This is an optimization exercise on Yosys and OpenROAD, whose aim is small area and a short achievable clock period, not a production implementation. Where RTL was checked, it was by simulation tests only, not by an equivalence proof against the original. The series may have gaps, and a smaller design here may also do less where the tests do not look. No functional check of the RTL was part of runs 2, 5 and 6. Power figures rest on the tool's default switching activity, not on a simulated workload.

### flow/config.mk
export PLATFORM = sky130hd
export DESIGN_NAME = riscv_cpu
export DESIGN_NICKNAME = riscv_cpu
export VERILOG_FILES = /design/flow/design.v
export SDC_FILE = /design/flow/constraint.sdc
export NUM_CORES = 4
export LEC_CHECK = 0
export CAP_MARGIN = 20
export CORE_MARGIN = 2
export CORE_UTILIZATION = 40
export PLACE_DENSITY = 0.6
export SLEW_MARGIN = 20
### flow/constraint.sdc
create_clock -name core_clock -period 26.0 [get_ports {clk_i}]
set_input_delay 5.2000 -clock core_clock [delete_from_list [all_inputs] [get_ports {clk_i}]]
set_output_delay 5.2000 -clock core_clock [all_outputs]
set_load 0.01 [all_outputs]
### flow/design.v
package alu_opcodes_pkg;
localparam ALU_OP_WIDTH = 5;
localparam ALU_ADD  = 5'b00000;
localparam ALU_SUB  = 5'b01000;
localparam ALU_XOR  = 5'b00100;
localparam ALU_OR   = 5'b00110;
localparam ALU_AND  = 5'b00111;
localparam ALU_SRA  = 5'b01101;
localparam ALU_SRL  = 5'b00101;
localparam ALU_SLL  = 5'b00001;
localparam ALU_LTS  = 5'b11100;
localparam ALU_LTU  = 5'b11110;
localparam ALU_GES  = 5'b11101;
localparam ALU_GEU  = 5'b11111;
localparam ALU_EQ   = 5'b11000;
localparam ALU_NE   = 5'b11001;
localparam ALU_SLTS = 5'b00010;
localparam ALU_SLTU = 5'b00011;
endpackage
package csr_pkg;
  localparam CSR_RW          = 3'b001;
  localparam CSR_RS          = 3'b010;
  localparam CSR_RC          = 3'b011;
  localparam CSR_RWI         = 3'b101;
  localparam CSR_RSI         = 3'b110;
  localparam CSR_RCI         = 3'b111;
  localparam MIE_ADDR        = 12'h304;
  localparam MTVEC_ADDR      = 12'h305;
  localparam MSCRATCH_ADDR   = 12'h340;
  localparam MEPC_ADDR       = 12'h341;
  localparam MCAUSE_ADDR     = 12'h342;
endpackage
package decoder_pkg;
  localparam LOAD_OPCODE     = 5'b00_000;
  localparam MISC_MEM_OPCODE = 5'b00_011;
  localparam OP_IMM_OPCODE   = 5'b00_100;
  localparam AUIPC_OPCODE    = 5'b00_101;
  localparam STORE_OPCODE    = 5'b01_000;
  localparam OP_OPCODE       = 5'b01_100;
  localparam LUI_OPCODE      = 5'b01_101;
  localparam BRANCH_OPCODE   = 5'b11_000;
  localparam JALR_OPCODE     = 5'b11_001;
  localparam JAL_OPCODE      = 5'b11_011;
  localparam SYSTEM_OPCODE   = 5'b11_100;
  localparam LDST_B          = 3'b000;
  localparam LDST_H          = 3'b001;
  localparam LDST_W          = 3'b010;
  localparam LDST_BU         = 3'b100;
  localparam LDST_HU         = 3'b101;
  localparam OP_A_RS1        = 2'b00;
  localparam OP_A_CURR_PC    = 2'b01;
  localparam OP_A_ZERO       = 2'b10;
  localparam OP_B_RS2        = 3'b000;
  localparam OP_B_IMM_I      = 3'b001;
  localparam OP_B_IMM_U      = 3'b010;
  localparam OP_B_IMM_S      = 3'b011;
  localparam OP_B_INCR       = 3'b100;
  localparam WB_EX_RESULT    = 2'd0;
  localparam WB_LSU_DATA     = 2'd1;
  localparam WB_CSR_DATA     = 2'd2;
endpackage
module full_adder(
                    input logic a,
                    input logic b,
                    input logic c_in,
                    output logic res,
                    output logic c_out
    );
    assign res = a ^ b ^ c_in;
    assign c_out = (a & b) | (a & c_in) | (b & c_in);
endmodule
module fulladder32(
    input logic [31:0]  a_i,
    input logic [31:0]  b_i,
    input logic         carry_i,
    output logic [31:0] sum_o,
    output logic        carry_o
    );
logic [30:0] c_in;
full_adder sum_0(
            .a(a_i[0]),
            .b(b_i[0]),
            .c_in(carry_i),
            .res(sum_o[0]),
            .c_out(c_in[0]));
full_adder full_adder_array[29:0](
                    .a(a_i[30:1]),
                    .b(b_i[30:1]),
                    .c_in(c_in[29:0]),
                    .res(sum_o[30:1]),
                    .c_out(c_in[30:1])
                    );
full_adder sum_31(
            .a(a_i[31]),
            .b(b_i[31]),
            .c_in(c_in[30]),
            .res(sum_o[31]),
            .c_out(carry_o));                  
endmodule
module alu_riscv(
  input  logic [31:0]  a_i,
  input  logic [31:0]  b_i,
  input  logic [4:0]   alu_op_i,
  output  logic          flag_o,
  output logic [31:0]  result_o
);
logic [31:0] B;
assign B = alu_op_i[3]? ~b_i: b_i;
logic [31:0] ADDER;
fulladder32 sub(.a_i(a_i[31:0]), .b_i(B[31:0]), .carry_i(alu_op_i[3]), .sum_o(ADDER[31:0]));
always_comb
 begin
case (alu_op_i)
alu_opcodes_pkg::ALU_ADD: result_o = ADDER;
alu_opcodes_pkg::ALU_SUB: result_o = ADDER;
alu_opcodes_pkg::ALU_XOR: result_o = a_i ^ b_i;
alu_opcodes_pkg::ALU_OR:  result_o = a_i | b_i;
alu_opcodes_pkg::ALU_AND: result_o = a_i & b_i;
alu_opcodes_pkg::ALU_SLL: result_o = a_i << b_i[4:0];
alu_opcodes_pkg::ALU_SRL: result_o = a_i >> b_i[4:0];
alu_opcodes_pkg::ALU_SRA: result_o = $signed(a_i) >>> b_i[4:0];
alu_opcodes_pkg::ALU_SLTS: result_o = {31'b0, ($signed(a_i)<$signed(b_i))};
alu_opcodes_pkg::ALU_SLTU: result_o = {31'b0, (a_i<b_i)};
default: result_o = 0;
endcase 
end
always_comb 
begin
case (alu_op_i)
alu_opcodes_pkg::ALU_EQ:     flag_o = a_i == b_i;                        
alu_opcodes_pkg::ALU_NE:     flag_o = a_i != b_i;                        
alu_opcodes_pkg::ALU_LTS:    flag_o = $signed(a_i) < $signed(b_i);      
alu_opcodes_pkg::ALU_GES:    flag_o = $signed(a_i) >= $signed(b_i);      
alu_opcodes_pkg::ALU_LTU:    flag_o = a_i < b_i;                         
alu_opcodes_pkg::ALU_GEU:    flag_o = a_i >= b_i;                         
default:    flag_o = 0;
endcase
end
endmodule
module decoder_riscv(
  input  logic [31:0]  fetched_instr_i,
  output logic [1:0]   a_sel_o,
  output logic [2:0]   b_sel_o,
  output logic [4:0]   alu_op_o,
  output logic [2:0]   csr_op_o,
  output logic         csr_we_o,
  output logic         mem_req_o,
  output logic         mem_we_o,
  output logic [2:0]   mem_size_o,
  output logic         gpr_we_o,
  output logic [1:0]   wb_sel_o,
  output logic         illegal_instr_o,
  output logic         branch_o,
  output logic         jal_o,
  output logic         jalr_o,
  output logic         mret_o
);
logic JALR;
logic JAL;
logic NOP;
logic UI;
logic uiPC;
logic BRANCH;
logic [1:0] SYSTEM;
logic LOAD;
logic STORE;
logic RR;
logic RI;
logic shift_i;
always_comb
case (fetched_instr_i[6:2])
decoder_pkg::LOAD_OPCODE:
    begin
             LOAD = ((&fetched_instr_i[14:13])|(&fetched_instr_i[13:12]))? 1'b0 : 1'b1; JALR = 1'b0;  RR = 1'b0; RI = 1'b0;
             NOP = 1'b0; BRANCH = 1'b0; SYSTEM = 2'b0;  STORE  = 1'b0;   UI = 1'b0; uiPC = 1'b0; JAL = 1'b0; shift_i = 1'b0;  
    end
decoder_pkg::STORE_OPCODE:    
            begin
            STORE = (fetched_instr_i[14]|&fetched_instr_i[13:12])? 1'b0: 1'b1; JALR = 1'b0; JAL = 1'b0; shift_i = 1'b0; NOP = 1'b0; BRANCH = 1'b0; 
            SYSTEM = 2'b0; LOAD = 1'b0; RR = 1'b0; RI = 1'b0; UI = 1'b0; uiPC = 1'b0;
            end
decoder_pkg::MISC_MEM_OPCODE:  
       begin
            NOP = (|fetched_instr_i[14:12])? 1'b0: 1'b1 ; JALR = 1'b0; JAL = 1'b0; shift_i = 1'b0; BRANCH = 1'b0; SYSTEM = 2'b0;
            LOAD = 1'b0; STORE  = 1'b0;  RR = 1'b0; RI = 1'b0; UI = 1'b0; uiPC = 1'b0;
       end
decoder_pkg::OP_IMM_OPCODE:
    case (fetched_instr_i[14:12])
        3'b001: 
            case (fetched_instr_i[31:25])
                   7'b0: begin   shift_i = 1'b0; RI=1'b1; JALR = 1'b0; JAL = 1'b0; NOP = 1'b0; BRANCH = 1'b0;
                    SYSTEM = 2'b0; LOAD = 1'b0; STORE  = 1'b0;  RR = 1'b0; UI = 1'b0; uiPC = 1'b0;
                   end  
                   default: begin
                        JALR = 1'b0; JAL = 1'b0; shift_i = 1'b0; NOP = 1'b0; BRANCH = 1'b0; SYSTEM = 2'b0; 
                        LOAD = 1'b0; STORE  = 1'b0;  RR = 1'b0; RI = 1'b0; UI = 1'b0; uiPC = 1'b0;
                   end
            endcase
        3'b101:
            case (fetched_instr_i[31:25])
                   7'b0, 7'b0100000: begin shift_i = 1'b1; RI = 1'b1;
                   JALR = 1'b0; JAL = 1'b0; NOP = 1'b0; BRANCH = 1'b0; SYSTEM = 2'b0; LOAD = 1'b0; STORE  = 1'b0;  RR = 1'b0; UI = 1'b0; uiPC = 1'b0;
                   end        
                   default: begin
                        JALR = 1'b0; JAL = 1'b0; shift_i = 1'b0; NOP = 1'b0; BRANCH = 1'b0; SYSTEM = 2'b0; 
                        LOAD = 1'b0; STORE  = 1'b0;  RR = 1'b0; RI = 1'b0; UI = 1'b0; uiPC = 1'b0;
                   end
            endcase
        default: begin shift_i = 1'b0; RI = 1'b1;
        JALR = 1'b0; JAL = 1'b0; NOP = 1'b0; BRANCH = 1'b0; SYSTEM = 2'b0; LOAD = 1'b0; STORE  = 1'b0;  RR = 1'b0; UI = 1'b0; uiPC = 1'b0;
        end
    endcase
decoder_pkg::AUIPC_OPCODE: 
    begin
    uiPC = 1'b1; JALR = 1'b0; JAL = 1'b0; shift_i = 1'b0; NOP = 1'b0; BRANCH = 1'b0;
    SYSTEM = 2'b0; LOAD = 1'b0; STORE  = 1'b0;  RR = 1'b0; RI = 1'b0; UI = 1'b0; 
    end
decoder_pkg::OP_OPCODE:
    case (fetched_instr_i[31:25])
        7'b0: begin RR = 1'b1;
        JALR = 1'b0; JAL = 1'b0; shift_i = 1'b0; NOP = 1'b0; BRANCH = 1'b0; 
        SYSTEM = 2'b0; LOAD = 1'b0; STORE  = 1'b0; RI = 1'b0; UI = 1'b0; uiPC = 1'b0;
        end       
        7'b0100000: 
        case(fetched_instr_i[14:12])
            3'b000, 3'b101: begin RR = 1'b1; 
            JALR = 1'b0; JAL = 1'b0; shift_i = 1'b0; NOP = 1'b0; BRANCH = 1'b0; 
            SYSTEM = 2'b0; LOAD = 1'b0; STORE  = 1'b0; RI = 1'b0; UI = 1'b0; uiPC = 1'b0;
            end  
            default: 
                   begin
                        JALR = 1'b0; JAL = 1'b0; shift_i = 1'b0; NOP = 1'b0; BRANCH = 1'b0; SYSTEM = 2'b0; 
                        LOAD = 1'b0; STORE  = 1'b0;  RR = 1'b0; RI = 1'b0; UI = 1'b0; uiPC = 1'b0;
                   end
        endcase
    default:       begin
                        JALR = 1'b0; JAL = 1'b0; shift_i = 1'b0; NOP = 1'b0; BRANCH = 1'b0; SYSTEM = 2'b0; 
                        LOAD = 1'b0; STORE  = 1'b0;  RR = 1'b0; RI = 1'b0; UI = 1'b0; uiPC = 1'b0;
                   end
    endcase
decoder_pkg::LUI_OPCODE:    begin  
    UI = 1'b1; JALR = 1'b0; JAL = 1'b0; shift_i = 1'b0; NOP = 1'b0; BRANCH = 1'b0;
    SYSTEM = 2'b0; LOAD = 1'b0; STORE  = 1'b0;  RR = 1'b0; RI = 1'b0; uiPC = 1'b0;
    end 
decoder_pkg::BRANCH_OPCODE: 
    begin
        BRANCH = (~fetched_instr_i[14]&fetched_instr_i[13])? 1'b0: 1'b1;  shift_i = 1'b0; NOP = 1'b0; SYSTEM = 2'b0;
        LOAD = 1'b0; STORE  = 1'b0;  RR = 1'b0; RI = 1'b0; UI = 1'b0; uiPC = 1'b0; JALR = 1'b0; JAL = 1'b0;
    end
decoder_pkg::JALR_OPCODE:
 begin
        JALR = (|fetched_instr_i[14:12])?1'b0 : 1'b1; JAL = 1'b0; shift_i = 1'b0; NOP = 1'b0; BRANCH = 1'b0; SYSTEM = 2'b0;
        LOAD = 1'b0; STORE  = 1'b0;  RR = 1'b0; RI = 1'b0; UI = 1'b0; uiPC = 1'b0;
 end
decoder_pkg::JAL_OPCODE:    
    begin
    JAL = 1'b1; JALR = 1'b0; shift_i = 1'b0; NOP = 1'b0; BRANCH = 1'b0; SYSTEM = 2'b0;
    LOAD = 1'b0; STORE  = 1'b0;  RR = 1'b0; RI = 1'b0; UI = 1'b0; uiPC = 1'b0;
    end
decoder_pkg::SYSTEM_OPCODE: 
    case (fetched_instr_i[14:12])
        3'b100: 
                begin
                     JALR = 1'b0; JAL = 1'b0; shift_i = 1'b0; NOP = 1'b0; BRANCH = 1'b0; SYSTEM = 2'b0;
                     LOAD = 1'b0; STORE  = 1'b0;  RR = 1'b0; RI = 1'b0; UI = 1'b0; uiPC = 1'b0; 
                end
        3'b000: 
        case(fetched_instr_i[31:7])
            25'b10000000000000, 25'b0: 
            begin
                 JALR = 1'b0; JAL = 1'b0; shift_i = 1'b1; NOP = 1'b0; BRANCH = 1'b0; SYSTEM = 2'b01;
                 LOAD = 1'b0; STORE  = 1'b0;  RR = 1'b0; RI = 1'b0; UI = 1'b0; uiPC = 1'b0; 
            end
            25'b0011000000100000000000000: 
            begin
                 JALR = 1'b0; JAL = 1'b0; shift_i = 1'b0; NOP = 1'b0; BRANCH = 1'b0; SYSTEM = 2'b10;
                 LOAD = 1'b0; STORE  = 1'b0;  RR = 1'b0; RI = 1'b0; UI = 1'b0; uiPC = 1'b0;
            end 
            default: 
            begin 
                 JALR = 1'b0; JAL = 1'b0; shift_i = 1'b0; NOP = 1'b0; BRANCH = 1'b0; SYSTEM = 2'b0;
                  LOAD = 1'b0; STORE  = 1'b0;  RR = 1'b0; RI = 1'b0; UI = 1'b0; uiPC = 1'b0;
             end
        endcase
        default:
        begin
            SYSTEM = 2'b11; JALR = 1'b0; JAL = 1'b0; shift_i = 1'b0; NOP = 1'b0; BRANCH = 1'b0;
            LOAD = 1'b0; STORE  = 1'b0;  RR = 1'b0; RI = 1'b0; UI = 1'b0; uiPC = 1'b0;
        end
    endcase
default: 
    begin 
        JALR = 1'b0; JAL = 1'b0; shift_i = 1'b0; NOP = 1'b0; BRANCH = 1'b0; SYSTEM = 2'b0;
        LOAD = 1'b0; STORE  = 1'b0;  RR = 1'b0; RI = 1'b0; UI = 1'b0; uiPC = 1'b0; 
    end
endcase
assign illegal_instr_o = ~(JALR|JAL|NOP|BRANCH|SYSTEM[1]|LOAD|STORE|RR|RI|UI|uiPC)|(~(&fetched_instr_i[1:0]))|(SYSTEM[0]&shift_i);
assign mret_o   = SYSTEM[1]&(~SYSTEM[0]);
assign wb_sel_o = SYSTEM[1]? decoder_pkg::WB_CSR_DATA : (LOAD? decoder_pkg::WB_LSU_DATA : decoder_pkg::WB_EX_RESULT);
assign a_sel_o  = (JAL|JALR|uiPC)?(decoder_pkg::OP_A_CURR_PC):((UI|NOP? decoder_pkg::OP_A_ZERO : decoder_pkg::OP_A_RS1)); 
assign b_sel_o  = (JAL|JALR)?decoder_pkg::OP_B_INCR:((UI|uiPC)? decoder_pkg::OP_B_IMM_U :((RR|BRANCH)? decoder_pkg::OP_B_RS2 : (STORE? decoder_pkg::OP_B_IMM_S: decoder_pkg::OP_B_IMM_I)) );
assign alu_op_o = (RR)? {fetched_instr_i[31:30],fetched_instr_i[14:12]} : (RI?(shift_i? {fetched_instr_i[31:30], fetched_instr_i[14:12]}:{2'b0, fetched_instr_i[14:12]}) : (BRANCH? {2'b11, fetched_instr_i[14:12]} : alu_opcodes_pkg::ALU_ADD));
assign gpr_we_o   = ((!illegal_instr_o)&((&SYSTEM) |JAL|JALR|LOAD|RI|RR|UI|uiPC))? 1'b1: 1'b0;
assign csr_we_o   = (&SYSTEM) &(!illegal_instr_o)? 1'b1 : 1'b0;
assign csr_op_o   = (&SYSTEM)&(!illegal_instr_o)? fetched_instr_i[14:12] : 3'b0;
assign jal_o      = JAL &(!illegal_instr_o)? 1'b1 : 1'b0 ;
assign jalr_o     = JALR &(!illegal_instr_o)? 1'b1 : 1'b0;
assign branch_o   = BRANCH &(!illegal_instr_o)? 1'b1 : 1'b0;
assign mem_req_o  = (LOAD|STORE)&(!illegal_instr_o)? 1'b1 : 1'b0;
assign mem_size_o = (LOAD|STORE)&(!illegal_instr_o)? fetched_instr_i[14:12] : 3'b0;
assign mem_we_o   = STORE&(!illegal_instr_o)? 1'b1 : 1'b0;
endmodule
module rf_riscv(
  input  logic        clk_i,
  input  logic        write_enable_i,
  input  logic [4:0] write_addr_i,
  input  logic [4:0] read_addr1_i,
  input  logic [4:0] read_addr2_i,
  input  logic [31:0] write_data_i,
  output logic [31:0] read_data1_o,
  output logic [31:0] read_data2_o
);
logic [31:0] rf_mem [0:31];
logic wa;
assign wa = |write_addr_i;
always_ff @(posedge clk_i) begin
if (write_enable_i & wa) rf_mem [write_addr_i] <= write_data_i;
end
assign read_data1_o = (|read_addr1_i) ? rf_mem[read_addr1_i] : 32'b0;
assign read_data2_o = (|read_addr2_i) ? rf_mem[read_addr2_i] : 32'b0;
endmodule
module csr_controller(
  input  logic        clk_i,
  input  logic        rst_i,
  input  logic        trap_i,
  input  logic [ 2:0] opcode_i,
  input  logic [11:0] addr_i,
  input  logic [31:0] pc_i,
  input  logic [31:0] mcause_i,
  input  logic [31:0] rs1_data_i,
  input  logic [31:0] imm_data_i,
  input  logic        write_enable_i,
  output logic [31:0] read_data_o,
  output logic [31:0] mie_o,
  output logic [31:0] mepc_o,
  output logic [31:0] mtvec_o
);
logic [31:0] mux_rd;
logic [4:0] we;
reg [31:0] mie_reg;
reg [31:0] mepc_reg;
reg [31:0] mtvec_reg;
reg [31:0] mcause_reg;
reg [31:0] mscratch_reg;
always_comb
case (opcode_i)
    csr_pkg::CSR_RW:  mux_rd = rs1_data_i;
    csr_pkg::CSR_RS:  mux_rd = rs1_data_i | read_data_o;
    csr_pkg::CSR_RC:  mux_rd = ~rs1_data_i & read_data_o;
    csr_pkg::CSR_RWI: mux_rd = imm_data_i;
    csr_pkg::CSR_RSI: mux_rd = imm_data_i | read_data_o;
    default:  mux_rd = ~imm_data_i & read_data_o;
endcase
always_comb
case (addr_i)
    csr_pkg::MIE_ADDR:      we = {4'b0000, write_enable_i};    
    csr_pkg::MTVEC_ADDR:    we = {3'b000, write_enable_i, 1'b0};
    csr_pkg::MSCRATCH_ADDR: we = {2'b00, write_enable_i, 2'b00};
    csr_pkg::MEPC_ADDR:     we = {1'b0, write_enable_i, 3'b000};
    default:       we = {write_enable_i, 4'b0000};
endcase
always_comb
case (addr_i)
    csr_pkg::MIE_ADDR:      read_data_o = mie_reg;
    csr_pkg::MTVEC_ADDR:    read_data_o = mtvec_reg;
    csr_pkg::MSCRATCH_ADDR: read_data_o = mscratch_reg;
    csr_pkg::MEPC_ADDR:     read_data_o = mepc_reg;
    default:       read_data_o = mcause_reg;
endcase
always_ff @(posedge clk_i)
    begin
        if (rst_i) mie_reg <=32'b0;      else if (we[0])             mie_reg <= mux_rd; 
        if (rst_i) mtvec_reg <=32'b0;    else if (we[1])           mtvec_reg <= mux_rd; 
        if (rst_i) mscratch_reg <=32'b0; else if (we[2])        mscratch_reg <= mux_rd; 
        if (rst_i) mepc_reg <=32'b0;     else if (we[3] | trap_i)   mepc_reg <= trap_i? pc_i : mux_rd; 
        if (rst_i) mcause_reg <=32'b0;   else if (we[4] | trap_i) mcause_reg <= trap_i? mcause_i : mux_rd; 
    end
assign mie_o = mie_reg;
assign mepc_o = mepc_reg;
assign mtvec_o = mtvec_reg;
endmodule
module daisy_chain(
input logic clk_i, 
input logic rst_i, 
input logic ready_i, 
input logic irq_ret_i,
input logic [15:0] masked_irq_i,
output logic  irq_o,
output logic [15:0] irq_ret_o,
output logic [31:0] irq_cause_o   
 );
logic [15:0] cause;
logic [15:0] ready;
reg   [15:0] irq_ret;
assign ready[0] = ready_i;
genvar i;
generate
  for(i = 0; i < 16; i++) begin
    assign cause[i] = ready[i] & masked_irq_i[i];
  end
endgenerate
genvar j;
generate
  for(j = 0; j < 15; j++) begin
    assign ready[j+1] = ~cause[j] & ready[j];
  end
endgenerate
assign irq_o = |cause;
assign irq_cause_o = {12'h800, cause, 4'h0};
assign irq_ret_o = irq_ret_i? irq_ret : 16'b0;
always_ff @(posedge clk_i)
if (rst_i)       irq_ret <= 16'b0;
else if (irq_o)  irq_ret <= cause;
else             irq_ret <= irq_ret;
endmodule
module interrupt_controller(
  input  logic        clk_i,
  input  logic        rst_i,
  input  logic        exception_i,
  input  logic [15:0] irq_req_i,
  input  logic [15:0] mie_i,
  input  logic        mret_i,
  output logic [15:0] irq_ret_o,
  output logic [31:0] irq_cause_o,
  output logic        irq_o
);
reg exc_h;
reg irq_h;
logic exc_set;
assign exc_set = exception_i | exc_h;
always_ff @(posedge clk_i)
exc_h <= exc_set & ~mret_i & ~rst_i;
always_ff @(posedge clk_i)
irq_h <= (irq_h | irq_o) & ~(mret_i & ~exc_set) & ~rst_i;
daisy_chain daisy_chain(
.clk_i(clk_i), 
.rst_i(rst_i), 
.ready_i(~(irq_h | exc_set)), 
.irq_ret_i(mret_i & ~exc_set),
.masked_irq_i(irq_req_i & mie_i),
.irq_o(irq_o),
.irq_ret_o(irq_ret_o),
.irq_cause_o(irq_cause_o)   
 );
endmodule
module riscv_core (
  input  logic        clk_i,
  input  logic        rst_i,
  input  logic        stall_i,
  input  logic [31:0] instr_i,
  input  logic [31:0] mem_rd_i,
  input  logic [15:0] irq_req_i,
  output logic [31:0] instr_addr_o,
  output logic [31:0] mem_addr_o,
  output logic [ 2:0] mem_size_o,
  output logic        mem_req_o,
  output logic        mem_we_o,
  output logic [31:0] mem_wd_o,
  output logic [15:0] irq_ret_o
);
logic [31:0] imm_I;
logic [31:0] imm_U;
logic [31:0] imm_S;
logic [31:0] imm_B;
logic [31:0] imm_J;
logic [31:0] imm_Z;
assign imm_I ={ {20{instr_i[31]}}, instr_i[31:20]};
assign imm_U = {instr_i[31:12], 12'h000}; 
assign imm_S ={ {20{instr_i[31]}}, instr_i[31:25], instr_i[11:7]};
assign imm_B ={ {20{instr_i[31]}}, instr_i[7], instr_i[30:25], instr_i[11:8], 1'b0};
assign imm_J ={ {12{instr_i[31]}}, instr_i[19:12], instr_i[20], instr_i[30:21], 1'b0};
assign imm_Z = { 27'b0, instr_i[19:15]};
logic [31:0] PC_jr;
reg   [31:0] PC;
logic [31:0] prev_next_PC;
logic [31:0] next_PC;
logic [31:0] PC_j;
logic [31:0] imm_PC_j;
logic [31:0] mepc;
logic [31:0] mtvec;
logic [31:0] PC_mepc;
logic [31:0] PC_mtvec;
logic [1:0] a_sel;
logic [2:0] b_sel; 
logic [1:0] wb_sel; 
logic [31:0] wb_data;
logic [31:0] rd_1;
logic        gpr_we;
logic        we_r;
logic        mem_we;
logic        mem_req;
logic jal;
logic jalr;
logic branch; 
logic alu_flag;            
logic [31:0] a_alu;
logic [31:0] b_alu;
logic [31:0] alu_result;
logic [4:0]  ALU_OP;
logic ill_instr;
logic irq;
logic [31:0] irq_cause;
logic trap;
logic mret;
logic [31:0] mie;
logic [31:0] csr_wd;
logic [2:0] csr_op;
logic csr_we;
assign trap = ill_instr | irq;
logic jump_flag;
assign jump_flag = jal | (alu_flag & branch);
assign we_r = gpr_we & ~(stall_i | trap);
assign PC_j     = branch? imm_B : imm_J;
assign imm_PC_j = jump_flag? PC_j : 32'b100;
assign PC_mtvec  = jalr? {PC_jr[31:1], 1'b0}: prev_next_PC;  
assign PC_mepc = trap? mtvec : PC_mtvec;
assign next_PC = mret? mepc: PC_mepc;
assign instr_addr_o = PC;
assign mem_we_o     = mem_we & ~trap; 
assign mem_req_o    = mem_req & ~trap;
always_comb
case (wb_sel)
    2'b00: wb_data   = alu_result;
    2'b01: wb_data   = mem_rd_i;
    default: wb_data = csr_wd;
endcase
always_comb
case (a_sel)
    2'b00: a_alu   = rd_1;
    2'b01: a_alu   = PC;
    default: a_alu = 32'b0;
endcase
always_comb
case (b_sel)
    3'b000: b_alu  = mem_wd_o;
    3'b001: b_alu  = imm_I;
    3'b010: b_alu  = imm_U;
    3'b011: b_alu  = imm_S;
    default: b_alu = 32'b100;
endcase
assign mem_addr_o = alu_result;
always_ff @(posedge clk_i)   
begin       
if (rst_i) PC <= 32'b0; 
else if (~stall_i | trap) begin
    PC <= next_PC;
 end
end
fulladder32 PC_jalr(.a_i(rd_1),
             .b_i(imm_I),
             .carry_i(1'b0),
             .sum_o(PC_jr));
fulladder32 PC_jump (.a_i(PC),
                  .b_i(imm_PC_j),
                  .carry_i(1'b0),
                  .sum_o(prev_next_PC));
csr_controller crs_cntrl(
 .clk_i(clk_i),
 .rst_i(rst_i),
 .trap_i(trap),
 .opcode_i(csr_op),
 .addr_i(instr_i[31:20]),
 .pc_i(PC),
 .mcause_i(ill_instr? 32'h0000_0002 : irq_cause),
 .rs1_data_i(rd_1),
 .imm_data_i(imm_Z),
 .write_enable_i(csr_we),
 .read_data_o(csr_wd),
 .mie_o(mie),
 .mepc_o(mepc),
 .mtvec_o(mtvec)
);
interrupt_controller irq_cntr(
                      .clk_i(clk_i),
                      .rst_i(rst_i),
                      .exception_i(ill_instr),
                      .irq_req_i(irq_req_i),
                      .mie_i(mie[15:0]),
                      .mret_i(mret),
                      .irq_ret_o(irq_ret_o),
                      .irq_cause_o(irq_cause),
                      .irq_o(irq)
);    
decoder_riscv decoder (.fetched_instr_i (instr_i),
             .a_sel_o (a_sel),
             .b_sel_o (b_sel),
             .alu_op_o (ALU_OP),
             .csr_op_o (csr_op),
             .csr_we_o (csr_we),
             .mem_req_o (mem_req),
             .mem_we_o (mem_we),
             .mem_size_o (mem_size_o),
             .gpr_we_o (gpr_we),
             .wb_sel_o (wb_sel),
             .illegal_instr_o (ill_instr),
             .branch_o (branch),
             .jal_o (jal),
             .jalr_o (jalr),
             .mret_o (mret));
rf_riscv register_file (.clk_i(clk_i),
                        .write_enable_i(we_r),
                        .write_addr_i(instr_i[11:7]),
                        .read_addr1_i(instr_i[19:15]),
                        .read_addr2_i(instr_i[24:20]),
                        .write_data_i(wb_data),
                        .read_data1_o(rd_1),
                        .read_data2_o(mem_wd_o));
alu_riscv ALU (.a_i(a_alu),
               .b_i(b_alu),
               .alu_op_i(ALU_OP),
               .flag_o(alu_flag),
               .result_o(alu_result));
endmodule
module riscv_lsu(
  input logic clk_i,
  input logic rst_i,
  input  logic        core_req_i,
  input  logic        core_we_i,
  input  logic [ 2:0] core_size_i,
  input  logic [31:0] core_addr_i,
  input  logic [31:0] core_wd_i,
  output logic [31:0] core_rd_o,
  output logic        core_stall_o,
  output logic        mem_req_o,
  output logic        mem_we_o,
  output logic [ 3:0] mem_be_o,
  output logic [31:0] mem_addr_o,
  output logic [31:0] mem_wd_o,
  input  logic [31:0] mem_rd_i,
  input  logic        mem_ready_i
);
reg stall_reg; 
assign mem_addr_o = core_addr_i;
assign mem_we_o   = core_we_i;
assign mem_req_o  = core_req_i;
assign core_stall_o = ~(mem_ready_i&stall_reg)&core_req_i;
always_ff @(posedge clk_i)
    stall_reg <= ~rst_i & core_stall_o;
always_comb
    case (core_size_i)
        decoder_pkg::LDST_B:  mem_be_o = 4'b0001<<core_addr_i[1:0];
        decoder_pkg::LDST_H:  mem_be_o = core_addr_i[1]? 4'b1100: 4'b0011;
        default: mem_be_o = 4'b1111;
    endcase
 always_comb
    case (core_size_i)
        decoder_pkg::LDST_B:  mem_wd_o = {{4{core_wd_i[7:0]}}};
        decoder_pkg::LDST_H:  mem_wd_o = {{2{core_wd_i[15:0]}}};
        default: mem_wd_o = core_wd_i;
   endcase
always_comb
    case (core_size_i)
        decoder_pkg::LDST_B:
               case (core_addr_i[1:0])
                   2'b00:    core_rd_o = {{24{mem_rd_i[7]}}, mem_rd_i[7:0]};
                   2'b01:    core_rd_o = {{24{mem_rd_i[15]}}, mem_rd_i[15:8]};
                   2'b10:    core_rd_o = {{24{mem_rd_i[23]}}, mem_rd_i[23:16]};
                   default:  core_rd_o = {{24{mem_rd_i[31]}}, mem_rd_i[31:24]};
               endcase
        decoder_pkg::LDST_BU:
               case (core_addr_i[1:0])
                   2'b00:    core_rd_o = {24'b0, mem_rd_i[7:0]};
                   2'b01:    core_rd_o = {24'b0, mem_rd_i[15:8]};
                   2'b10:    core_rd_o = {24'b0, mem_rd_i[23:16]};
                   default:  core_rd_o = {24'b0, mem_rd_i[31:24]};
               endcase
        decoder_pkg::LDST_H:  core_rd_o = (core_addr_i[1])? {{16{mem_rd_i[31]}}, mem_rd_i[31:16]} : { {16{mem_rd_i[15]}}, mem_rd_i[15:0]};
        decoder_pkg::LDST_HU:  core_rd_o = (core_addr_i[1])? {16'b0, mem_rd_i[31:16]} : {16'b0, mem_rd_i[15:0]};
        default: core_rd_o = mem_rd_i;
    endcase
endmodule
module riscv_cpu (
  input  logic        clk_i,
  input  logic        rst_i,
  output logic [31:0] instr_addr_o,
  input  logic [31:0] instr_i,
  output logic        mem_req_o,
  output logic        mem_we_o,
  output logic [ 3:0] mem_be_o,
  output logic [31:0] mem_addr_o,
  output logic [31:0] mem_wd_o,
  input  logic [31:0] mem_rd_i,
  input  logic        mem_ready_i,
  input  logic [15:0] irq_req_i,
  output logic [15:0] irq_ret_o
);
logic        stall;
logic [31:0] core_rd;
logic [31:0] core_addr;
logic [ 2:0] core_size;
logic        core_req;
logic        core_we;
logic [31:0] core_wd;
riscv_core core (
  .clk_i        (clk_i),
  .rst_i        (rst_i),
  .stall_i      (stall),
  .instr_i      (instr_i),
  .mem_rd_i     (core_rd),
  .irq_req_i    (irq_req_i),
  .instr_addr_o (instr_addr_o),
  .mem_addr_o   (core_addr),
  .mem_size_o   (core_size),
  .mem_req_o    (core_req),
  .mem_we_o     (core_we),
  .mem_wd_o     (core_wd),
  .irq_ret_o    (irq_ret_o)
);
riscv_lsu lsu (
  .clk_i        (clk_i),
  .rst_i        (rst_i),
  .core_req_i   (core_req),
  .core_we_i    (core_we),
  .core_size_i  (core_size),
  .core_addr_i  (core_addr),
  .core_wd_i    (core_wd),
  .core_rd_o    (core_rd),
  .core_stall_o (stall),
  .mem_req_o    (mem_req_o),
  .mem_we_o     (mem_we_o),
  .mem_be_o     (mem_be_o),
  .mem_addr_o   (mem_addr_o),
  .mem_wd_o     (mem_wd_o),
  .mem_rd_i     (mem_rd_i),
  .mem_ready_i  (mem_ready_i)
);
endmodule
### flow/run.sh
#!/bin/bash
# synth_recipe.tcl (not shown) runs the flow's synth.tcl, then flattens the netlist and writes it again
# the make line also repeats each setting of config.mk as NAME=value (left out here)
make -C /OpenROAD-flow-scripts/flow DESIGN_CONFIG=/design/flow/config.mk WORK_HOME=/design/flow/orfs CLKGATE_MAP_FILE= SYNTH_SCRIPT=/design/flow/synth_recipe.tcl finish
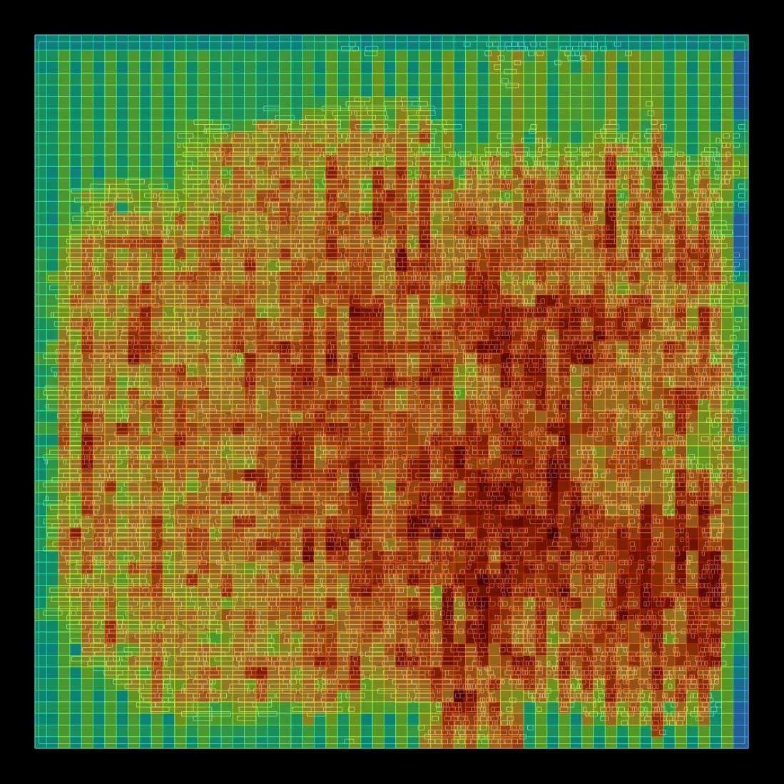
Figure 1: run 1, track usage over the die.
Total GRT Usage: 0.3306
met2 Resource Use GR: 0.5068

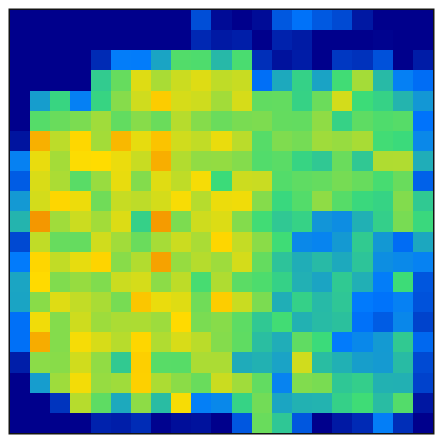
Figure 2: run 1, cell area per tile.
(1 px per um) 21 x 21 tiles, from dark blue (low) to red (high), 0 to 100% covered.
mean over tiles: 44%
nearly empty tiles: 12%
tiles over 75% full: 4.8%
fullest tile: 83%
area of the core: 174200 um2
starting density of the core: 0.4031

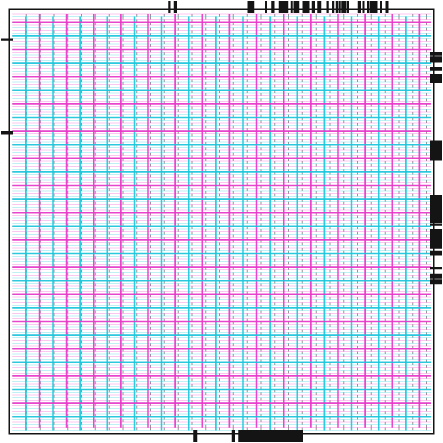
Figure 3: run 1, supply network.
(1 px per um) Pins as bars on the die edge. Tap cells in grey.
| colour | net |
|---|---|
| magenta | VDD |
| cyan | VSS |
signal pins: 201
tap cells: 2325
met4 straps: 30
rows: 153
die height: 423.0 um
x dimension of the die: 423.0 um

==> impl_results.html, run 1 <==
<table>
<tr><th>Metric</th><th>Value</th></tr>
<tr><th colspan="2">Timing</th></tr>
<tr><td>Final total negative setup slack</td><td>0 ns</td></tr>
<tr><td>Remaining max-slew budget at the tightest pin</td><td>0.1467</td></tr>
<tr><td>Clock skew</td><td>0.05908 ns</td></tr>
<tr><td>Final Max Slew Viols</td><td>0</td></tr>
<tr><td>Final Hold Viols</td><td>0</td></tr>
<tr><td>Endpoints failing setup</td><td>0</td></tr>
<tr><th colspan="2">Worst setup path</th></tr>
<tr><td>Signal arrival time at the worst endpoint</td><td>20.46 ns</td></tr>
<tr><td>Critical Path Start</td><td>instr_i[6]</td></tr>
<tr><td>Most repeated library cell on the critical path</td><td>sky130_fd_sc_hd__fa_2</td></tr>
<tr><td>Worst r2r dst</td><td>core.PC[31]</td></tr>
<tr><td>Levels on crit path</td><td>49</td></tr>
<tr><td>Crit-path leading delay family</td><td>adder cells</td></tr>
<tr><td>CP Class</td><td>input pin to output port</td></tr>
<tr><td>Worst-path fanout max</td><td>8</td></tr>
<tr><td>Crit path buf inv count</td><td>8</td></tr>
<tr><th colspan="2">Clock tree</th></tr>
<tr><td>Clock Tree Buf Depth</td><td>3</td></tr>
<tr><td>Clock H-tree levels</td><td>4</td></tr>
<tr><td>Total setup buffers inserted after CTS</td><td>0</td></tr>
<tr><th colspan="2">Synthesis</th></tr>
<tr><td>Library cells used by synthesis</td><td>105</td></tr>
<tr><td>Yosys warnings</td><td>8</td></tr>
<tr><td>Fraction of the mapped netlist area in compound gates</td><td>0.1289</td></tr>
<tr><td>Combinational family with the most area after synthesis</td><td>multiplexers</td></tr>
<tr><td>Library cell with the highest instance count after synthesis</td><td>sky130_fd_sc_hd__edfxtp_1</td></tr>
<tr><td>Asr flop ratio synth</td><td>0</td></tr>
<tr><td>Mux share of post-synthesis cell area</td><td>0.2009</td></tr>
<tr><td>Sequential-to-total area share from yosys stat</td><td>0.4955</td></tr>
<tr><th colspan="2">GRT</th></tr>
<tr><td>Via count of the first global-routing pass</td><td>52.77k</td></tr>
<tr><td>Met3 usage in global routing</td><td>0.07443</td></tr>
<tr><td>Pin count of the biggest net entering global routing</td><td>108</td></tr>
<tr><td>M1 GR Usage</td><td>0.4273</td></tr>
<tr><th colspan="2">Finish</th></tr>
<tr><td>Largest register FFs</td><td>1018</td></tr>
<tr><td>Post-layout nets</td><td>6234</td></tr>
<tr><td>Largest reg by FF count</td><td>core.register_file.rf_mem</td></tr>
<tr><td>Non-CTS inverters</td><td>131</td></tr>
<tr><td>Filler cell count in the final layout</td><td>15.64k</td></tr>
<tr><td>Share of the core filled with cells</td><td>0.4666</td></tr>
<tr><td>Area of the multi-input gates</td><td>33190 um2</td></tr>
<tr><td>Number of sequential storage elements</td><td>1229</td></tr>
<tr><td>Fraction of final layout cells with drive strength greater than 1</td><td>0.2107</td></tr>
<tr><th colspan="2">Route</th></tr>
<tr><td>Highest metal layer with signal wires</td><td>met5</td></tr>
<tr><td>Wire length per cell after detailed routing</td><td>35.96 um</td></tr>
<tr><td>Total wire length after detailed routing</td><td>302200 um</td></tr>
<tr><td>1st-iter DRT viols</td><td>8116</td></tr>
<tr><td>Met3 layer wire length in the routed design</td><td>33450 um</td></tr>
<tr><td>Average vias per placed instance</td><td>6.614</td></tr>
<tr><th colspan="2">Power</th></tr>
<tr><td>Cell leakage power</td><td>28.62 nW</td></tr>
<tr><td>Power in the clock group</td><td>1.90 mW</td></tr>
<tr><td>Power Sequential</td><td>2.37 mW</td></tr>
<tr><td>Switch share</td><td>0.3149</td></tr>
<tr><td>Seq pwr share</td><td>0.423</td></tr>
<tr><td>Peak ir drop on the vdd network</td><td>0.08854 mV</td></tr>
<tr><th colspan="2">Place</th></tr>
<tr><td>Total of buffers placed on input and output ports</td><td>200</td></tr>
<tr><td>Placer's final routability congestion estimate</td><td>1.035</td></tr>
<tr><th colspan="2">Hold path</th></tr>
<tr><td>Endpoint with the worst hold slack</td><td>core.irq_cntr.daisy_chain.irq_ret[15]</td></tr>
<tr><th colspan="2">Outcome</th></tr>
<tr><td>Status</td><td>complete, no violations</td></tr>
</table>
==> run 2: a larger rewrite; changed files in full <==
removed: flow/run.sh
==> flow/design.v <==
package alu_opcodes_pkg;
localparam ALU_OP_WIDTH = 5;
localparam ALU_ADD  = 5'b00000;
localparam ALU_SUB  = 5'b01000;
localparam ALU_XOR  = 5'b00100;
localparam ALU_OR   = 5'b00110;
localparam ALU_AND  = 5'b00111;
localparam ALU_SRA  = 5'b01101;
localparam ALU_SRL  = 5'b00101;
localparam ALU_SLL  = 5'b00001;
localparam ALU_LTS  = 5'b11100;
localparam ALU_LTU  = 5'b11110;
localparam ALU_GES  = 5'b11101;
localparam ALU_GEU  = 5'b11111;
localparam ALU_EQ   = 5'b11000;
localparam ALU_NE   = 5'b11001;
localparam ALU_SLTS = 5'b00010;
localparam ALU_SLTU = 5'b00011;
endpackage
package csr_pkg;
  localparam CSR_RW          = 3'b001;
  localparam CSR_RS          = 3'b010;
  localparam CSR_RC          = 3'b011;
  localparam CSR_RWI         = 3'b101;
  localparam CSR_RSI         = 3'b110;
  localparam CSR_RCI         = 3'b111;
  localparam MIE_ADDR        = 12'h304;
  localparam MTVEC_ADDR      = 12'h305;
  localparam MSCRATCH_ADDR   = 12'h340;
  localparam MEPC_ADDR       = 12'h341;
  localparam MCAUSE_ADDR     = 12'h342;
endpackage
package decoder_pkg;
  localparam LOAD_OPCODE     = 5'b00_000;
  localparam MISC_MEM_OPCODE = 5'b00_011;
  localparam OP_IMM_OPCODE   = 5'b00_100;
  localparam AUIPC_OPCODE    = 5'b00_101;
  localparam STORE_OPCODE    = 5'b01_000;
  localparam OP_OPCODE       = 5'b01_100;
  localparam LUI_OPCODE      = 5'b01_101;
  localparam BRANCH_OPCODE   = 5'b11_000;
  localparam JALR_OPCODE     = 5'b11_001;
  localparam JAL_OPCODE      = 5'b11_011;
  localparam SYSTEM_OPCODE   = 5'b11_100;
  localparam LDST_B          = 3'b000;
  localparam LDST_H          = 3'b001;
  localparam LDST_W          = 3'b010;
  localparam LDST_BU         = 3'b100;
  localparam LDST_HU         = 3'b101;
  localparam OP_A_RS1        = 2'b00;
  localparam OP_A_CURR_PC    = 2'b01;
  localparam OP_A_ZERO       = 2'b10;
  localparam OP_B_RS2        = 3'b000;
  localparam OP_B_IMM_I      = 3'b001;
  localparam OP_B_IMM_U      = 3'b010;
  localparam OP_B_IMM_S      = 3'b011;
  localparam OP_B_INCR       = 3'b100;
  localparam WB_EX_RESULT    = 2'd0;
  localparam WB_LSU_DATA     = 2'd1;
  localparam WB_CSR_DATA     = 2'd2;
endpackage
module rf_riscv(
  input  logic        clk_i,
  input  logic        write_enable_i,
  input  logic [4:0] write_addr_i,
  input  logic [4:0] read_addr1_i,
  input  logic [4:0] read_addr2_i,
  input  logic [31:0] write_data_i,
  output logic [31:0] read_data1_o,
  output logic [31:0] read_data2_o
);
logic [31:1][31:0] rf_q;
genvar i, b;
generate
  for (i = 1; i < 32; i++) begin : g_reg
    always_ff @(posedge clk_i)
      if (write_enable_i && write_addr_i == i) rf_q[i] <= write_data_i;
  end
endgenerate
logic [31:0] sel1_n, sel2_n;
rf_dec dec1 (.a_i(read_addr1_i), .sel_n_o(sel1_n));
rf_dec dec2 (.a_i(read_addr2_i), .sel_n_o(sel2_n));
generate
  for (b = 0; b < 32; b++) begin : g_bit
    logic [31:1] col;
    for (i = 1; i < 32; i++) begin : g_col
      assign col[i] = rf_q[i][b];
    end
    rf_mux m1 (.d_i(col), .sel_n_i(sel1_n), .y_o(read_data1_o[b]));
    rf_mux m2 (.d_i(col), .sel_n_i(sel2_n), .y_o(read_data2_o[b]));
  end
endgenerate
endmodule
module rf_dec(
  input  logic [4:0]  a_i,
  output logic [31:0] sel_n_o
);
assign sel_n_o = ~(32'b1 << a_i);
endmodule
module rf_mux(
  input  logic [31:1] d_i,
  input  logic [31:0] sel_n_i,
  output logic        y_o
);
assign y_o = sel_n_i[0] & (&(d_i | sel_n_i[31:1]));
endmodule
module riscv_core (
  input  logic        clk_i,
  input  logic        rst_i,
  input  logic [31:0] instr_i,
  input  logic [15:0] irq_req_i,
  output logic [31:0] instr_addr_o,
  output logic        mem_req_o,
  output logic        mem_we_o,
  output logic [ 3:0] mem_be_o,
  output logic [31:0] mem_addr_o,
  output logic [31:0] mem_wd_o,
  input  logic [31:0] mem_rd_i,
  input  logic        mem_ready_i,
  output logic [15:0] irq_ret_o
);
logic [31:0] PC;
logic ill_instr;
logic mret;
logic gpr_we;
logic csr_we;
logic [2:0] csr_op;
logic jal;
logic jalr;
logic branch;
logic mem_req;
logic mem_we;
logic JALR;
logic JAL;
logic NOP;
logic UI;
logic uiPC;
logic BRANCH;
logic [1:0] SYSTEM;
logic LOAD;
logic STORE;
logic RR;
logic RI;
logic shift_i;
always_comb
case (instr_i[6:2])
decoder_pkg::LOAD_OPCODE:
    begin
             LOAD = ((&instr_i[14:13])|(&instr_i[13:12]))? 1'b0 : 1'b1; JALR = 1'b0;  RR = 1'b0; RI = 1'b0;
             NOP = 1'b0; BRANCH = 1'b0; SYSTEM = 2'b0;  STORE  = 1'b0;   UI = 1'b0; uiPC = 1'b0; JAL = 1'b0; shift_i = 1'b0;  
    end
decoder_pkg::STORE_OPCODE:    
            begin
            STORE = (instr_i[14]|&instr_i[13:12])? 1'b0: 1'b1; JALR = 1'b0; JAL = 1'b0; shift_i = 1'b0; NOP = 1'b0; BRANCH = 1'b0; 
            SYSTEM = 2'b0; LOAD = 1'b0; RR = 1'b0; RI = 1'b0; UI = 1'b0; uiPC = 1'b0;
            end
decoder_pkg::MISC_MEM_OPCODE:  
       begin
            NOP = (|instr_i[14:12])? 1'b0: 1'b1 ; JALR = 1'b0; JAL = 1'b0; shift_i = 1'b0; BRANCH = 1'b0; SYSTEM = 2'b0;
            LOAD = 1'b0; STORE  = 1'b0;  RR = 1'b0; RI = 1'b0; UI = 1'b0; uiPC = 1'b0;
       end
decoder_pkg::OP_IMM_OPCODE:
    case (instr_i[14:12])
        3'b001: 
            case (instr_i[31:25])
                   7'b0: begin   shift_i = 1'b0; RI=1'b1; JALR = 1'b0; JAL = 1'b0; NOP = 1'b0; BRANCH = 1'b0;
                    SYSTEM = 2'b0; LOAD = 1'b0; STORE  = 1'b0;  RR = 1'b0; UI = 1'b0; uiPC = 1'b0;
                   end  
                   default: begin
                        JALR = 1'b0; JAL = 1'b0; shift_i = 1'b0; NOP = 1'b0; BRANCH = 1'b0; SYSTEM = 2'b0; 
                        LOAD = 1'b0; STORE  = 1'b0;  RR = 1'b0; RI = 1'b0; UI = 1'b0; uiPC = 1'b0;
                   end
            endcase
        3'b101:
            case (instr_i[31:25])
                   7'b0, 7'b0100000: begin shift_i = 1'b1; RI = 1'b1;
                   JALR = 1'b0; JAL = 1'b0; NOP = 1'b0; BRANCH = 1'b0; SYSTEM = 2'b0; LOAD = 1'b0; STORE  = 1'b0;  RR = 1'b0; UI = 1'b0; uiPC = 1'b0;
                   end        
                   default: begin
                        JALR = 1'b0; JAL = 1'b0; shift_i = 1'b0; NOP = 1'b0; BRANCH = 1'b0; SYSTEM = 2'b0; 
                        LOAD = 1'b0; STORE  = 1'b0;  RR = 1'b0; RI = 1'b0; UI = 1'b0; uiPC = 1'b0;
                   end
            endcase
        default: begin shift_i = 1'b0; RI = 1'b1;
        JALR = 1'b0; JAL = 1'b0; NOP = 1'b0; BRANCH = 1'b0; SYSTEM = 2'b0; LOAD = 1'b0; STORE  = 1'b0;  RR = 1'b0; UI = 1'b0; uiPC = 1'b0;
        end
    endcase
decoder_pkg::AUIPC_OPCODE: 
    begin
    uiPC = 1'b1; JALR = 1'b0; JAL = 1'b0; shift_i = 1'b0; NOP = 1'b0; BRANCH = 1'b0;
    SYSTEM = 2'b0; LOAD = 1'b0; STORE  = 1'b0;  RR = 1'b0; RI = 1'b0; UI = 1'b0; 
    end
decoder_pkg::OP_OPCODE:
    case (instr_i[31:25])
        7'b0: begin RR = 1'b1;
        JALR = 1'b0; JAL = 1'b0; shift_i = 1'b0; NOP = 1'b0; BRANCH = 1'b0; 
        SYSTEM = 2'b0; LOAD = 1'b0; STORE  = 1'b0; RI = 1'b0; UI = 1'b0; uiPC = 1'b0;
        end       
        7'b0100000: 
        case(instr_i[14:12])
            3'b000, 3'b101: begin RR = 1'b1; 
            JALR = 1'b0; JAL = 1'b0; shift_i = 1'b0; NOP = 1'b0; BRANCH = 1'b0; 
            SYSTEM = 2'b0; LOAD = 1'b0; STORE  = 1'b0; RI = 1'b0; UI = 1'b0; uiPC = 1'b0;
            end  
            default: 
                   begin
                        JALR = 1'b0; JAL = 1'b0; shift_i = 1'b0; NOP = 1'b0; BRANCH = 1'b0; SYSTEM = 2'b0; 
                        LOAD = 1'b0; STORE  = 1'b0;  RR = 1'b0; RI = 1'b0; UI = 1'b0; uiPC = 1'b0;
                   end
        endcase
    default:       begin
                        JALR = 1'b0; JAL = 1'b0; shift_i = 1'b0; NOP = 1'b0; BRANCH = 1'b0; SYSTEM = 2'b0; 
                        LOAD = 1'b0; STORE  = 1'b0;  RR = 1'b0; RI = 1'b0; UI = 1'b0; uiPC = 1'b0;
                   end
    endcase
decoder_pkg::LUI_OPCODE:    begin  
    UI = 1'b1; JALR = 1'b0; JAL = 1'b0; shift_i = 1'b0; NOP = 1'b0; BRANCH = 1'b0;
    SYSTEM = 2'b0; LOAD = 1'b0; STORE  = 1'b0;  RR = 1'b0; RI = 1'b0; uiPC = 1'b0;
    end 
decoder_pkg::BRANCH_OPCODE: 
    begin
        BRANCH = (~instr_i[14]&instr_i[13])? 1'b0: 1'b1;  shift_i = 1'b0; NOP = 1'b0; SYSTEM = 2'b0;
        LOAD = 1'b0; STORE  = 1'b0;  RR = 1'b0; RI = 1'b0; UI = 1'b0; uiPC = 1'b0; JALR = 1'b0; JAL = 1'b0;
    end
decoder_pkg::JALR_OPCODE:
 begin
        JALR = (|instr_i[14:12])?1'b0 : 1'b1; JAL = 1'b0; shift_i = 1'b0; NOP = 1'b0; BRANCH = 1'b0; SYSTEM = 2'b0;
        LOAD = 1'b0; STORE  = 1'b0;  RR = 1'b0; RI = 1'b0; UI = 1'b0; uiPC = 1'b0;
 end
decoder_pkg::JAL_OPCODE:    
    begin
    JAL = 1'b1; JALR = 1'b0; shift_i = 1'b0; NOP = 1'b0; BRANCH = 1'b0; SYSTEM = 2'b0;
    LOAD = 1'b0; STORE  = 1'b0;  RR = 1'b0; RI = 1'b0; UI = 1'b0; uiPC = 1'b0;
    end
decoder_pkg::SYSTEM_OPCODE: 
    case (instr_i[14:12])
        3'b100: 
                begin
                     JALR = 1'b0; JAL = 1'b0; shift_i = 1'b0; NOP = 1'b0; BRANCH = 1'b0; SYSTEM = 2'b0;
                     LOAD = 1'b0; STORE  = 1'b0;  RR = 1'b0; RI = 1'b0; UI = 1'b0; uiPC = 1'b0; 
                end
        3'b000: 
        case(instr_i[31:7])
            25'b10000000000000, 25'b0: 
            begin
                 JALR = 1'b0; JAL = 1'b0; shift_i = 1'b1; NOP = 1'b0; BRANCH = 1'b0; SYSTEM = 2'b01;
                 LOAD = 1'b0; STORE  = 1'b0;  RR = 1'b0; RI = 1'b0; UI = 1'b0; uiPC = 1'b0; 
            end
            25'b0011000000100000000000000: 
            begin
                 JALR = 1'b0; JAL = 1'b0; shift_i = 1'b0; NOP = 1'b0; BRANCH = 1'b0; SYSTEM = 2'b10;
                 LOAD = 1'b0; STORE  = 1'b0;  RR = 1'b0; RI = 1'b0; UI = 1'b0; uiPC = 1'b0;
            end 
            default: 
            begin 
                 JALR = 1'b0; JAL = 1'b0; shift_i = 1'b0; NOP = 1'b0; BRANCH = 1'b0; SYSTEM = 2'b0;
                  LOAD = 1'b0; STORE  = 1'b0;  RR = 1'b0; RI = 1'b0; UI = 1'b0; uiPC = 1'b0;
             end
        endcase
        default:
        begin
            SYSTEM = 2'b11; JALR = 1'b0; JAL = 1'b0; shift_i = 1'b0; NOP = 1'b0; BRANCH = 1'b0;
            LOAD = 1'b0; STORE  = 1'b0;  RR = 1'b0; RI = 1'b0; UI = 1'b0; uiPC = 1'b0;
        end
    endcase
default: 
    begin 
        JALR = 1'b0; JAL = 1'b0; shift_i = 1'b0; NOP = 1'b0; BRANCH = 1'b0; SYSTEM = 2'b0;
        LOAD = 1'b0; STORE  = 1'b0;  RR = 1'b0; RI = 1'b0; UI = 1'b0; uiPC = 1'b0; 
    end
endcase
assign ill_instr = ~(JALR|JAL|NOP|BRANCH|SYSTEM[1]|LOAD|STORE|RR|RI|UI|uiPC)|(~(&instr_i[1:0]))|(SYSTEM[0]&shift_i);
assign mret   = SYSTEM[1]&(~SYSTEM[0]);
assign gpr_we   = ((!ill_instr)&((&SYSTEM) |JAL|JALR|LOAD|RI|RR|UI|uiPC))? 1'b1: 1'b0;
assign csr_we   = (&SYSTEM) &(!ill_instr)? 1'b1 : 1'b0;
assign csr_op   = (&SYSTEM)&(!ill_instr)? instr_i[14:12] : 3'b0;
assign jal      = JAL &(!ill_instr)? 1'b1 : 1'b0 ;
assign jalr     = JALR &(!ill_instr)? 1'b1 : 1'b0;
assign branch   = BRANCH &(!ill_instr)? 1'b1 : 1'b0;
assign mem_req  = (LOAD|STORE)&(!ill_instr)? 1'b1 : 1'b0;
assign mem_we   = STORE&(!ill_instr)? 1'b1 : 1'b0;
logic [2:0] f3;
assign f3 = instr_i[14:12];
logic op6, op5, op4, op3, op2;
assign {op6, op5, op4, op3, op2} = instr_i[6:2];
logic store_fmt;
assign store_fmt = ~op6 & op5 & ~op4;
logic [31:0] imm_I;
logic [31:0] imm_U;
logic [31:0] imm_B;
logic [31:0] imm_J;
logic [31:0] imm_LS;
logic [31:0] imm_PC;
assign imm_I  = { {20{instr_i[31]}}, instr_i[31:20]};
assign imm_U  = {instr_i[31:12], 12'h000};
assign imm_B  = { {20{instr_i[31]}}, instr_i[7], instr_i[30:25], instr_i[11:8], 1'b0};
assign imm_J  = { {12{instr_i[31]}}, instr_i[19:12], instr_i[20], instr_i[30:21], 1'b0};
assign imm_LS = { {21{instr_i[31]}}, instr_i[30:25], store_fmt ? instr_i[11:7] : instr_i[24:20]};
assign imm_PC = op3 ? imm_J : (op4 ? imm_U : imm_B);
logic [31:0] rd_1;
logic [31:0] rd_2;
logic [31:0] wb_data;
logic        we_r;
rf_riscv register_file (.clk_i(clk_i),
                        .write_enable_i(we_r),
                        .write_addr_i(instr_i[11:7]),
                        .read_addr1_i(instr_i[19:15]),
                        .read_addr2_i(instr_i[24:20]),
                        .write_data_i(wb_data),
                        .read_data1_o(rd_1),
                        .read_data2_o(rd_2));
logic [31:0] alu_b;
logic        alu_sub;
logic        alu_flag;
logic [31:0] alu_result;
assign alu_b   = (op5 & ~op2 & (op4 | op6)) ? rd_2 : imm_I;
assign alu_sub = (op6 & ~op4 & ~op2) |
                 (~op6 & op4 & ~op2 & ((f3[2:1] == 2'b01) | ((f3 == 3'b000) & op5 & instr_i[30])));
logic [32:0] alu_sum;
assign alu_sum = {1'b0, rd_1} + {1'b0, alu_b ^ {32{alu_sub}}} + {32'b0, alu_sub};
logic ltu, lts, eq;
assign ltu = ~alu_sum[32];
assign lts = (rd_1[31] ^ alu_b[31]) ? rd_1[31] : alu_sum[31];
assign eq  = (rd_1 == alu_b);
logic        sh_left;
logic [31:0] sh_in, sh_out, sh_rev;
logic [32:0] sh_ext;
assign sh_left = ~f3[2];
always_comb
  for (int k = 0; k < 32; k++) sh_in[k] = sh_left ? rd_1[31-k] : rd_1[k];
assign sh_ext = $signed({instr_i[30] & rd_1[31] & ~sh_left, sh_in}) >>> alu_b[4:0];
assign sh_out = sh_ext[31:0];
always_comb
  for (int k = 0; k < 32; k++) sh_rev[k] = sh_out[31-k];
always_comb
  case (f3)
    3'b000:  alu_result = alu_sum[31:0];
    3'b001:  alu_result = sh_rev;
    3'b010:  alu_result = {31'b0, lts};
    3'b011:  alu_result = {31'b0, ltu};
    3'b100:  alu_result = rd_1 ^ alu_b;
    3'b101:  alu_result = sh_out;
    3'b110:  alu_result = rd_1 | alu_b;
    default: alu_result = rd_1 & alu_b;
  endcase
always_comb
  case (f3)
    3'b000:  alu_flag = eq;
    3'b001:  alu_flag = ~eq;
    3'b100:  alu_flag = lts;
    3'b101:  alu_flag = ~lts;
    3'b110:  alu_flag = ltu;
    3'b111:  alu_flag = ~ltu;
    default: alu_flag = 1'b0;
  endcase
logic        irq;
logic        trap;
logic        exc_set;
logic        exc_h;
logic        irq_h;
logic        irq_ready;
logic [15:0] masked_irq;
logic [15:0] cause;
logic [15:0] irq_ret;
logic [31:0] mie;
assign exc_set    = ill_instr | exc_h;
assign irq_ready  = ~(irq_h | exc_set);
assign masked_irq = irq_req_i & mie[15:0];
always_comb begin
  cause = 16'b0;
  for (int k = 15; k >= 0; k--)
    if (masked_irq[k]) cause = 16'b1 << k;
  cause = cause & {16{irq_ready}};
end
assign irq  = |cause;
assign trap = ill_instr | irq;
always_ff @(posedge clk_i)
  exc_h <= exc_set & ~mret & ~rst_i;
always_ff @(posedge clk_i)
  irq_h <= (irq_h | irq) & ~(mret & ~exc_set) & ~rst_i;
always_ff @(posedge clk_i)
  if (rst_i)    irq_ret <= 16'b0;
  else if (irq) irq_ret <= cause;
assign irq_ret_o = (mret & ~exc_set) ? irq_ret : 16'b0;
logic [31:0] mtvec;
logic [31:0] mscratch;
logic [31:0] mepc;
logic [31:0] mcause;
logic [31:0] csr_rd;
logic [31:0] csr_src;
logic [31:0] csr_wd;
logic [31:0] trap_cause;
logic        sel_mie, sel_mtvec, sel_mscratch, sel_mepc, sel_mcause;
logic [11:0] csr_addr;
assign csr_addr     = instr_i[31:20];
assign sel_mie      = csr_addr == csr_pkg::MIE_ADDR;
assign sel_mtvec    = csr_addr == csr_pkg::MTVEC_ADDR;
assign sel_mscratch = csr_addr == csr_pkg::MSCRATCH_ADDR;
assign sel_mepc     = csr_addr == csr_pkg::MEPC_ADDR;
assign sel_mcause   = ~(sel_mie | sel_mtvec | sel_mscratch | sel_mepc);
assign csr_rd = ({32{sel_mie}}      & mie)      |
                ({32{sel_mtvec}}    & mtvec)    |
                ({32{sel_mscratch}} & mscratch) |
                ({32{sel_mepc}}     & mepc)     |
                ({32{sel_mcause}}   & mcause);
assign csr_src = csr_op[2] ? {27'b0, instr_i[19:15]} : rd_1;
always_comb
  case (csr_op[1:0])
    2'b01:   csr_wd = csr_src;
    2'b10:   csr_wd = csr_src | csr_rd;
    default: csr_wd = ~csr_src & csr_rd;
  endcase
assign trap_cause = ill_instr ? 32'h0000_0002 : {12'h800, cause, 4'h0};
always_ff @(posedge clk_i) begin
  if (rst_i) mie      <= 32'b0; else if (csr_we & sel_mie)      mie      <= csr_wd;
  if (rst_i) mtvec    <= 32'b0; else if (csr_we & sel_mtvec)    mtvec    <= csr_wd;
  if (rst_i) mscratch <= 32'b0; else if (csr_we & sel_mscratch) mscratch <= csr_wd;
  if (rst_i) mepc     <= 32'b0; else if (trap) mepc   <= PC;         else if (csr_we & sel_mepc)   mepc   <= csr_wd;
  if (rst_i) mcause   <= 32'b0; else if (trap) mcause <= trap_cause; else if (csr_we & sel_mcause) mcause <= csr_wd;
end
logic [31:0] next_PC;
logic [31:0] PC_4;
logic [31:0] PC_target;
logic [31:0] agu;
logic        stall;
logic        stall_reg;
logic        jump_flag;
assign agu       = rd_1 + imm_LS;
assign PC_target = PC + imm_PC;
assign PC_4      = {PC[31:2] + 30'd1, PC[1:0]};
assign jump_flag = jal | (alu_flag & branch);
assign next_PC = mret ? mepc :
                 trap ? mtvec :
                 jalr ? {agu[31:1], 1'b0} :
                 jump_flag ? PC_target : PC_4;
always_ff @(posedge clk_i)
  if (rst_i) PC <= 32'b0;
  else if (~stall | trap) PC <= next_PC;
assign instr_addr_o = PC;
assign we_r = gpr_we & ~(stall | trap);
logic [31:0] load_data;
always_comb
  if (op6)       wb_data = op4 ? csr_rd : PC_4;             
  else if (~op4) wb_data = load_data;                       
  else if (op2)  wb_data = op5 ? imm_U : PC_target;         
  else           wb_data = alu_result;                      
assign mem_req_o  = mem_req & ~trap;
assign mem_we_o   = mem_we & ~trap;
assign mem_addr_o = agu;
assign stall = ~(mem_ready_i & stall_reg) & mem_req_o;
always_ff @(posedge clk_i)
  stall_reg <= ~rst_i & stall;
always_comb
  case (f3)
    decoder_pkg::LDST_B: mem_be_o = 4'b0001 << agu[1:0];
    decoder_pkg::LDST_H: mem_be_o = agu[1] ? 4'b1100 : 4'b0011;
    default:             mem_be_o = 4'b1111;
  endcase
always_comb
  case (f3)
    decoder_pkg::LDST_B: mem_wd_o = {4{rd_2[7:0]}};
    decoder_pkg::LDST_H: mem_wd_o = {2{rd_2[15:0]}};
    default:             mem_wd_o = rd_2;
  endcase
logic [7:0]  ld_byte;
logic [15:0] ld_half;
assign ld_byte = mem_rd_i[8*agu[1:0] +: 8];
assign ld_half = agu[1] ? mem_rd_i[31:16] : mem_rd_i[15:0];
always_comb
  case (f3)
    decoder_pkg::LDST_B:  load_data = {{24{ld_byte[7]}}, ld_byte};
    decoder_pkg::LDST_BU: load_data = {24'b0, ld_byte};
    decoder_pkg::LDST_H:  load_data = {{16{ld_half[15]}}, ld_half};
    decoder_pkg::LDST_HU: load_data = {16'b0, ld_half};
    default:              load_data = mem_rd_i;
  endcase
endmodule
module riscv_cpu (
  input  logic        clk_i,
  input  logic        rst_i,
  output logic [31:0] instr_addr_o,
  input  logic [31:0] instr_i,
  output logic        mem_req_o,
  output logic        mem_we_o,
  output logic [ 3:0] mem_be_o,
  output logic [31:0] mem_addr_o,
  output logic [31:0] mem_wd_o,
  input  logic [31:0] mem_rd_i,
  input  logic        mem_ready_i,
  input  logic [15:0] irq_req_i,
  output logic [15:0] irq_ret_o
);
riscv_core core (
  .clk_i        (clk_i),
  .rst_i        (rst_i),
  .instr_i      (instr_i),
  .irq_req_i    (irq_req_i),
  .instr_addr_o (instr_addr_o),
  .mem_req_o    (mem_req_o),
  .mem_we_o     (mem_we_o),
  .mem_be_o     (mem_be_o),
  .mem_addr_o   (mem_addr_o),
  .mem_wd_o     (mem_wd_o),
  .mem_rd_i     (mem_rd_i),
  .mem_ready_i  (mem_ready_i),
  .irq_ret_o    (irq_ret_o)
);
endmodule
==> flow/flow/run.sh <==
#!/bin/bash
# The standard layout (standard.sh), with two changes to how the layout
# is optimised; the clock period, SDC and all constraints are unchanged:
#  * repair_timing aims for extra setup slack, so the flow works on the real
#    critical paths instead of stopping once the 26 ns period is met;
#  * port buffers are plain buffers rather than clock-delay cells.
set -o pipefail
export SETUP_SLACK_MARGIN=11
export BUFFER_PORTS_ARGS="-buffer_cell sky130_fd_sc_hd__buf_2"
bash standard.sh > standard.log 2>&1
==> flow/standard.sh <==
#!/bin/bash
# synth_recipe.tcl (not shown) runs the flow's synth.tcl, then flattens the netlist and writes it again
# the make line also repeats each setting of config.mk as NAME=value (left out here)
make -C /OpenROAD-flow-scripts/flow DESIGN_CONFIG=/design/flow/config.mk WORK_HOME=/design/flow/orfs CLKGATE_MAP_FILE= SYNTH_SCRIPT=/design/flow/synth_recipe.tcl "${@:-finish}"
==> flow/config.mk <==
export PLATFORM = sky130hd
export DESIGN_NAME = riscv_cpu
export DESIGN_NICKNAME = riscv_cpu
export VERILOG_FILES = /design/flow/design.v
export SDC_FILE = /design/flow/constraint.sdc
export NUM_CORES = 4
export LEC_CHECK = 0
export CAP_MARGIN = 20
export CORE_MARGIN = 2
export CORE_UTILIZATION = 40
export CTS_BUF_LIST = sky130_fd_sc_hd__clkbuf_8
export PLACE_DENSITY = 0.6
export SLEW_MARGIN = 20
export SYNTH_HIERARCHICAL = 1
==> run 2 against run 1 <==
Clock power decreased by 15%. Sequential share of layout area increased by 3.0 points. Register-to-register slack improved by 11 ns. Final area decreased by 8.6%. Via count increased by 12%. Maximum frequency increased by 71%. Worst hold slack got worse by 0.0016 ns. First-iteration DRC count increased by 36%. Critical path depth decreased by 30. Wire length increased by 1.7%. Power decreased by 14%. Critical path type unchanged. Critical endpoint unchanged. Highest routed layer unchanged.
==> impl_results.html, run 2 <==
<table>
<tr><th>Metric</th><th>Value</th></tr>
<tr><th colspan="2">Outcome</th></tr>
<tr><td>Status</td><td>complete, no violations</td></tr>
<tr><th colspan="2">GRT</th></tr>
<tr><td>M1 GR Usage</td><td>0.4725</td></tr>
<tr><td>Pin count of the biggest net entering global routing</td><td>85</td></tr>
<tr><td>Overall overflow remaining after global route</td><td>0</td></tr>
<tr><td>Via count of the first global-routing pass</td><td>56.18k</td></tr>
<tr><td>Met3 usage in global routing</td><td>0.1325</td></tr>
<tr><td>Layer carrying the most global-route usage</td><td>met2</td></tr>
<tr><td>Met2 Resource Use GR</td><td>0.5075</td></tr>
<tr><td>Total GRT Usage</td><td>0.3554</td></tr>
<tr><td>Wire length of the first global-routing pass</td><td>415600 um</td></tr>
<tr><th colspan="2">Synthesis</th></tr>
<tr><td>Sequential-to-total area share from yosys stat</td><td>0.5312</td></tr>
<tr><td>Fraction of the mapped netlist area in compound gates</td><td>0.2240</td></tr>
<tr><td>Most frequent cells after synthesis</td><td>sky130_fd_sc_hd__edfxtp_1, sky130_fd_sc_hd__o22ai_1, sky130_fd_sc_hd__nor2_1</td></tr>
<tr><td>Asr flop ratio synth</td><td>0</td></tr>
<tr><td>Library cells used by synthesis</td><td>97</td></tr>
<tr><td>Simple-gate share of the synthesized area</td><td>0.1434</td></tr>
<tr><td>XOR/XNOR Fraction of Synth Area</td><td>0.01887</td></tr>
<tr><td>Combinational family with the most area after synthesis</td><td>compound AO/OA/AOI/OAI gates</td></tr>
<tr><td>Yosys warnings</td><td>8</td></tr>
<tr><td>Cells after Synth</td><td>6293</td></tr>
<tr><td>Largest area contributor in the synthesized netlist</td><td>sky130_fd_sc_hd__edfxtp_1</td></tr>
<tr><td>Syn_area_per_cell</td><td>10.18 um2</td></tr>
<tr><td>Mux share of post-synthesis cell area</td><td>0.02773</td></tr>
<tr><td>Library cell with the highest instance count after synthesis</td><td>sky130_fd_sc_hd__edfxtp_1</td></tr>
<tr><th colspan="2">Worst setup path</th></tr>
<tr><td>Origin of the critical flop-to-flop path</td><td>core.register_file.rf_q[450]</td></tr>
<tr><td>Crit-path leading delay family</td><td>simple AND/OR/NAND/NOR gates</td></tr>
<tr><td>Crit path buf inv count</td><td>4</td></tr>
<tr><td>Category of the worst setup path launch point</td><td>input pin</td></tr>
<tr><td>Critical Path Start</td><td>instr_i[15]</td></tr>
<tr><td>CP Class</td><td>input pin to output port</td></tr>
<tr><td>Worst r2r dst</td><td>core.PC[23]</td></tr>
<tr><td>Standard cell with the maximum stage delay on the critical path</td><td>sky130_fd_sc_hd__nor2_1</td></tr>
<tr><td>Levels on crit path</td><td>19</td></tr>
<tr><td>Element type at the critical path end</td><td>output port</td></tr>
<tr><td>Signal arrival time at the worst endpoint</td><td>9.81 ns</td></tr>
<tr><td>CP cell instances</td><td>buf_6 -&gt; nor3b_4 -&gt; buf_4 -&gt; nand2_1 -&gt; buf_12 -&gt; o22ai_1 -&gt; nor4_1 -&gt; nand3_1 -&gt; nor2_1 -&gt; ha_1 -&gt; a21o_1 -&gt; a21o_1 -&gt; a21oi_1 -&gt; o21ai_0 -&gt; a21oi_1 -&gt; a31oi_1 -&gt; a31oi_1 -&gt; xnor2_1 -&gt; buf_2</td></tr>
<tr><td>Worst-path fanout max</td><td>32</td></tr>
<tr><th colspan="2">Hold path</th></tr>
<tr><td>Endpoint with the worst hold slack</td><td>core.mcause[27]</td></tr>
<tr><th colspan="2">Finish</th></tr>
<tr><td>Most common cell after layout, fill and taps aside</td><td>sky130_fd_sc_hd__edfxtp_1</td></tr>
<tr><td>Largest reg by FF count</td><td>core.register_file.rf_q</td></tr>
<tr><td>Filler cell count in the final layout</td><td>14.71k</td></tr>
<tr><td>Most frequent cells in the layout</td><td>sky130_fd_sc_hd__edfxtp_1, sky130_fd_sc_hd__o22ai_1, sky130_fd_sc_hd__nor2_1</td></tr>
<tr><td>Non-CTS inverters</td><td>113</td></tr>
<tr><td>Filler-free cell count of the finished design</td><td>8979</td></tr>
<tr><td>Non-clk bufs</td><td>501</td></tr>
<tr><td>Number of multi-input logic gates</td><td>4722</td></tr>
<tr><td>Post-layout nets</td><td>6984</td></tr>
<tr><td>Diodes inserted</td><td>16</td></tr>
<tr><td>Fraction of final layout cells with drive strength greater than 1</td><td>0.1487</td></tr>
<tr><td>Layout area overhead</td><td>15.95%</td></tr>
<tr><td>Area occupied by registers</td><td>34010 um2</td></tr>
<tr><td>Largest register FFs</td><td>992</td></tr>
<tr><td>Area of the multi-input gates</td><td>29310 um2</td></tr>
<tr><th colspan="2">Route</th></tr>
<tr><td>Routed length on met2</td><td>126300 um</td></tr>
<tr><td>Average vias per placed instance</td><td>6.939</td></tr>
<tr><td>DR DRC count</td><td>0</td></tr>
<tr><td>Wire length per cell after detailed routing</td><td>34.24 um</td></tr>
<tr><td>Total wire length after detailed routing</td><td>307500 um</td></tr>
<tr><td>Met3 layer wire length in the routed design</td><td>47250 um</td></tr>
<tr><td>1st-iter DRT viols</td><td>11.07k</td></tr>
<tr><td>Highest metal layer with signal wires</td><td>met5</td></tr>
<tr><th colspan="2">Timing</th></tr>
<tr><td>Remaining max-slew budget at the tightest pin</td><td>0.1754</td></tr>
<tr><td>Final Hold Viols</td><td>0</td></tr>
<tr><td>Final critical-path required period</td><td>15.01 ns</td></tr>
<tr><td>Maximum frequency from static timing analysis</td><td>66.64 MHz</td></tr>
<tr><td>Final Max Slew Viols</td><td>0</td></tr>
<tr><td>Final total negative setup slack</td><td>0 ns</td></tr>
<tr><td>Endpoints failing setup</td><td>0</td></tr>
<tr><td>Worst slew pin tran</td><td>1.232 ns</td></tr>
<tr><td>Crit share post-route</td><td>0.5772</td></tr>
<tr><td>Unrepaired setup endpoints after global routing</td><td>true</td></tr>
<tr><th colspan="2">Clock tree</th></tr>
<tr><td>Clock H-tree levels</td><td>4</td></tr>
<tr><td>Source-to-sink clock delay at the later pin of the worst-skew pair</td><td>0.97 ns</td></tr>
<tr><td>Number of buffers inserted for hold repair after clock tree synthesis</td><td>0</td></tr>
<tr><td>Cell chosen for the clock root</td><td>sky130_fd_sc_hd__clkbuf_8</td></tr>
<tr><td>Total setup buffers inserted after CTS</td><td>0</td></tr>
<tr><td>Clock Tree Buf Depth</td><td>3</td></tr>
<tr><td>Clock tree from TritonCTS</td><td>yes</td></tr>
<tr><td>Number of cells upsized or downsized after cts</td><td>51</td></tr>
<tr><td>CTS Sinks</td><td>1203</td></tr>
<tr><td>Clock-pin slew on the worst setup and hold paths</td><td>0.05 ns</td></tr>
<tr><th colspan="2">Die</th></tr>
<tr><td>Total number of placement rows</td><td>146</td></tr>
<tr><td>I/O pin count</td><td>201</td></tr>
<tr><td>Tap cell count</td><td>2072</td></tr>
<tr><th colspan="2">Power</th></tr>
<tr><td>Power in the clock group</td><td>1.61 mW</td></tr>
<tr><td>Switch share</td><td>0.3290</td></tr>
<tr><td>Largest power group</td><td>sequential cells</td></tr>
<tr><td>Power Sequential</td><td>2.13 mW</td></tr>
<tr><td>Tot Pwr</td><td>4.813 mW</td></tr>
<tr><td>Cell leakage power</td><td>26.36 nW</td></tr>
<tr><td>Portion of total power attributed to combinational logic</td><td>0.222</td></tr>
<tr><td>Seq pwr share</td><td>0.442</td></tr>
<tr><td>Switching component of the power</td><td>1.583 mW</td></tr>
<tr><th colspan="2">Place</th></tr>
<tr><td>Total of buffers placed on input and output ports</td><td>200</td></tr>
<tr><td>Post-Place Worst Slack</td><td>10.30 ns</td></tr>
<tr><td>Placer's final routability congestion estimate</td><td>1.050</td></tr>
<tr><td>Detailed-placement wirelength estimate</td><td>201000 um</td></tr>
</table>
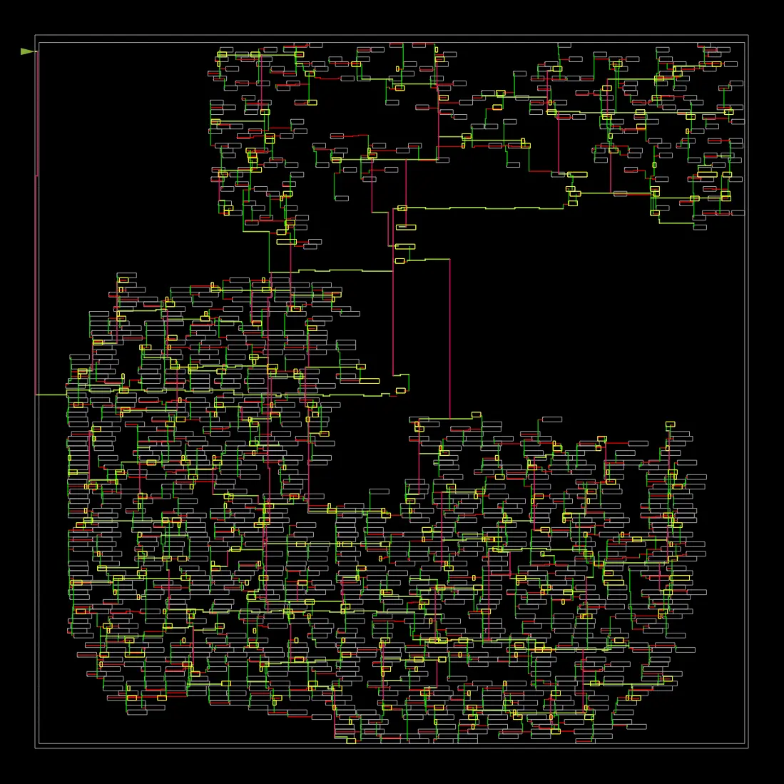
Figure 4: run 2, clock routing.
CLK BUF: 206
number of sequential storage elements: 1203
number of buffers added by the clock tree synthesis step: 198
clock skew: 0.08376 ns

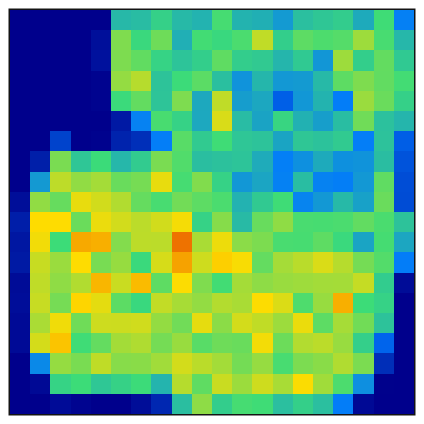
Figure 5: run 2, cell area per tile.
(1 px per um) 20 x 20 tiles, from dark blue (low) to red (high), 0 to 100% covered.
fullest tile: 87%
tiles over 75% full: 2.5%
emptiest ninth of the die: north-west
nearly empty tiles: 13%
mean over tiles: 44%
area of the core: 158700 um2
share of the core filled with cells: 0.4677
starting density of the core: 0.4034

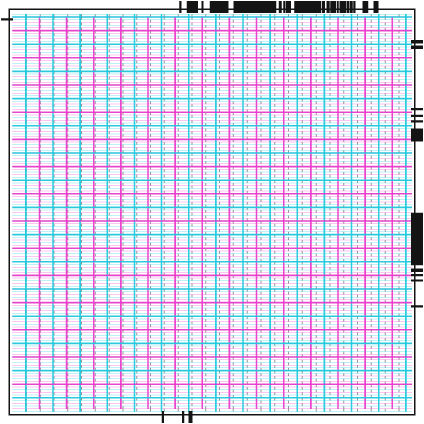
Figure 6: run 2, supply network.
(1 px per um) Pins as bars on the die edge. Tap cells in grey.
| colour | net |
|---|---|
| magenta | VDD |
| cyan | VSS |
rows: 146
met4 straps: 29
x dimension of the die: 404.1 um
die height: 404.1 um
peak ir drop on the vdd network: 0.06078 mV

==> inputs of run 3 (changes only) <==
--- a/flow/design.v
+++ b/flow/design.v
@@ -425,7 +425,7 @@
 logic        stall;
 logic        stall_reg;
 logic        jump_flag;
-assign agu       = rd_1 + imm_LS;
+riscv_agu agu_unit (.rs1_i(rd_1), .imm_i(imm_LS[11:0]), .sum_o(agu));
 assign PC_target = PC + imm_PC;
 assign PC_4      = {PC[31:2] + 30'd1, PC[1:0]};
 assign jump_flag = jal | (alu_flag & branch);
@@ -475,6 +475,22 @@
     default:              load_data = mem_rd_i;
   endcase
 endmodule
+module riscv_agu (
+  input  logic [31:0] rs1_i,
+  input  logic [11:0] imm_i,
+  output logic [31:0] sum_o
+);
+logic [12:0] lo;
+logic [19:0] hi_inc, hi_dec;
+assign lo     = {1'b0, rs1_i[11:0]} + {1'b0, imm_i};
+always_comb
+  for (int k = 0; k < 20; k++) begin
+    hi_inc[k] = rs1_i[12+k] ^ (&(rs1_i[12 +: 20] | ~(20'hfffff >> (20 - k))));
+    hi_dec[k] = rs1_i[12+k] ^ ~(|(rs1_i[12 +: 20] & (20'hfffff >> (20 - k))));
+  end
+assign sum_o  = {(imm_i[11] == lo[12]) ? rs1_i[31:12] :
+                 (lo[12] ? hi_inc : hi_dec), lo[11:0]};
+endmodule
 module riscv_cpu (
   input  logic        clk_i,
   input  logic        rst_i,
--- a/flow/flow/run.sh
+++ b/flow/flow/run.sh
@@ -5,6 +5,6 @@
 #    critical paths instead of stopping once the 26 ns period is met;
 #  * port buffers are plain buffers rather than clock-delay cells.
 set -o pipefail
-export SETUP_SLACK_MARGIN=11
+export SETUP_SLACK_MARGIN=12
 export BUFFER_PORTS_ARGS="-buffer_cell sky130_fd_sc_hd__buf_2"
 bash standard.sh > standard.log 2>&1
--- a/flow/config.mk
+++ b/flow/config.mk
@@ -8,7 +8,7 @@
 export CAP_MARGIN = 20
 export CORE_MARGIN = 2
 export CORE_UTILIZATION = 40
-export CTS_BUF_LIST = sky130_fd_sc_hd__clkbuf_8
+export CTS_BUF_LIST = sky130_fd_sc_hd__clkbuf_4
 export PLACE_DENSITY = 0.6
 export SLEW_MARGIN = 20
 export SYNTH_HIERARCHICAL = 1
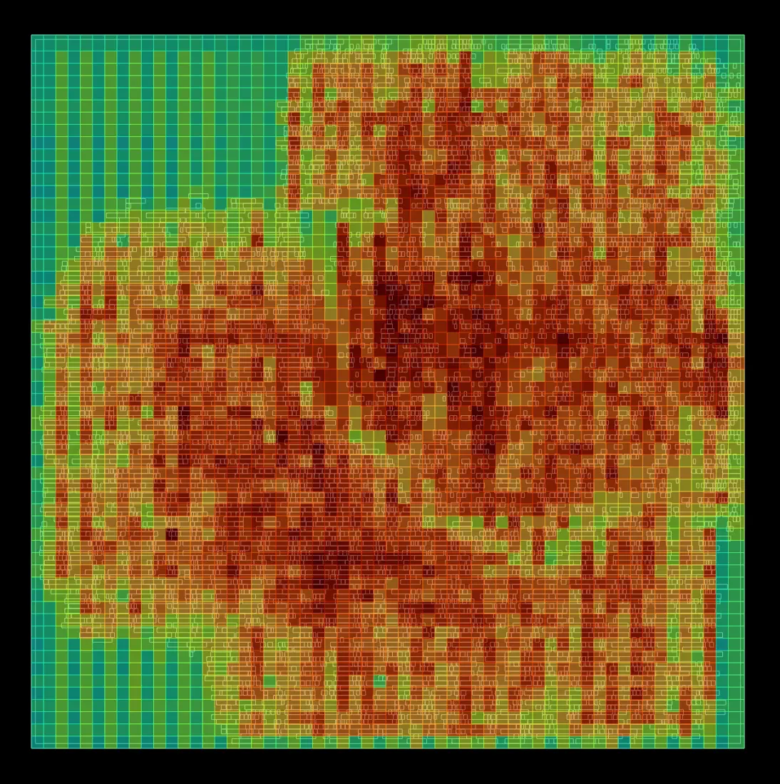
Figure 7: run 3, track usage over the die.
wire length per cell after detailed routing: 36.15 um
met2 Resource Use GR: 0.5538
met3 usage in global routing: 0.1665

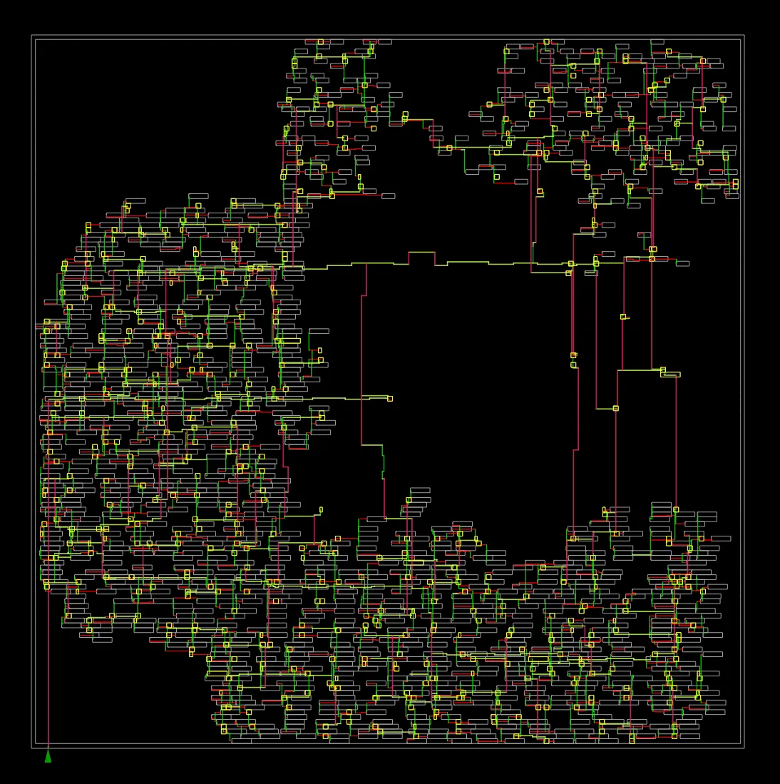
Figure 8: run 3, clock routing.
power in the clock group: 1.66 mW
CLK BUF: 450
number of buffers added by the clock tree synthesis step: 328

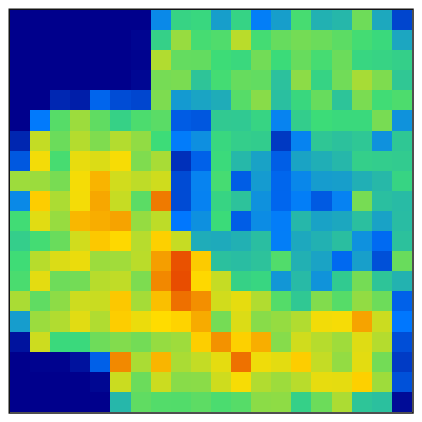
Figure 9: run 3, cell area per tile.
(1 px per um) 20 x 20 tiles, from dark blue (low) to red (high), 0 to 100% covered.
share of the core filled with cells: 0.4889
starting density of the core: 0.4017
area of the core: 158000 um2

==> run 3 against run 2 <==
Still clean. Flip-flop and latch count stayed put. Worst hold slack worse by 0.0032 ns. Critical path depth is 1 lower. Die area is 0.87% lower. Utilization is 2.1 points higher. Clock skew is 0.068 ns higher. First-iteration DRC count is 0.16% higher. Combinational power is 7% higher. Critical endpoint unchanged. Largest cell class unchanged. Largest power group unchanged.
==> impl_results.html, run 3 <==
<table>
<tr><th>Metric</th><th>Value</th></tr>
<tr><th colspan="2">Finish</th></tr>
<tr><td>Area occupied by registers</td><td>34010 um2</td></tr>
<tr><td>Most common cell after layout, fill and taps aside</td><td>sky130_fd_sc_hd__o22ai_1</td></tr>
<tr><td>Non-clk bufs</td><td>673</td></tr>
<tr><td>Layout area overhead</td><td>21.70%</td></tr>
<tr><td>Most frequent cells in the layout</td><td>sky130_fd_sc_hd__o22ai_1, sky130_fd_sc_hd__edfxtp_1, sky130_fd_sc_hd__nor2_1</td></tr>
<tr><td>Filler cell count in the final layout</td><td>14.42k</td></tr>
<tr><td>Number of sequential storage elements</td><td>1203</td></tr>
<tr><td>Area of the multi-input gates</td><td>29900 um2</td></tr>
<tr><td>Filler-free cell count of the finished design</td><td>9155</td></tr>
<tr><th colspan="2">Power</th></tr>
<tr><td>Tot Pwr</td><td>4.911 mW</td></tr>
<tr><td>Seq pwr share</td><td>0.432</td></tr>
<tr><td>Switching component of the power</td><td>1.612 mW</td></tr>
<tr><td>Power Sequential</td><td>2.12 mW</td></tr>
<tr><td>Peak ir drop on the vdd network</td><td>0.05397 mV</td></tr>
<tr><td>Portion of total power attributed to combinational logic</td><td>0.231</td></tr>
<tr><th colspan="2">GRT</th></tr>
<tr><td>M1 GR Usage</td><td>0.4979</td></tr>
<tr><td>Pin count of the biggest net entering global routing</td><td>88</td></tr>
<tr><td>Overall overflow remaining after global route</td><td>0</td></tr>
<tr><td>Total GRT Usage</td><td>0.3924</td></tr>
<tr><th colspan="2">Hold path</th></tr>
<tr><td>Endpoint with the worst hold slack</td><td>core.irq_ret[11]</td></tr>
<tr><th colspan="2">Route</th></tr>
<tr><td>DR DRC count</td><td>0</td></tr>
<tr><td>Total wire length after detailed routing</td><td>331000 um</td></tr>
<tr><td>Highest metal layer with signal wires</td><td>met5</td></tr>
<tr><th colspan="2">Worst setup path</th></tr>
<tr><td>CP Class</td><td>input pin to output port</td></tr>
<tr><td>Origin of the critical flop-to-flop path</td><td>core.register_file.rf_q[322]</td></tr>
<tr><td>Levels on crit path</td><td>18</td></tr>
<tr><td>Crit-path leading delay family</td><td>simple AND/OR/NAND/NOR gates</td></tr>
<tr><td>Worst-path fanout max</td><td>13</td></tr>
<tr><td>Element type at the critical path end</td><td>output port</td></tr>
<tr><td>Worst r2r dst</td><td>core.register_file.rf_q[28]</td></tr>
<tr><td>Category of the worst setup path launch point</td><td>input pin</td></tr>
<tr><th colspan="2">Synthesis</th></tr>
<tr><td>Yosys warnings</td><td>9</td></tr>
<tr><td>Sequential-to-total area share from yosys stat</td><td>0.5359</td></tr>
<tr><td>Mux share of post-synthesis cell area</td><td>0.03077</td></tr>
<tr><td>Largest area contributor in the synthesized netlist</td><td>sky130_fd_sc_hd__edfxtp_1</td></tr>
<tr><td>Cells after Synth</td><td>6149</td></tr>
<tr><td>Fraction of the mapped netlist area in compound gates</td><td>0.2203</td></tr>
<tr><td>Asr flop ratio synth</td><td>0</td></tr>
<tr><td>Most frequent cells after synthesis</td><td>sky130_fd_sc_hd__o22ai_1, sky130_fd_sc_hd__edfxtp_1, sky130_fd_sc_hd__nor2_1</td></tr>
<tr><td>Library cell with the highest instance count after synthesis</td><td>sky130_fd_sc_hd__o22ai_1</td></tr>
<tr><td>Simple-gate share of the synthesized area</td><td>0.1387</td></tr>
<tr><th colspan="2">Place</th></tr>
<tr><td>Total of buffers placed on input and output ports</td><td>200</td></tr>
<tr><td>Post-Place Worst Slack</td><td>10.50 ns</td></tr>
<tr><th colspan="2">Die</th></tr>
<tr><td>X dimension of the die</td><td>402.4 um</td></tr>
<tr><td>Total number of placement rows</td><td>146</td></tr>
<tr><th colspan="2">Clock tree</th></tr>
<tr><td>Clock-pin slew on the worst setup and hold paths</td><td>0.05 ns</td></tr>
<tr><td>Number of cells upsized or downsized after cts</td><td>389</td></tr>
<tr><td>Number of buffers inserted for hold repair after clock tree synthesis</td><td>0</td></tr>
<tr><td>Source-to-sink clock delay at the later pin of the worst-skew pair</td><td>1.45 ns</td></tr>
<tr><th colspan="2">Timing</th></tr>
<tr><td>Maximum frequency from static timing analysis</td><td>70.30 MHz</td></tr>
<tr><td>Endpoints failing setup</td><td>0</td></tr>
<tr><td>Unrepaired setup endpoints after global routing</td><td>true</td></tr>
<tr><td>Clock skew</td><td>0.1516 ns</td></tr>
<tr><td>Crit share post-route</td><td>0.5471</td></tr>
<tr><th colspan="2">Outcome</th></tr>
<tr><td>Status</td><td>complete, no violations</td></tr>
</table>
==> inputs of run 4 (changes only) <==
--- a/flow/flow/run.sh
+++ b/flow/flow/run.sh
@@ -5,6 +5,6 @@
 #    critical paths instead of stopping once the 26 ns period is met;
 #  * port buffers are plain buffers rather than clock-delay cells.
 set -o pipefail
-export SETUP_SLACK_MARGIN=12
+export SETUP_SLACK_MARGIN=11
 export BUFFER_PORTS_ARGS="-buffer_cell sky130_fd_sc_hd__buf_2"
 bash standard.sh > standard.log 2>&1
==> run 4 against run 3 <==
Sequential share of layout area grew 3.1 points. Count of clock-buffer cells in the layout grew 19. Flip-flop and latch count is the same. Global-route usage shrank 2.1 points. Utilization shrank 3.2 points. Critical path depth shrank 2. Synthesized cell count is the same. First-iteration DRC count is essentially flat. Clock skew grew 0.015 ns. Non-clock buffer count shrank 229. Combinational power shrank 11%. Critical endpoint is now mem_addr_o[29].
==> impl_results.html, run 4 <==
<table>
<tr><th>Metric</th><th>Value</th></tr>
<tr><th colspan="2">Clock tree</th></tr>
<tr><td>Clock H-tree levels</td><td>5</td></tr>
<tr><td>Source-to-sink clock delay at the later pin of the worst-skew pair</td><td>1.45 ns</td></tr>
<tr><td>Clock Tree Buf Depth</td><td>4</td></tr>
<tr><td>Number of buffers inserted for hold repair after clock tree synthesis</td><td>0</td></tr>
<tr><td>Cell chosen for the clock root</td><td>sky130_fd_sc_hd__clkbuf_4</td></tr>
<tr><td>Number of cells upsized or downsized after cts</td><td>11</td></tr>
<tr><td>Number of buffers added by the clock tree synthesis step</td><td>333</td></tr>
<tr><td>CTS Sinks</td><td>1203</td></tr>
<tr><td>Clock tree from TritonCTS</td><td>yes</td></tr>
<tr><td>Total setup buffers inserted after CTS</td><td>0</td></tr>
<tr><td>Clock-pin slew on the worst setup and hold paths</td><td>0.06 ns</td></tr>
<tr><th colspan="2">Power</th></tr>
<tr><td>Power Sequential</td><td>2.12 mW</td></tr>
<tr><td>Peak ir drop on the vdd network</td><td>0.04990 mV</td></tr>
<tr><td>Power in the clock group</td><td>1.65 mW</td></tr>
<tr><td>Switch share</td><td>0.3251</td></tr>
<tr><td>Largest power group</td><td>sequential cells</td></tr>
<tr><td>Seq pwr share</td><td>0.442</td></tr>
<tr><td>Cell leakage power</td><td>25.06 nW</td></tr>
<tr><td>Tot Pwr</td><td>4.798 mW</td></tr>
<tr><th colspan="2">Timing</th></tr>
<tr><td>Maximum frequency from static timing analysis</td><td>66.21 MHz</td></tr>
<tr><td>Unrepaired setup endpoints after global routing</td><td>false</td></tr>
<tr><td>Final Max Slew Viols</td><td>0</td></tr>
<tr><td>Worst slew pin tran</td><td>1.280 ns</td></tr>
<tr><td>Final Hold Viols</td><td>0</td></tr>
<tr><td>Endpoints failing setup</td><td>0</td></tr>
<tr><td>Final total negative setup slack</td><td>0 ns</td></tr>
<tr><td>Remaining max-slew budget at the tightest pin</td><td>0.1432</td></tr>
<tr><th colspan="2">Worst setup path</th></tr>
<tr><td>Crit-path leading delay family</td><td>simple AND/OR/NAND/NOR gates</td></tr>
<tr><td>Levels on crit path</td><td>16</td></tr>
<tr><td>Worst r2r dst</td><td>core.register_file.rf_q[28]</td></tr>
<tr><td>CP cell instances</td><td>buf_2 -&gt; nor2b_4 -&gt; nand2_1 -&gt; buf_4 -&gt; o22ai_1 -&gt; nor4_1 -&gt; nand3_2 -&gt; nor2_1 -&gt; buf_4 -&gt; and4b_1 -&gt; nand3_2 -&gt; or4_4 -&gt; nor4b_4 -&gt; a31oi_1 -&gt; xnor2_1 -&gt; buf_2</td></tr>
<tr><td>Crit path buf inv count</td><td>4</td></tr>
<tr><td>Category of the worst setup path launch point</td><td>input pin</td></tr>
<tr><td>Worst-path fanout max</td><td>32</td></tr>
<tr><td>Standard cell with the maximum stage delay on the critical path</td><td>sky130_fd_sc_hd__or4_4</td></tr>
<tr><td>Critical Path Start</td><td>instr_i[19]</td></tr>
<tr><td>CP Class</td><td>input pin to output port</td></tr>
<tr><th colspan="2">Die</th></tr>
<tr><td>Total number of placement rows</td><td>146</td></tr>
<tr><td>Die height</td><td>402.4 um</td></tr>
<tr><td>Tap cell count</td><td>2072</td></tr>
<tr><td>X dimension of the die</td><td>402.4 um</td></tr>
<tr><td>Starting density of the core</td><td>0.4017</td></tr>
<tr><th colspan="2">Finish</th></tr>
<tr><td>Layout area overhead</td><td>13.76%</td></tr>
<tr><td>Number of multi-input logic gates</td><td>4550</td></tr>
<tr><td>Non-CTS inverters</td><td>99</td></tr>
<tr><td>Largest reg by FF count</td><td>core.register_file.rf_q</td></tr>
<tr><td>Diodes inserted</td><td>12</td></tr>
<tr><td>Most common cell after layout, fill and taps aside</td><td>sky130_fd_sc_hd__o22ai_1</td></tr>
<tr><td>Area occupied by registers</td><td>34010 um2</td></tr>
<tr><td>Post-layout nets</td><td>6857</td></tr>
<tr><td>Non-clk bufs</td><td>444</td></tr>
<tr><td>Filler-free cell count of the finished design</td><td>8914</td></tr>
<tr><td>Area of the multi-input gates</td><td>28410 um2</td></tr>
<tr><td>Filler cell count in the final layout</td><td>14.94k</td></tr>
<tr><th colspan="2">Route</th></tr>
<tr><td>Average vias per placed instance</td><td>6.904</td></tr>
<tr><td>Routed length on met2</td><td>128200 um</td></tr>
<tr><td>1st-iter DRT viols</td><td>11.09k</td></tr>
<tr><td>Met3 layer wire length in the routed design</td><td>47970 um</td></tr>
<tr><th colspan="2">Synthesis</th></tr>
<tr><td>Cells after Synth</td><td>6149</td></tr>
<tr><td>Sequential-to-total area share from yosys stat</td><td>0.5359</td></tr>
<tr><td>Syn_area_per_cell</td><td>10.32 um2</td></tr>
<tr><td>Mux share of post-synthesis cell area</td><td>0.03077</td></tr>
<tr><td>Library cells used by synthesis</td><td>105</td></tr>
<tr><td>Combinational family with the most area after synthesis</td><td>compound AO/OA/AOI/OAI gates</td></tr>
<tr><td>Largest area contributor in the synthesized netlist</td><td>sky130_fd_sc_hd__edfxtp_1</td></tr>
<tr><td>Most frequent cells after synthesis</td><td>sky130_fd_sc_hd__o22ai_1, sky130_fd_sc_hd__edfxtp_1, sky130_fd_sc_hd__nor2_1</td></tr>
<tr><td>Library cell with the highest instance count after synthesis</td><td>sky130_fd_sc_hd__o22ai_1</td></tr>
<tr><td>Simple-gate share of the synthesized area</td><td>0.1387</td></tr>
<tr><td>Fraction of the mapped netlist area in compound gates</td><td>0.2203</td></tr>
<tr><td>XOR/XNOR Fraction of Synth Area</td><td>0.02042</td></tr>
<tr><th colspan="2">GRT</th></tr>
<tr><td>Wire length of the first global-routing pass</td><td>426800 um</td></tr>
<tr><td>M1 GR Usage</td><td>0.5090</td></tr>
<tr><td>Pin count of the biggest net entering global routing</td><td>74</td></tr>
<tr><td>Met3 usage in global routing</td><td>0.1291</td></tr>
<tr><td>Via count of the first global-routing pass</td><td>55.56k</td></tr>
<tr><th colspan="2">Outcome</th></tr>
<tr><td>Status</td><td>complete, no violations</td></tr>
<tr><th colspan="2">Place</th></tr>
<tr><td>Placer's final routability congestion estimate</td><td>1.099</td></tr>
<tr><td>Total of buffers placed on input and output ports</td><td>200</td></tr>
</table>
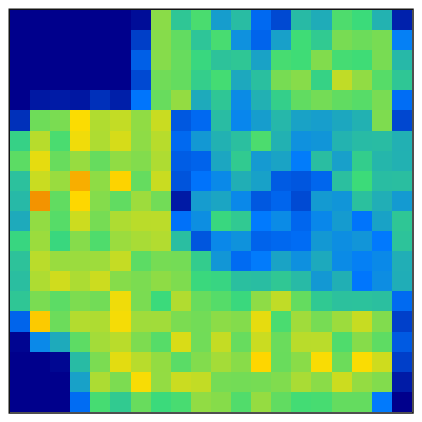
Figure 10: run 4, cell area per tile.
(1 px per um) 20 x 20 tiles, from dark blue (low) to red (high), 0 to 100% covered.
share of the core filled with cells: 0.4570

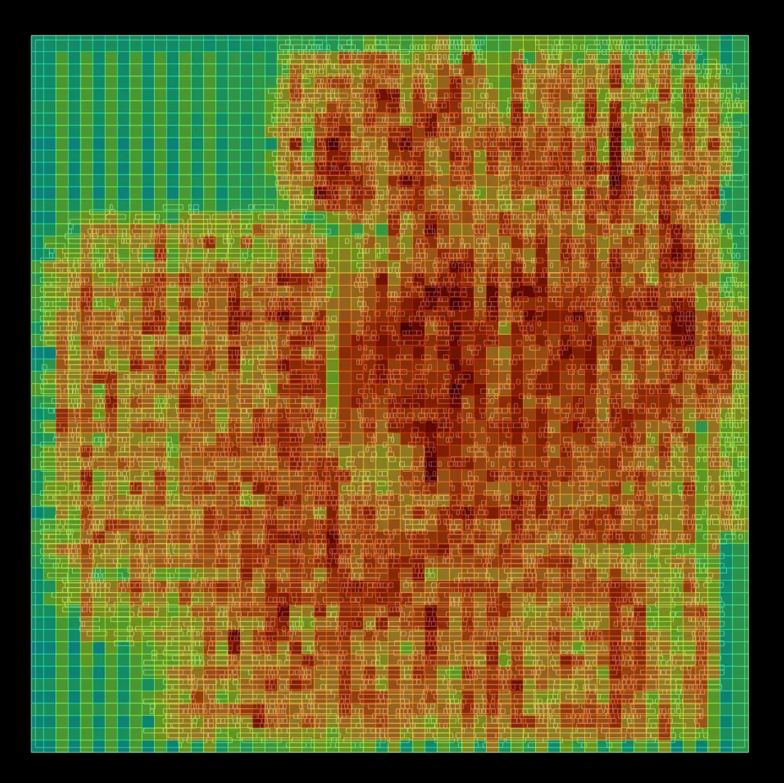
Figure 11: run 4, track usage over the die.
layer carrying the most global-route usage: met2
met2 Resource Use GR: 0.5251
wire length per cell after detailed routing: 35.00 um

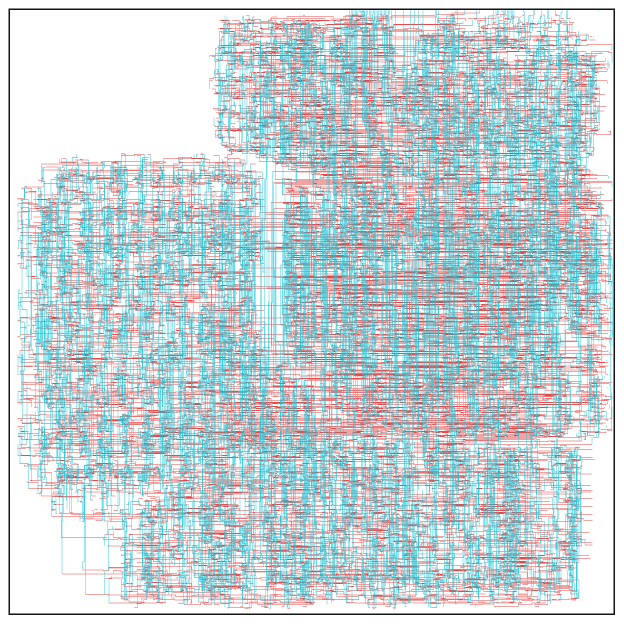
Figure 12: run 4, wiring by layer.
(1.5 px per um) Two of the layers only.
| colour | layer | wire length |
|---|---|---|
| red | met1 | 119 mm |
| cyan | met2 | 128 mm |
vias post-DR: 61.54k
Total GRT Usage: 0.3709
total wire length after detailed routing: 312000 um

==> inputs of run 5 (changes only) <==
--- a/flow/design.v
+++ b/flow/design.v
@@ -102,7 +102,25 @@
   input  logic [31:0] sel_n_i,
   output logic        y_o
 );
-assign y_o = sel_n_i[0] & (&(d_i | sel_n_i[31:1]));
+logic [15:0] g_n;
+rf_grp  grp (.d_i(d_i), .sel_n_i(sel_n_i), .g_n_o(g_n));
+rf_and16 red (.g_n_i(g_n), .y_o(y_o));
+endmodule
+module rf_grp(
+  input  logic [31:1] d_i,
+  input  logic [31:0] sel_n_i,
+  output logic [15:0] g_n_o
+);
+logic [31:0] t;
+assign t = {d_i, 1'b0} | sel_n_i;
+always_comb
+  for (int k = 0; k < 16; k++) g_n_o[k] = ~(t[2*k] & t[2*k+1]);
+endmodule
+module rf_and16(
+  input  logic [15:0] g_n_i,
+  output logic        y_o
+);
+assign y_o = ~(|g_n_i);
 endmodule
 module riscv_core (
   input  logic        clk_i,
--- a/flow/flow/run.sh
+++ b/flow/flow/run.sh
@@ -5,6 +5,6 @@
 #    critical paths instead of stopping once the 26 ns period is met;
 #  * port buffers are plain buffers rather than clock-delay cells.
 set -o pipefail
-export SETUP_SLACK_MARGIN=11
+export SETUP_SLACK_MARGIN=11.5
 export BUFFER_PORTS_ARGS="-buffer_cell sky130_fd_sc_hd__buf_2"
 bash standard.sh > standard.log 2>&1
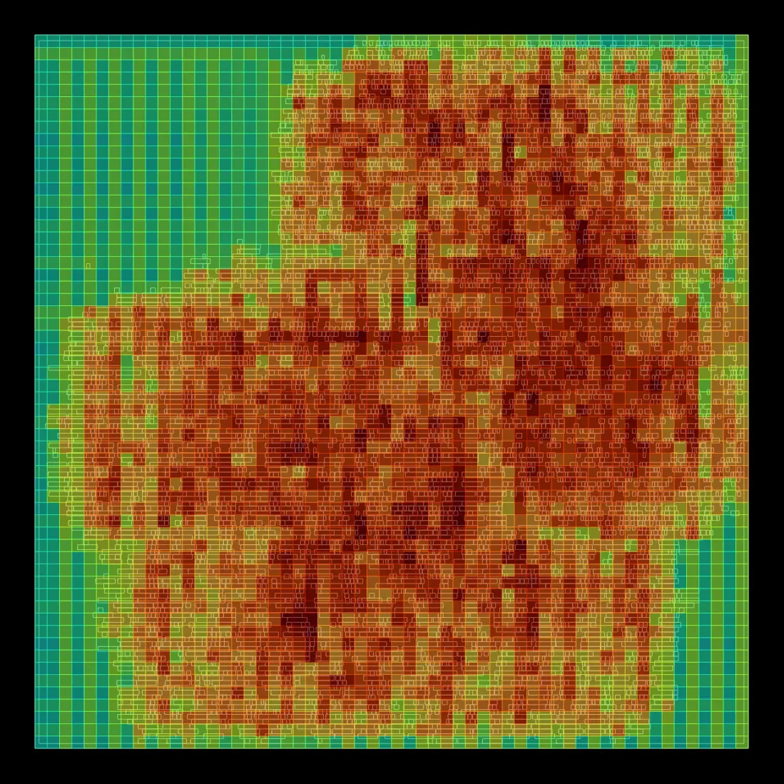
Figure 13: run 5, track usage over the die.
wire length per cell after detailed routing: 37.31 um
Total GRT Usage: 0.3809
M1 GR Usage: 0.4839

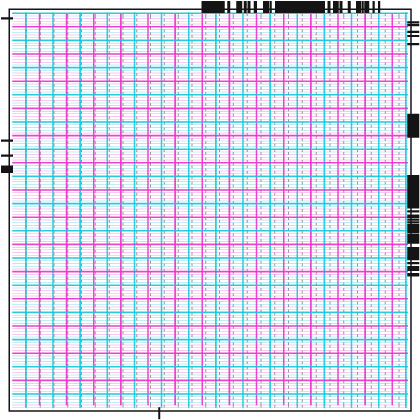
Figure 14: run 5, supply network.
(1 px per um) Pins as bars on the die edge. Tap cells in grey.
| colour | net |
|---|---|
| magenta | VDD |
| cyan | VSS |
met5 straps: 29
tap cells: 2058
met1 rails: 146
signal pins: 201
area of the core: 156000 um2
x dimension of the die: 400.3 um
die height: 400.3 um
peak ir drop on the vdd network: 0.05141 mV

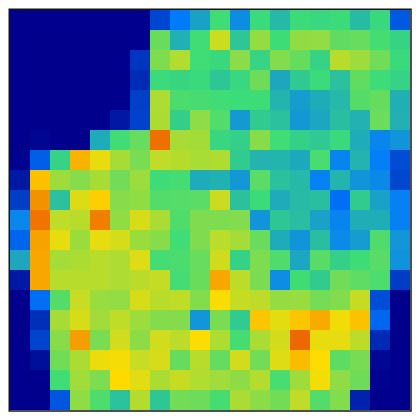
Figure 15: run 5, cell area per tile.
(1 px per um) 20 x 20 tiles, from dark blue (low) to red (high), 0 to 100% covered.
mean over tiles: 45%
nearly empty tiles: 15%
emptiest ninth of the die: north-west
tiles over 75% full: 4.8%
densest ninth of the die: south
share of the core filled with cells: 0.4749
starting density of the core: 0.4027

==> run 5 against run 4 <==
The layout now fails its checks (antenna rules). Sequential share of layout area is 1.2 points lower. Global-route usage rose by 1.0 points. Non-clock buffer count grew 80. Area after synthesis fell by 1.0%. Count of clock-buffer cells in the layout fell by 25. Clock skew rose by 0.082 ns. Maximum frequency increased by 3.1%. Flip-flop and latch count unchanged. Die area down 1.0%. Worst setup slack better by 0.45 ns. Wire length grew 3.9%. Cell count fell by 2.5%. Largest cell class unchanged.
==> impl_results.html, run 5 <==
<table>
<tr><th>Metric</th><th>Value</th></tr>
<tr><th colspan="2">Clock tree</th></tr>
<tr><td>Source-to-sink clock delay at the later pin of the worst-skew pair</td><td>1.48 ns</td></tr>
<tr><td>Clock tree from TritonCTS</td><td>yes</td></tr>
<tr><td>Cell chosen for the clock root</td><td>sky130_fd_sc_hd__clkbuf_4</td></tr>
<tr><td>Total setup buffers inserted after CTS</td><td>16</td></tr>
<tr><td>Clock-pin slew on the worst setup and hold paths</td><td>0.06 ns</td></tr>
<tr><td>CTS Sinks</td><td>1203</td></tr>
<tr><td>Number of buffers added by the clock tree synthesis step</td><td>331</td></tr>
<tr><td>Clock H-tree levels</td><td>5</td></tr>
<tr><th colspan="2">Die</th></tr>
<tr><td>Total number of placement rows</td><td>145</td></tr>
<tr><th colspan="2">Finish</th></tr>
<tr><td>Number of sequential storage elements</td><td>1203</td></tr>
<tr><td>Filler-free cell count of the finished design</td><td>8687</td></tr>
<tr><td>Filler cell count in the final layout</td><td>14.27k</td></tr>
<tr><td>Non-clk bufs</td><td>524</td></tr>
<tr><td>Post-layout nets</td><td>6616</td></tr>
<tr><td>Area occupied by registers</td><td>34010 um2</td></tr>
<tr><td>Largest reg by FF count</td><td>core.register_file.rf_q</td></tr>
<tr><th colspan="2">Power</th></tr>
<tr><td>Power in the clock group</td><td>1.64 mW</td></tr>
<tr><td>Switch share</td><td>0.3270</td></tr>
<tr><td>Largest power group</td><td>sequential cells</td></tr>
<tr><td>Tot Pwr</td><td>4.812 mW</td></tr>
<tr><td>Seq pwr share</td><td>0.441</td></tr>
<tr><td>Switching component of the power</td><td>1.574 mW</td></tr>
<tr><th colspan="2">Timing</th></tr>
<tr><td>Maximum frequency from static timing analysis</td><td>68.24 MHz</td></tr>
<tr><td>Remaining max-slew budget at the tightest pin</td><td>0.1097</td></tr>
<tr><td>Final critical-path required period</td><td>14.65 ns</td></tr>
<tr><td>Final Hold Viols</td><td>0</td></tr>
<tr><td>Unrepaired setup endpoints after global routing</td><td>true</td></tr>
<tr><td>Endpoints failing setup</td><td>0</td></tr>
<tr><td>Crit share post-route</td><td>0.5636</td></tr>
<tr><td>Worst slew pin tran</td><td>1.324 ns</td></tr>
<tr><td>Final Max Slew Viols</td><td>0</td></tr>
<tr><th colspan="2">Worst setup path</th></tr>
<tr><td>Crit-path leading delay family</td><td>simple AND/OR/NAND/NOR gates</td></tr>
<tr><td>Standard cell with the maximum stage delay on the critical path</td><td>sky130_fd_sc_hd__nand2_1</td></tr>
<tr><td>Signal arrival time at the worst endpoint</td><td>9.45 ns</td></tr>
<tr><td>Crit path buf inv count</td><td>3</td></tr>
<tr><td>Category of the worst setup path launch point</td><td>input pin</td></tr>
<tr><td>Origin of the critical flop-to-flop path</td><td>core.register_file.rf_q[736]</td></tr>
<tr><td>CP cell instances</td><td>buf_2 -&gt; nor2_1 -&gt; nand2_1 -&gt; buf_4 -&gt; o22ai_1 -&gt; nor4_1 -&gt; and4_1 -&gt; nor2_1 -&gt; a21oi_1 -&gt; buf_2</td></tr>
<tr><td>Critical Path Start</td><td>instr_i[22]</td></tr>
<tr><td>Levels on crit path</td><td>10</td></tr>
<tr><th colspan="2">Route</th></tr>
<tr><td>Post-DRT Antenna Nets</td><td>1</td></tr>
<tr><td>Total wire length after detailed routing</td><td>324100 um</td></tr>
<tr><td>Met3 layer wire length in the routed design</td><td>55270 um</td></tr>
<tr><td>Routed length on met2</td><td>128200 um</td></tr>
<tr><th colspan="2">Synthesis</th></tr>
<tr><td>Cells after Synth</td><td>5829</td></tr>
<tr><td>Asr flop ratio synth</td><td>0</td></tr>
<tr><td>Most frequent cells after synthesis</td><td>sky130_fd_sc_hd__o22ai_1, sky130_fd_sc_hd__edfxtp_1, sky130_fd_sc_hd__nor2_1</td></tr>
<tr><td>Library cell with the highest instance count after synthesis</td><td>sky130_fd_sc_hd__o22ai_1</td></tr>
<tr><td>Fraction of the mapped netlist area in compound gates</td><td>0.2225</td></tr>
<tr><td>Syn_area_per_cell</td><td>10.78 um2</td></tr>
<tr><td>Mux share of post-synthesis cell area</td><td>0.03108</td></tr>
<tr><td>Combinational family with the most area after synthesis</td><td>compound AO/OA/AOI/OAI gates</td></tr>
<tr><td>Largest area contributor in the synthesized netlist</td><td>sky130_fd_sc_hd__edfxtp_1</td></tr>
<tr><th colspan="2">GRT</th></tr>
<tr><td>Layer carrying the most global-route usage</td><td>met2</td></tr>
<tr><td>Wire length of the first global-routing pass</td><td>436300 um</td></tr>
<tr><td>Overall overflow remaining after global route</td><td>0</td></tr>
<tr><td>Met3 usage in global routing</td><td>0.1699</td></tr>
<tr><th colspan="2">Outcome</th></tr>
<tr><td>Layout Check Fail Reasons</td><td>antenna rules</td></tr>
<tr><td>Status</td><td>complete, but fails checks</td></tr>
<tr><th colspan="2">Place</th></tr>
<tr><td>Placer's final routability congestion estimate</td><td>1.127</td></tr>
<tr><td>Detailed-placement wirelength estimate</td><td>211200 um</td></tr>
<tr><td>Total of buffers placed on input and output ports</td><td>200</td></tr>
<tr><td>Post-Place Worst Slack</td><td>10.14 ns</td></tr>
<tr><th colspan="2">Hold path</th></tr>
<tr><td>Endpoint with the worst hold slack</td><td>core.irq_ret[14]</td></tr>
</table>
==> inputs of run 6 (changes only) <==
--- a/flow/config.mk
+++ b/flow/config.mk
@@ -8,7 +8,9 @@
 export CAP_MARGIN = 20
 export CORE_MARGIN = 2
 export CORE_UTILIZATION = 40
-export CTS_BUF_LIST = sky130_fd_sc_hd__clkbuf_4
+export CTS_BUF_LIST = sky130_fd_sc_hd__clkbuf_8
+export CTS_CLUSTER_DIAMETER = 60
+export CTS_CLUSTER_SIZE = 16
 export PLACE_DENSITY = 0.6
 export SLEW_MARGIN = 20
 export SYNTH_HIERARCHICAL = 1
==> run 6 against run 5 <==
The run now finishes clean. Utilization shrank 0.88 points. Sequential power about the same. Global-route usage shrank 0.53 points. Cell count fell by 4.2%. Critical endpoint unchanged.
==> impl_results.html, run 6 <==
<table>
<tr><th>Metric</th><th>Value</th></tr>
<tr><th colspan="2">Outcome</th></tr>
<tr><td>Status</td><td>complete, no violations</td></tr>
<tr><th colspan="2">Timing</th></tr>
<tr><td>Endpoints failing setup</td><td>0</td></tr>
<tr><td>Final Hold Viols</td><td>0</td></tr>
<tr><td>Final Max Slew Viols</td><td>0</td></tr>
<tr><td>Clock skew</td><td>0.1134 ns</td></tr>
<tr><td>Remaining max-slew budget at the tightest pin</td><td>0.1009</td></tr>
<tr><td>Unrepaired setup endpoints after global routing</td><td>true</td></tr>
<tr><td>Worst slew pin tran</td><td>1.336 ns</td></tr>
<tr><td>Crit share post-route</td><td>0.5619</td></tr>
<tr><td>Maximum frequency from static timing analysis</td><td>68.45 MHz</td></tr>
<tr><td>Final critical-path required period</td><td>14.61 ns</td></tr>
<tr><th colspan="2">Finish</th></tr>
<tr><td>Layout area overhead</td><td>15.75%</td></tr>
<tr><td>Number of sequential storage elements</td><td>1203</td></tr>
<tr><td>Filler-free cell count of the finished design</td><td>8323</td></tr>
<tr><td>CLK BUF</td><td>103</td></tr>
<tr><td>Area of the multi-input gates</td><td>29040 um2</td></tr>
<tr><td>Non-CTS inverters</td><td>99</td></tr>
<tr><td>Non-clk bufs</td><td>532</td></tr>
<tr><td>Most frequent cells in the layout</td><td>sky130_fd_sc_hd__o22ai_1, sky130_fd_sc_hd__edfxtp_1, sky130_fd_sc_hd__nor2_1</td></tr>
<tr><td>Largest register FFs</td><td>992</td></tr>
<tr><td>Fraction of final layout cells with drive strength greater than 1</td><td>0.1649</td></tr>
<tr><td>Post-layout nets</td><td>6395</td></tr>
<tr><td>Filler cell count in the final layout</td><td>14.19k</td></tr>
<tr><td>Largest reg by FF count</td><td>core.register_file.rf_q</td></tr>
<tr><td>Number of multi-input logic gates</td><td>4230</td></tr>
<tr><td>Diodes inserted</td><td>32</td></tr>
<tr><th colspan="2">Route</th></tr>
<tr><td>DR DRC count</td><td>0</td></tr>
<tr><td>Routed length on met2</td><td>126900 um</td></tr>
<tr><td>Post-DRT Antenna Nets</td><td>0</td></tr>
<tr><td>Vias post-DR</td><td>60.86k</td></tr>
<tr><td>Met3 layer wire length in the routed design</td><td>53210 um</td></tr>
<tr><td>1st-iter DRT viols</td><td>12.32k</td></tr>
<tr><td>Highest metal layer with signal wires</td><td>met5</td></tr>
<tr><td>Met1 layer wirelength in the final routing</td><td>115500 um</td></tr>
<tr><th colspan="2">Die</th></tr>
<tr><td>I/O pin count</td><td>201</td></tr>
<tr><td>Die height</td><td>400.3 um</td></tr>
<tr><td>X dimension of the die</td><td>400.3 um</td></tr>
<tr><td>Tap cell count</td><td>2058</td></tr>
<tr><td>Starting density of the core</td><td>0.4027</td></tr>
<tr><td>Area of the core</td><td>156000 um2</td></tr>
<tr><th colspan="2">GRT</th></tr>
<tr><td>Met2 Resource Use GR</td><td>0.5165</td></tr>
<tr><td>Overall overflow remaining after global route</td><td>0</td></tr>
<tr><td>Met3 usage in global routing</td><td>0.1523</td></tr>
<tr><td>M1 GR Usage</td><td>0.4890</td></tr>
<tr><td>Total GRT Usage</td><td>0.3755</td></tr>
<tr><td>Wire length of the first global-routing pass</td><td>430700 um</td></tr>
<tr><td>Layer carrying the most global-route usage</td><td>met2</td></tr>
<tr><td>Pin count of the biggest net entering global routing</td><td>84</td></tr>
<tr><td>Via count of the first global-routing pass</td><td>54.34k</td></tr>
<tr><th colspan="2">Clock tree</th></tr>
<tr><td>Number of buffers inserted for hold repair after clock tree synthesis</td><td>0</td></tr>
<tr><td>Source-to-sink clock delay at the later pin of the worst-skew pair</td><td>0.94 ns</td></tr>
<tr><td>Cell chosen for the clock root</td><td>sky130_fd_sc_hd__clkbuf_8</td></tr>
<tr><td>Clock-pin slew on the worst setup and hold paths</td><td>0.09 ns</td></tr>
<tr><td>Clock Tree Buf Depth</td><td>3</td></tr>
<tr><td>Total setup buffers inserted after CTS</td><td>15</td></tr>
<tr><td>Clock H-tree levels</td><td>3</td></tr>
<tr><th colspan="2">Worst setup path</th></tr>
<tr><td>CP cell instances</td><td>buf_2 -&gt; nor2_1 -&gt; nand2_1 -&gt; buf_4 -&gt; o22ai_1 -&gt; nor4_1 -&gt; and4_1 -&gt; nor2_1 -&gt; a21oi_1 -&gt; buf_2</td></tr>
<tr><td>Signal arrival time at the worst endpoint</td><td>9.41 ns</td></tr>
<tr><td>Critical Path Start</td><td>instr_i[22]</td></tr>
<tr><td>Worst r2r dst</td><td>core.register_file.rf_q[344]</td></tr>
<tr><td>Levels on crit path</td><td>10</td></tr>
<tr><td>Standard cell with the maximum stage delay on the critical path</td><td>sky130_fd_sc_hd__nand2_1</td></tr>
<tr><td>Element type at the critical path end</td><td>output port</td></tr>
<tr><td>Worst-path fanout max</td><td>19</td></tr>
<tr><td>Crit path buf inv count</td><td>3</td></tr>
<tr><td>Crit-path leading delay family</td><td>simple AND/OR/NAND/NOR gates</td></tr>
<tr><th colspan="2">Place</th></tr>
<tr><td>Post-Place Worst Slack</td><td>10.14 ns</td></tr>
<tr><td>Total of buffers placed on input and output ports</td><td>200</td></tr>
<tr><td>Detailed-placement wirelength estimate</td><td>211200 um</td></tr>
<tr><td>Placer's final routability congestion estimate</td><td>1.127</td></tr>
<tr><th colspan="2">Synthesis</th></tr>
<tr><td>XOR/XNOR Fraction of Synth Area</td><td>0.02063</td></tr>
<tr><td>Library cells used by synthesis</td><td>105</td></tr>
<tr><td>Combinational family with the most area after synthesis</td><td>compound AO/OA/AOI/OAI gates</td></tr>
<tr><td>Asr flop ratio synth</td><td>0</td></tr>
<tr><td>Syn_area_per_cell</td><td>10.78 um2</td></tr>
<tr><td>Yosys warnings</td><td>10</td></tr>
<tr><td>Cells after Synth</td><td>5829</td></tr>
<tr><td>Most frequent cells after synthesis</td><td>sky130_fd_sc_hd__o22ai_1, sky130_fd_sc_hd__edfxtp_1, sky130_fd_sc_hd__nor2_1</td></tr>
<tr><th colspan="2">Power</th></tr>
<tr><td>Cell leakage power</td><td>24.66 nW</td></tr>
<tr><td>Tot Pwr</td><td>4.419 mW</td></tr>
<tr><td>Peak ir drop on the vdd network</td><td>0.03902 mV</td></tr>
<tr><td>Portion of total power attributed to combinational logic</td><td>0.238</td></tr>
<tr><td>Power in the clock group</td><td>1.25 mW</td></tr>
<tr><td>Seq pwr share</td><td>0.479</td></tr>
<tr><td>Switch share</td><td>0.3338</td></tr>
<tr><td>Largest power group</td><td>sequential cells</td></tr>
<tr><td>Power Sequential</td><td>2.12 mW</td></tr>
</table>
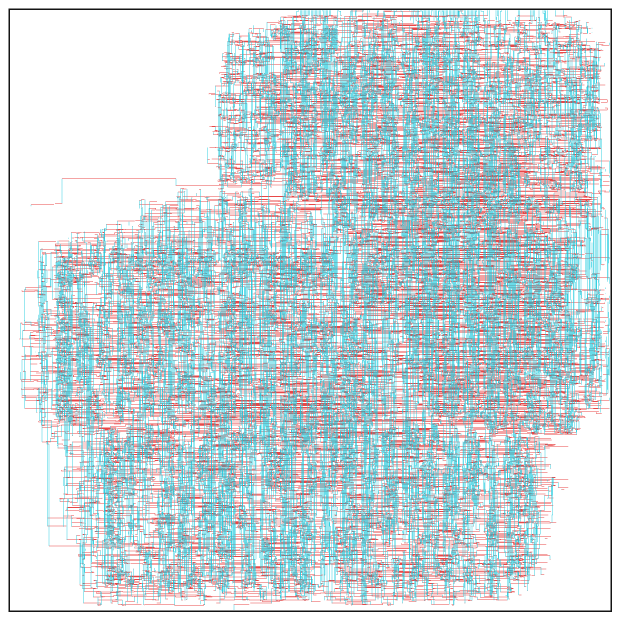
Figure 16: run 6, wiring by layer.
(1.5 px per um) Two of the layers only.
| colour | layer | wire length |
|---|---|---|
| red | met1 | 116 mm |
| cyan | met2 | 127 mm |
total wire length after detailed routing: 321500 um
wire length per cell after detailed routing: 38.63 um

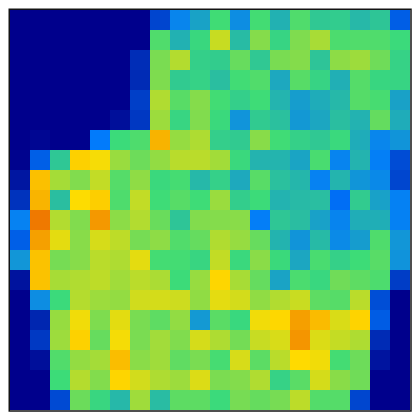
Figure 17: run 6, cell area per tile.
(1 px per um) 20 x 20 tiles, from dark blue (low) to red (high), 0 to 100% covered.
share of the core filled with cells: 0.4661

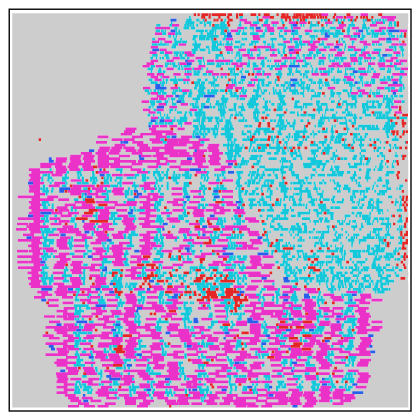
Figure 18: run 6, cell classes on the final placement.
(1 px per um) Fill, decap, tap and diode cells in grey.
| colour | class | cells | share of their area |
|---|---|---|---|
| red | other buffers and delay cells | 532 | 6.2% |
| blue | clock drivers and dummy loads | 169 | 3.3% |
| magenta | flip-flops | 1203 | 49% |
| cyan | all other logic | 4329 | 42% |
Seq/total area: 0.4677
total number of placement rows: 145
post-route cell area: 72730 um2


==> gallery <==
Clock routing.
(a)
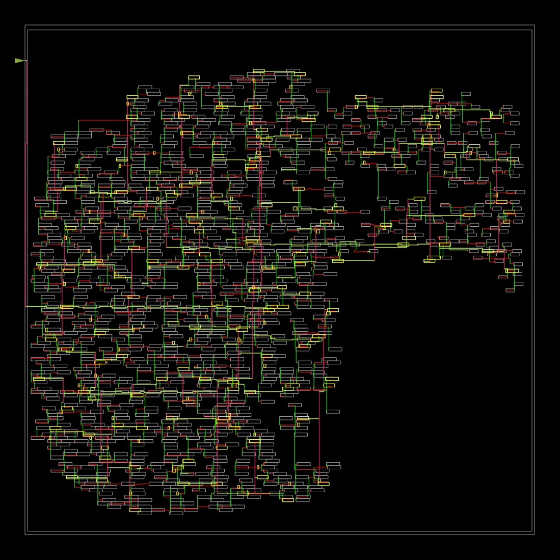
(b)
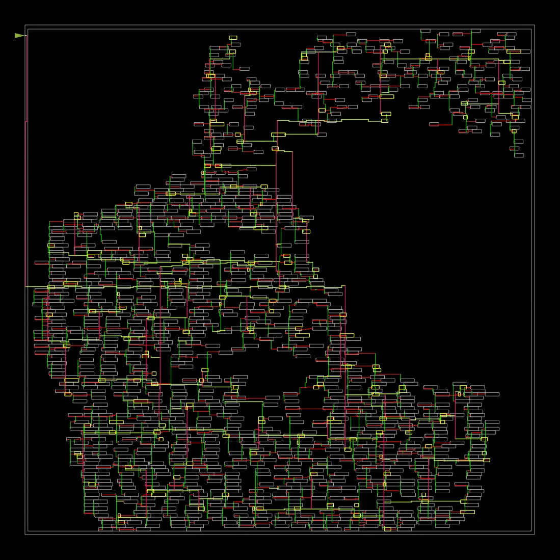
(c)
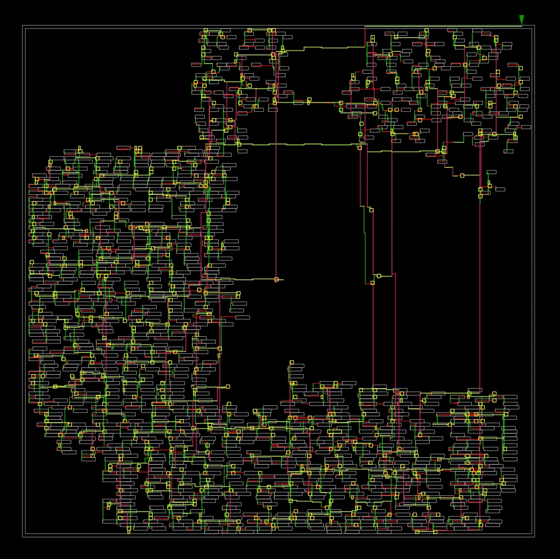
Run 1 is (a).
Run 6 is (b).
Run 4 is (c).
Of these, most clock buffers: (c)
Of these, fewest clock buffers: (b)


==> notes/layouts.md <==
Pictures saved along the way, in no particular order.

Cell classes on the final placement.
(1 px per um) Fill, decap, tap and diode cells in grey.
Plate I
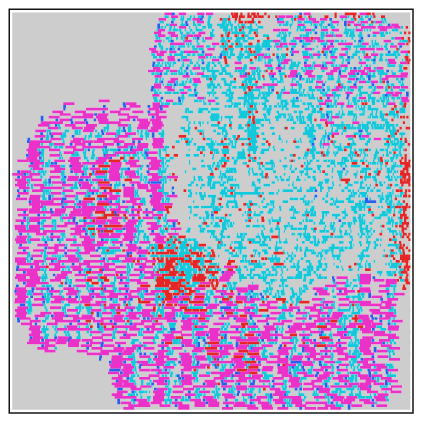
Plate II
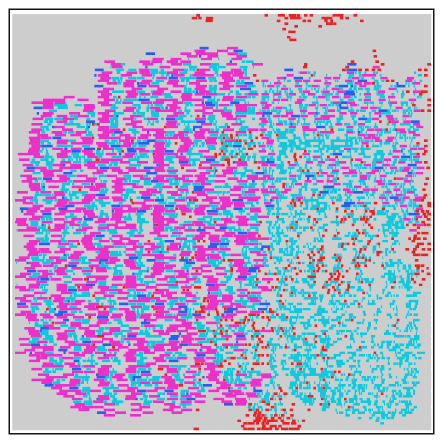
Plate III
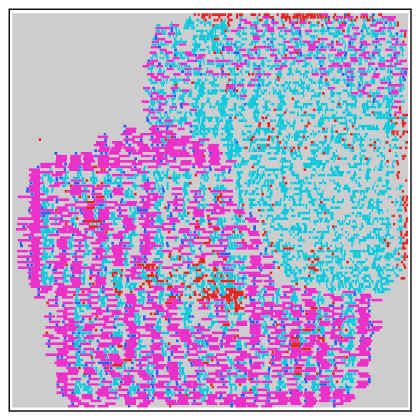
run 5: Plate III
run 1: Plate II
run 3: Plate I

## static timing again, ports no longer ideal
Ports are ideal in the flow. The routed layouts listed here were re-timed in OpenROAD. Step 1: set_driving_cell puts a clkbuf_16 on clk_i and a buf_2 on each other input, an assumption about the parent block. Step 2 moves the port delays by t, midway between the first and last clock arrival at a register: inputs arrive t later, outputs are due t later. That takes back most of the time a late clock gives input paths. Three values: ideal ports, drivers, drivers and shift; two values: the first two.
run	t, ns	setup slack, ns	worst setup path at the end	latest minus earliest clock arrival (ns)
run 1	0.859	0.339 / 0.297 / -0.003	input to register	0.059 / 0.059
run 2	1.002	10.993 / 10.865 / 10.865	input to output	0.084 / 0.084
run 3	1.461	11.775 / 11.469 / 11.199	input to register	0.151 / 0.151
run 4	1.451	10.897 / 10.863 / 10.863	input to output	0.167 / 0.166
run 5	1.433	11.346 / 11.237 / 11.061	input to register	0.249 / 0.249
run 6	0.961	11.390 / 11.298 / 11.298	input to output	0.116 / 0.116
Met with ideal ports but missed after step 2: setup timing in run 1. The setup slack of run 3, which loses most, moves by -0.306 ns with the drivers and by -0.576 ns with both steps.
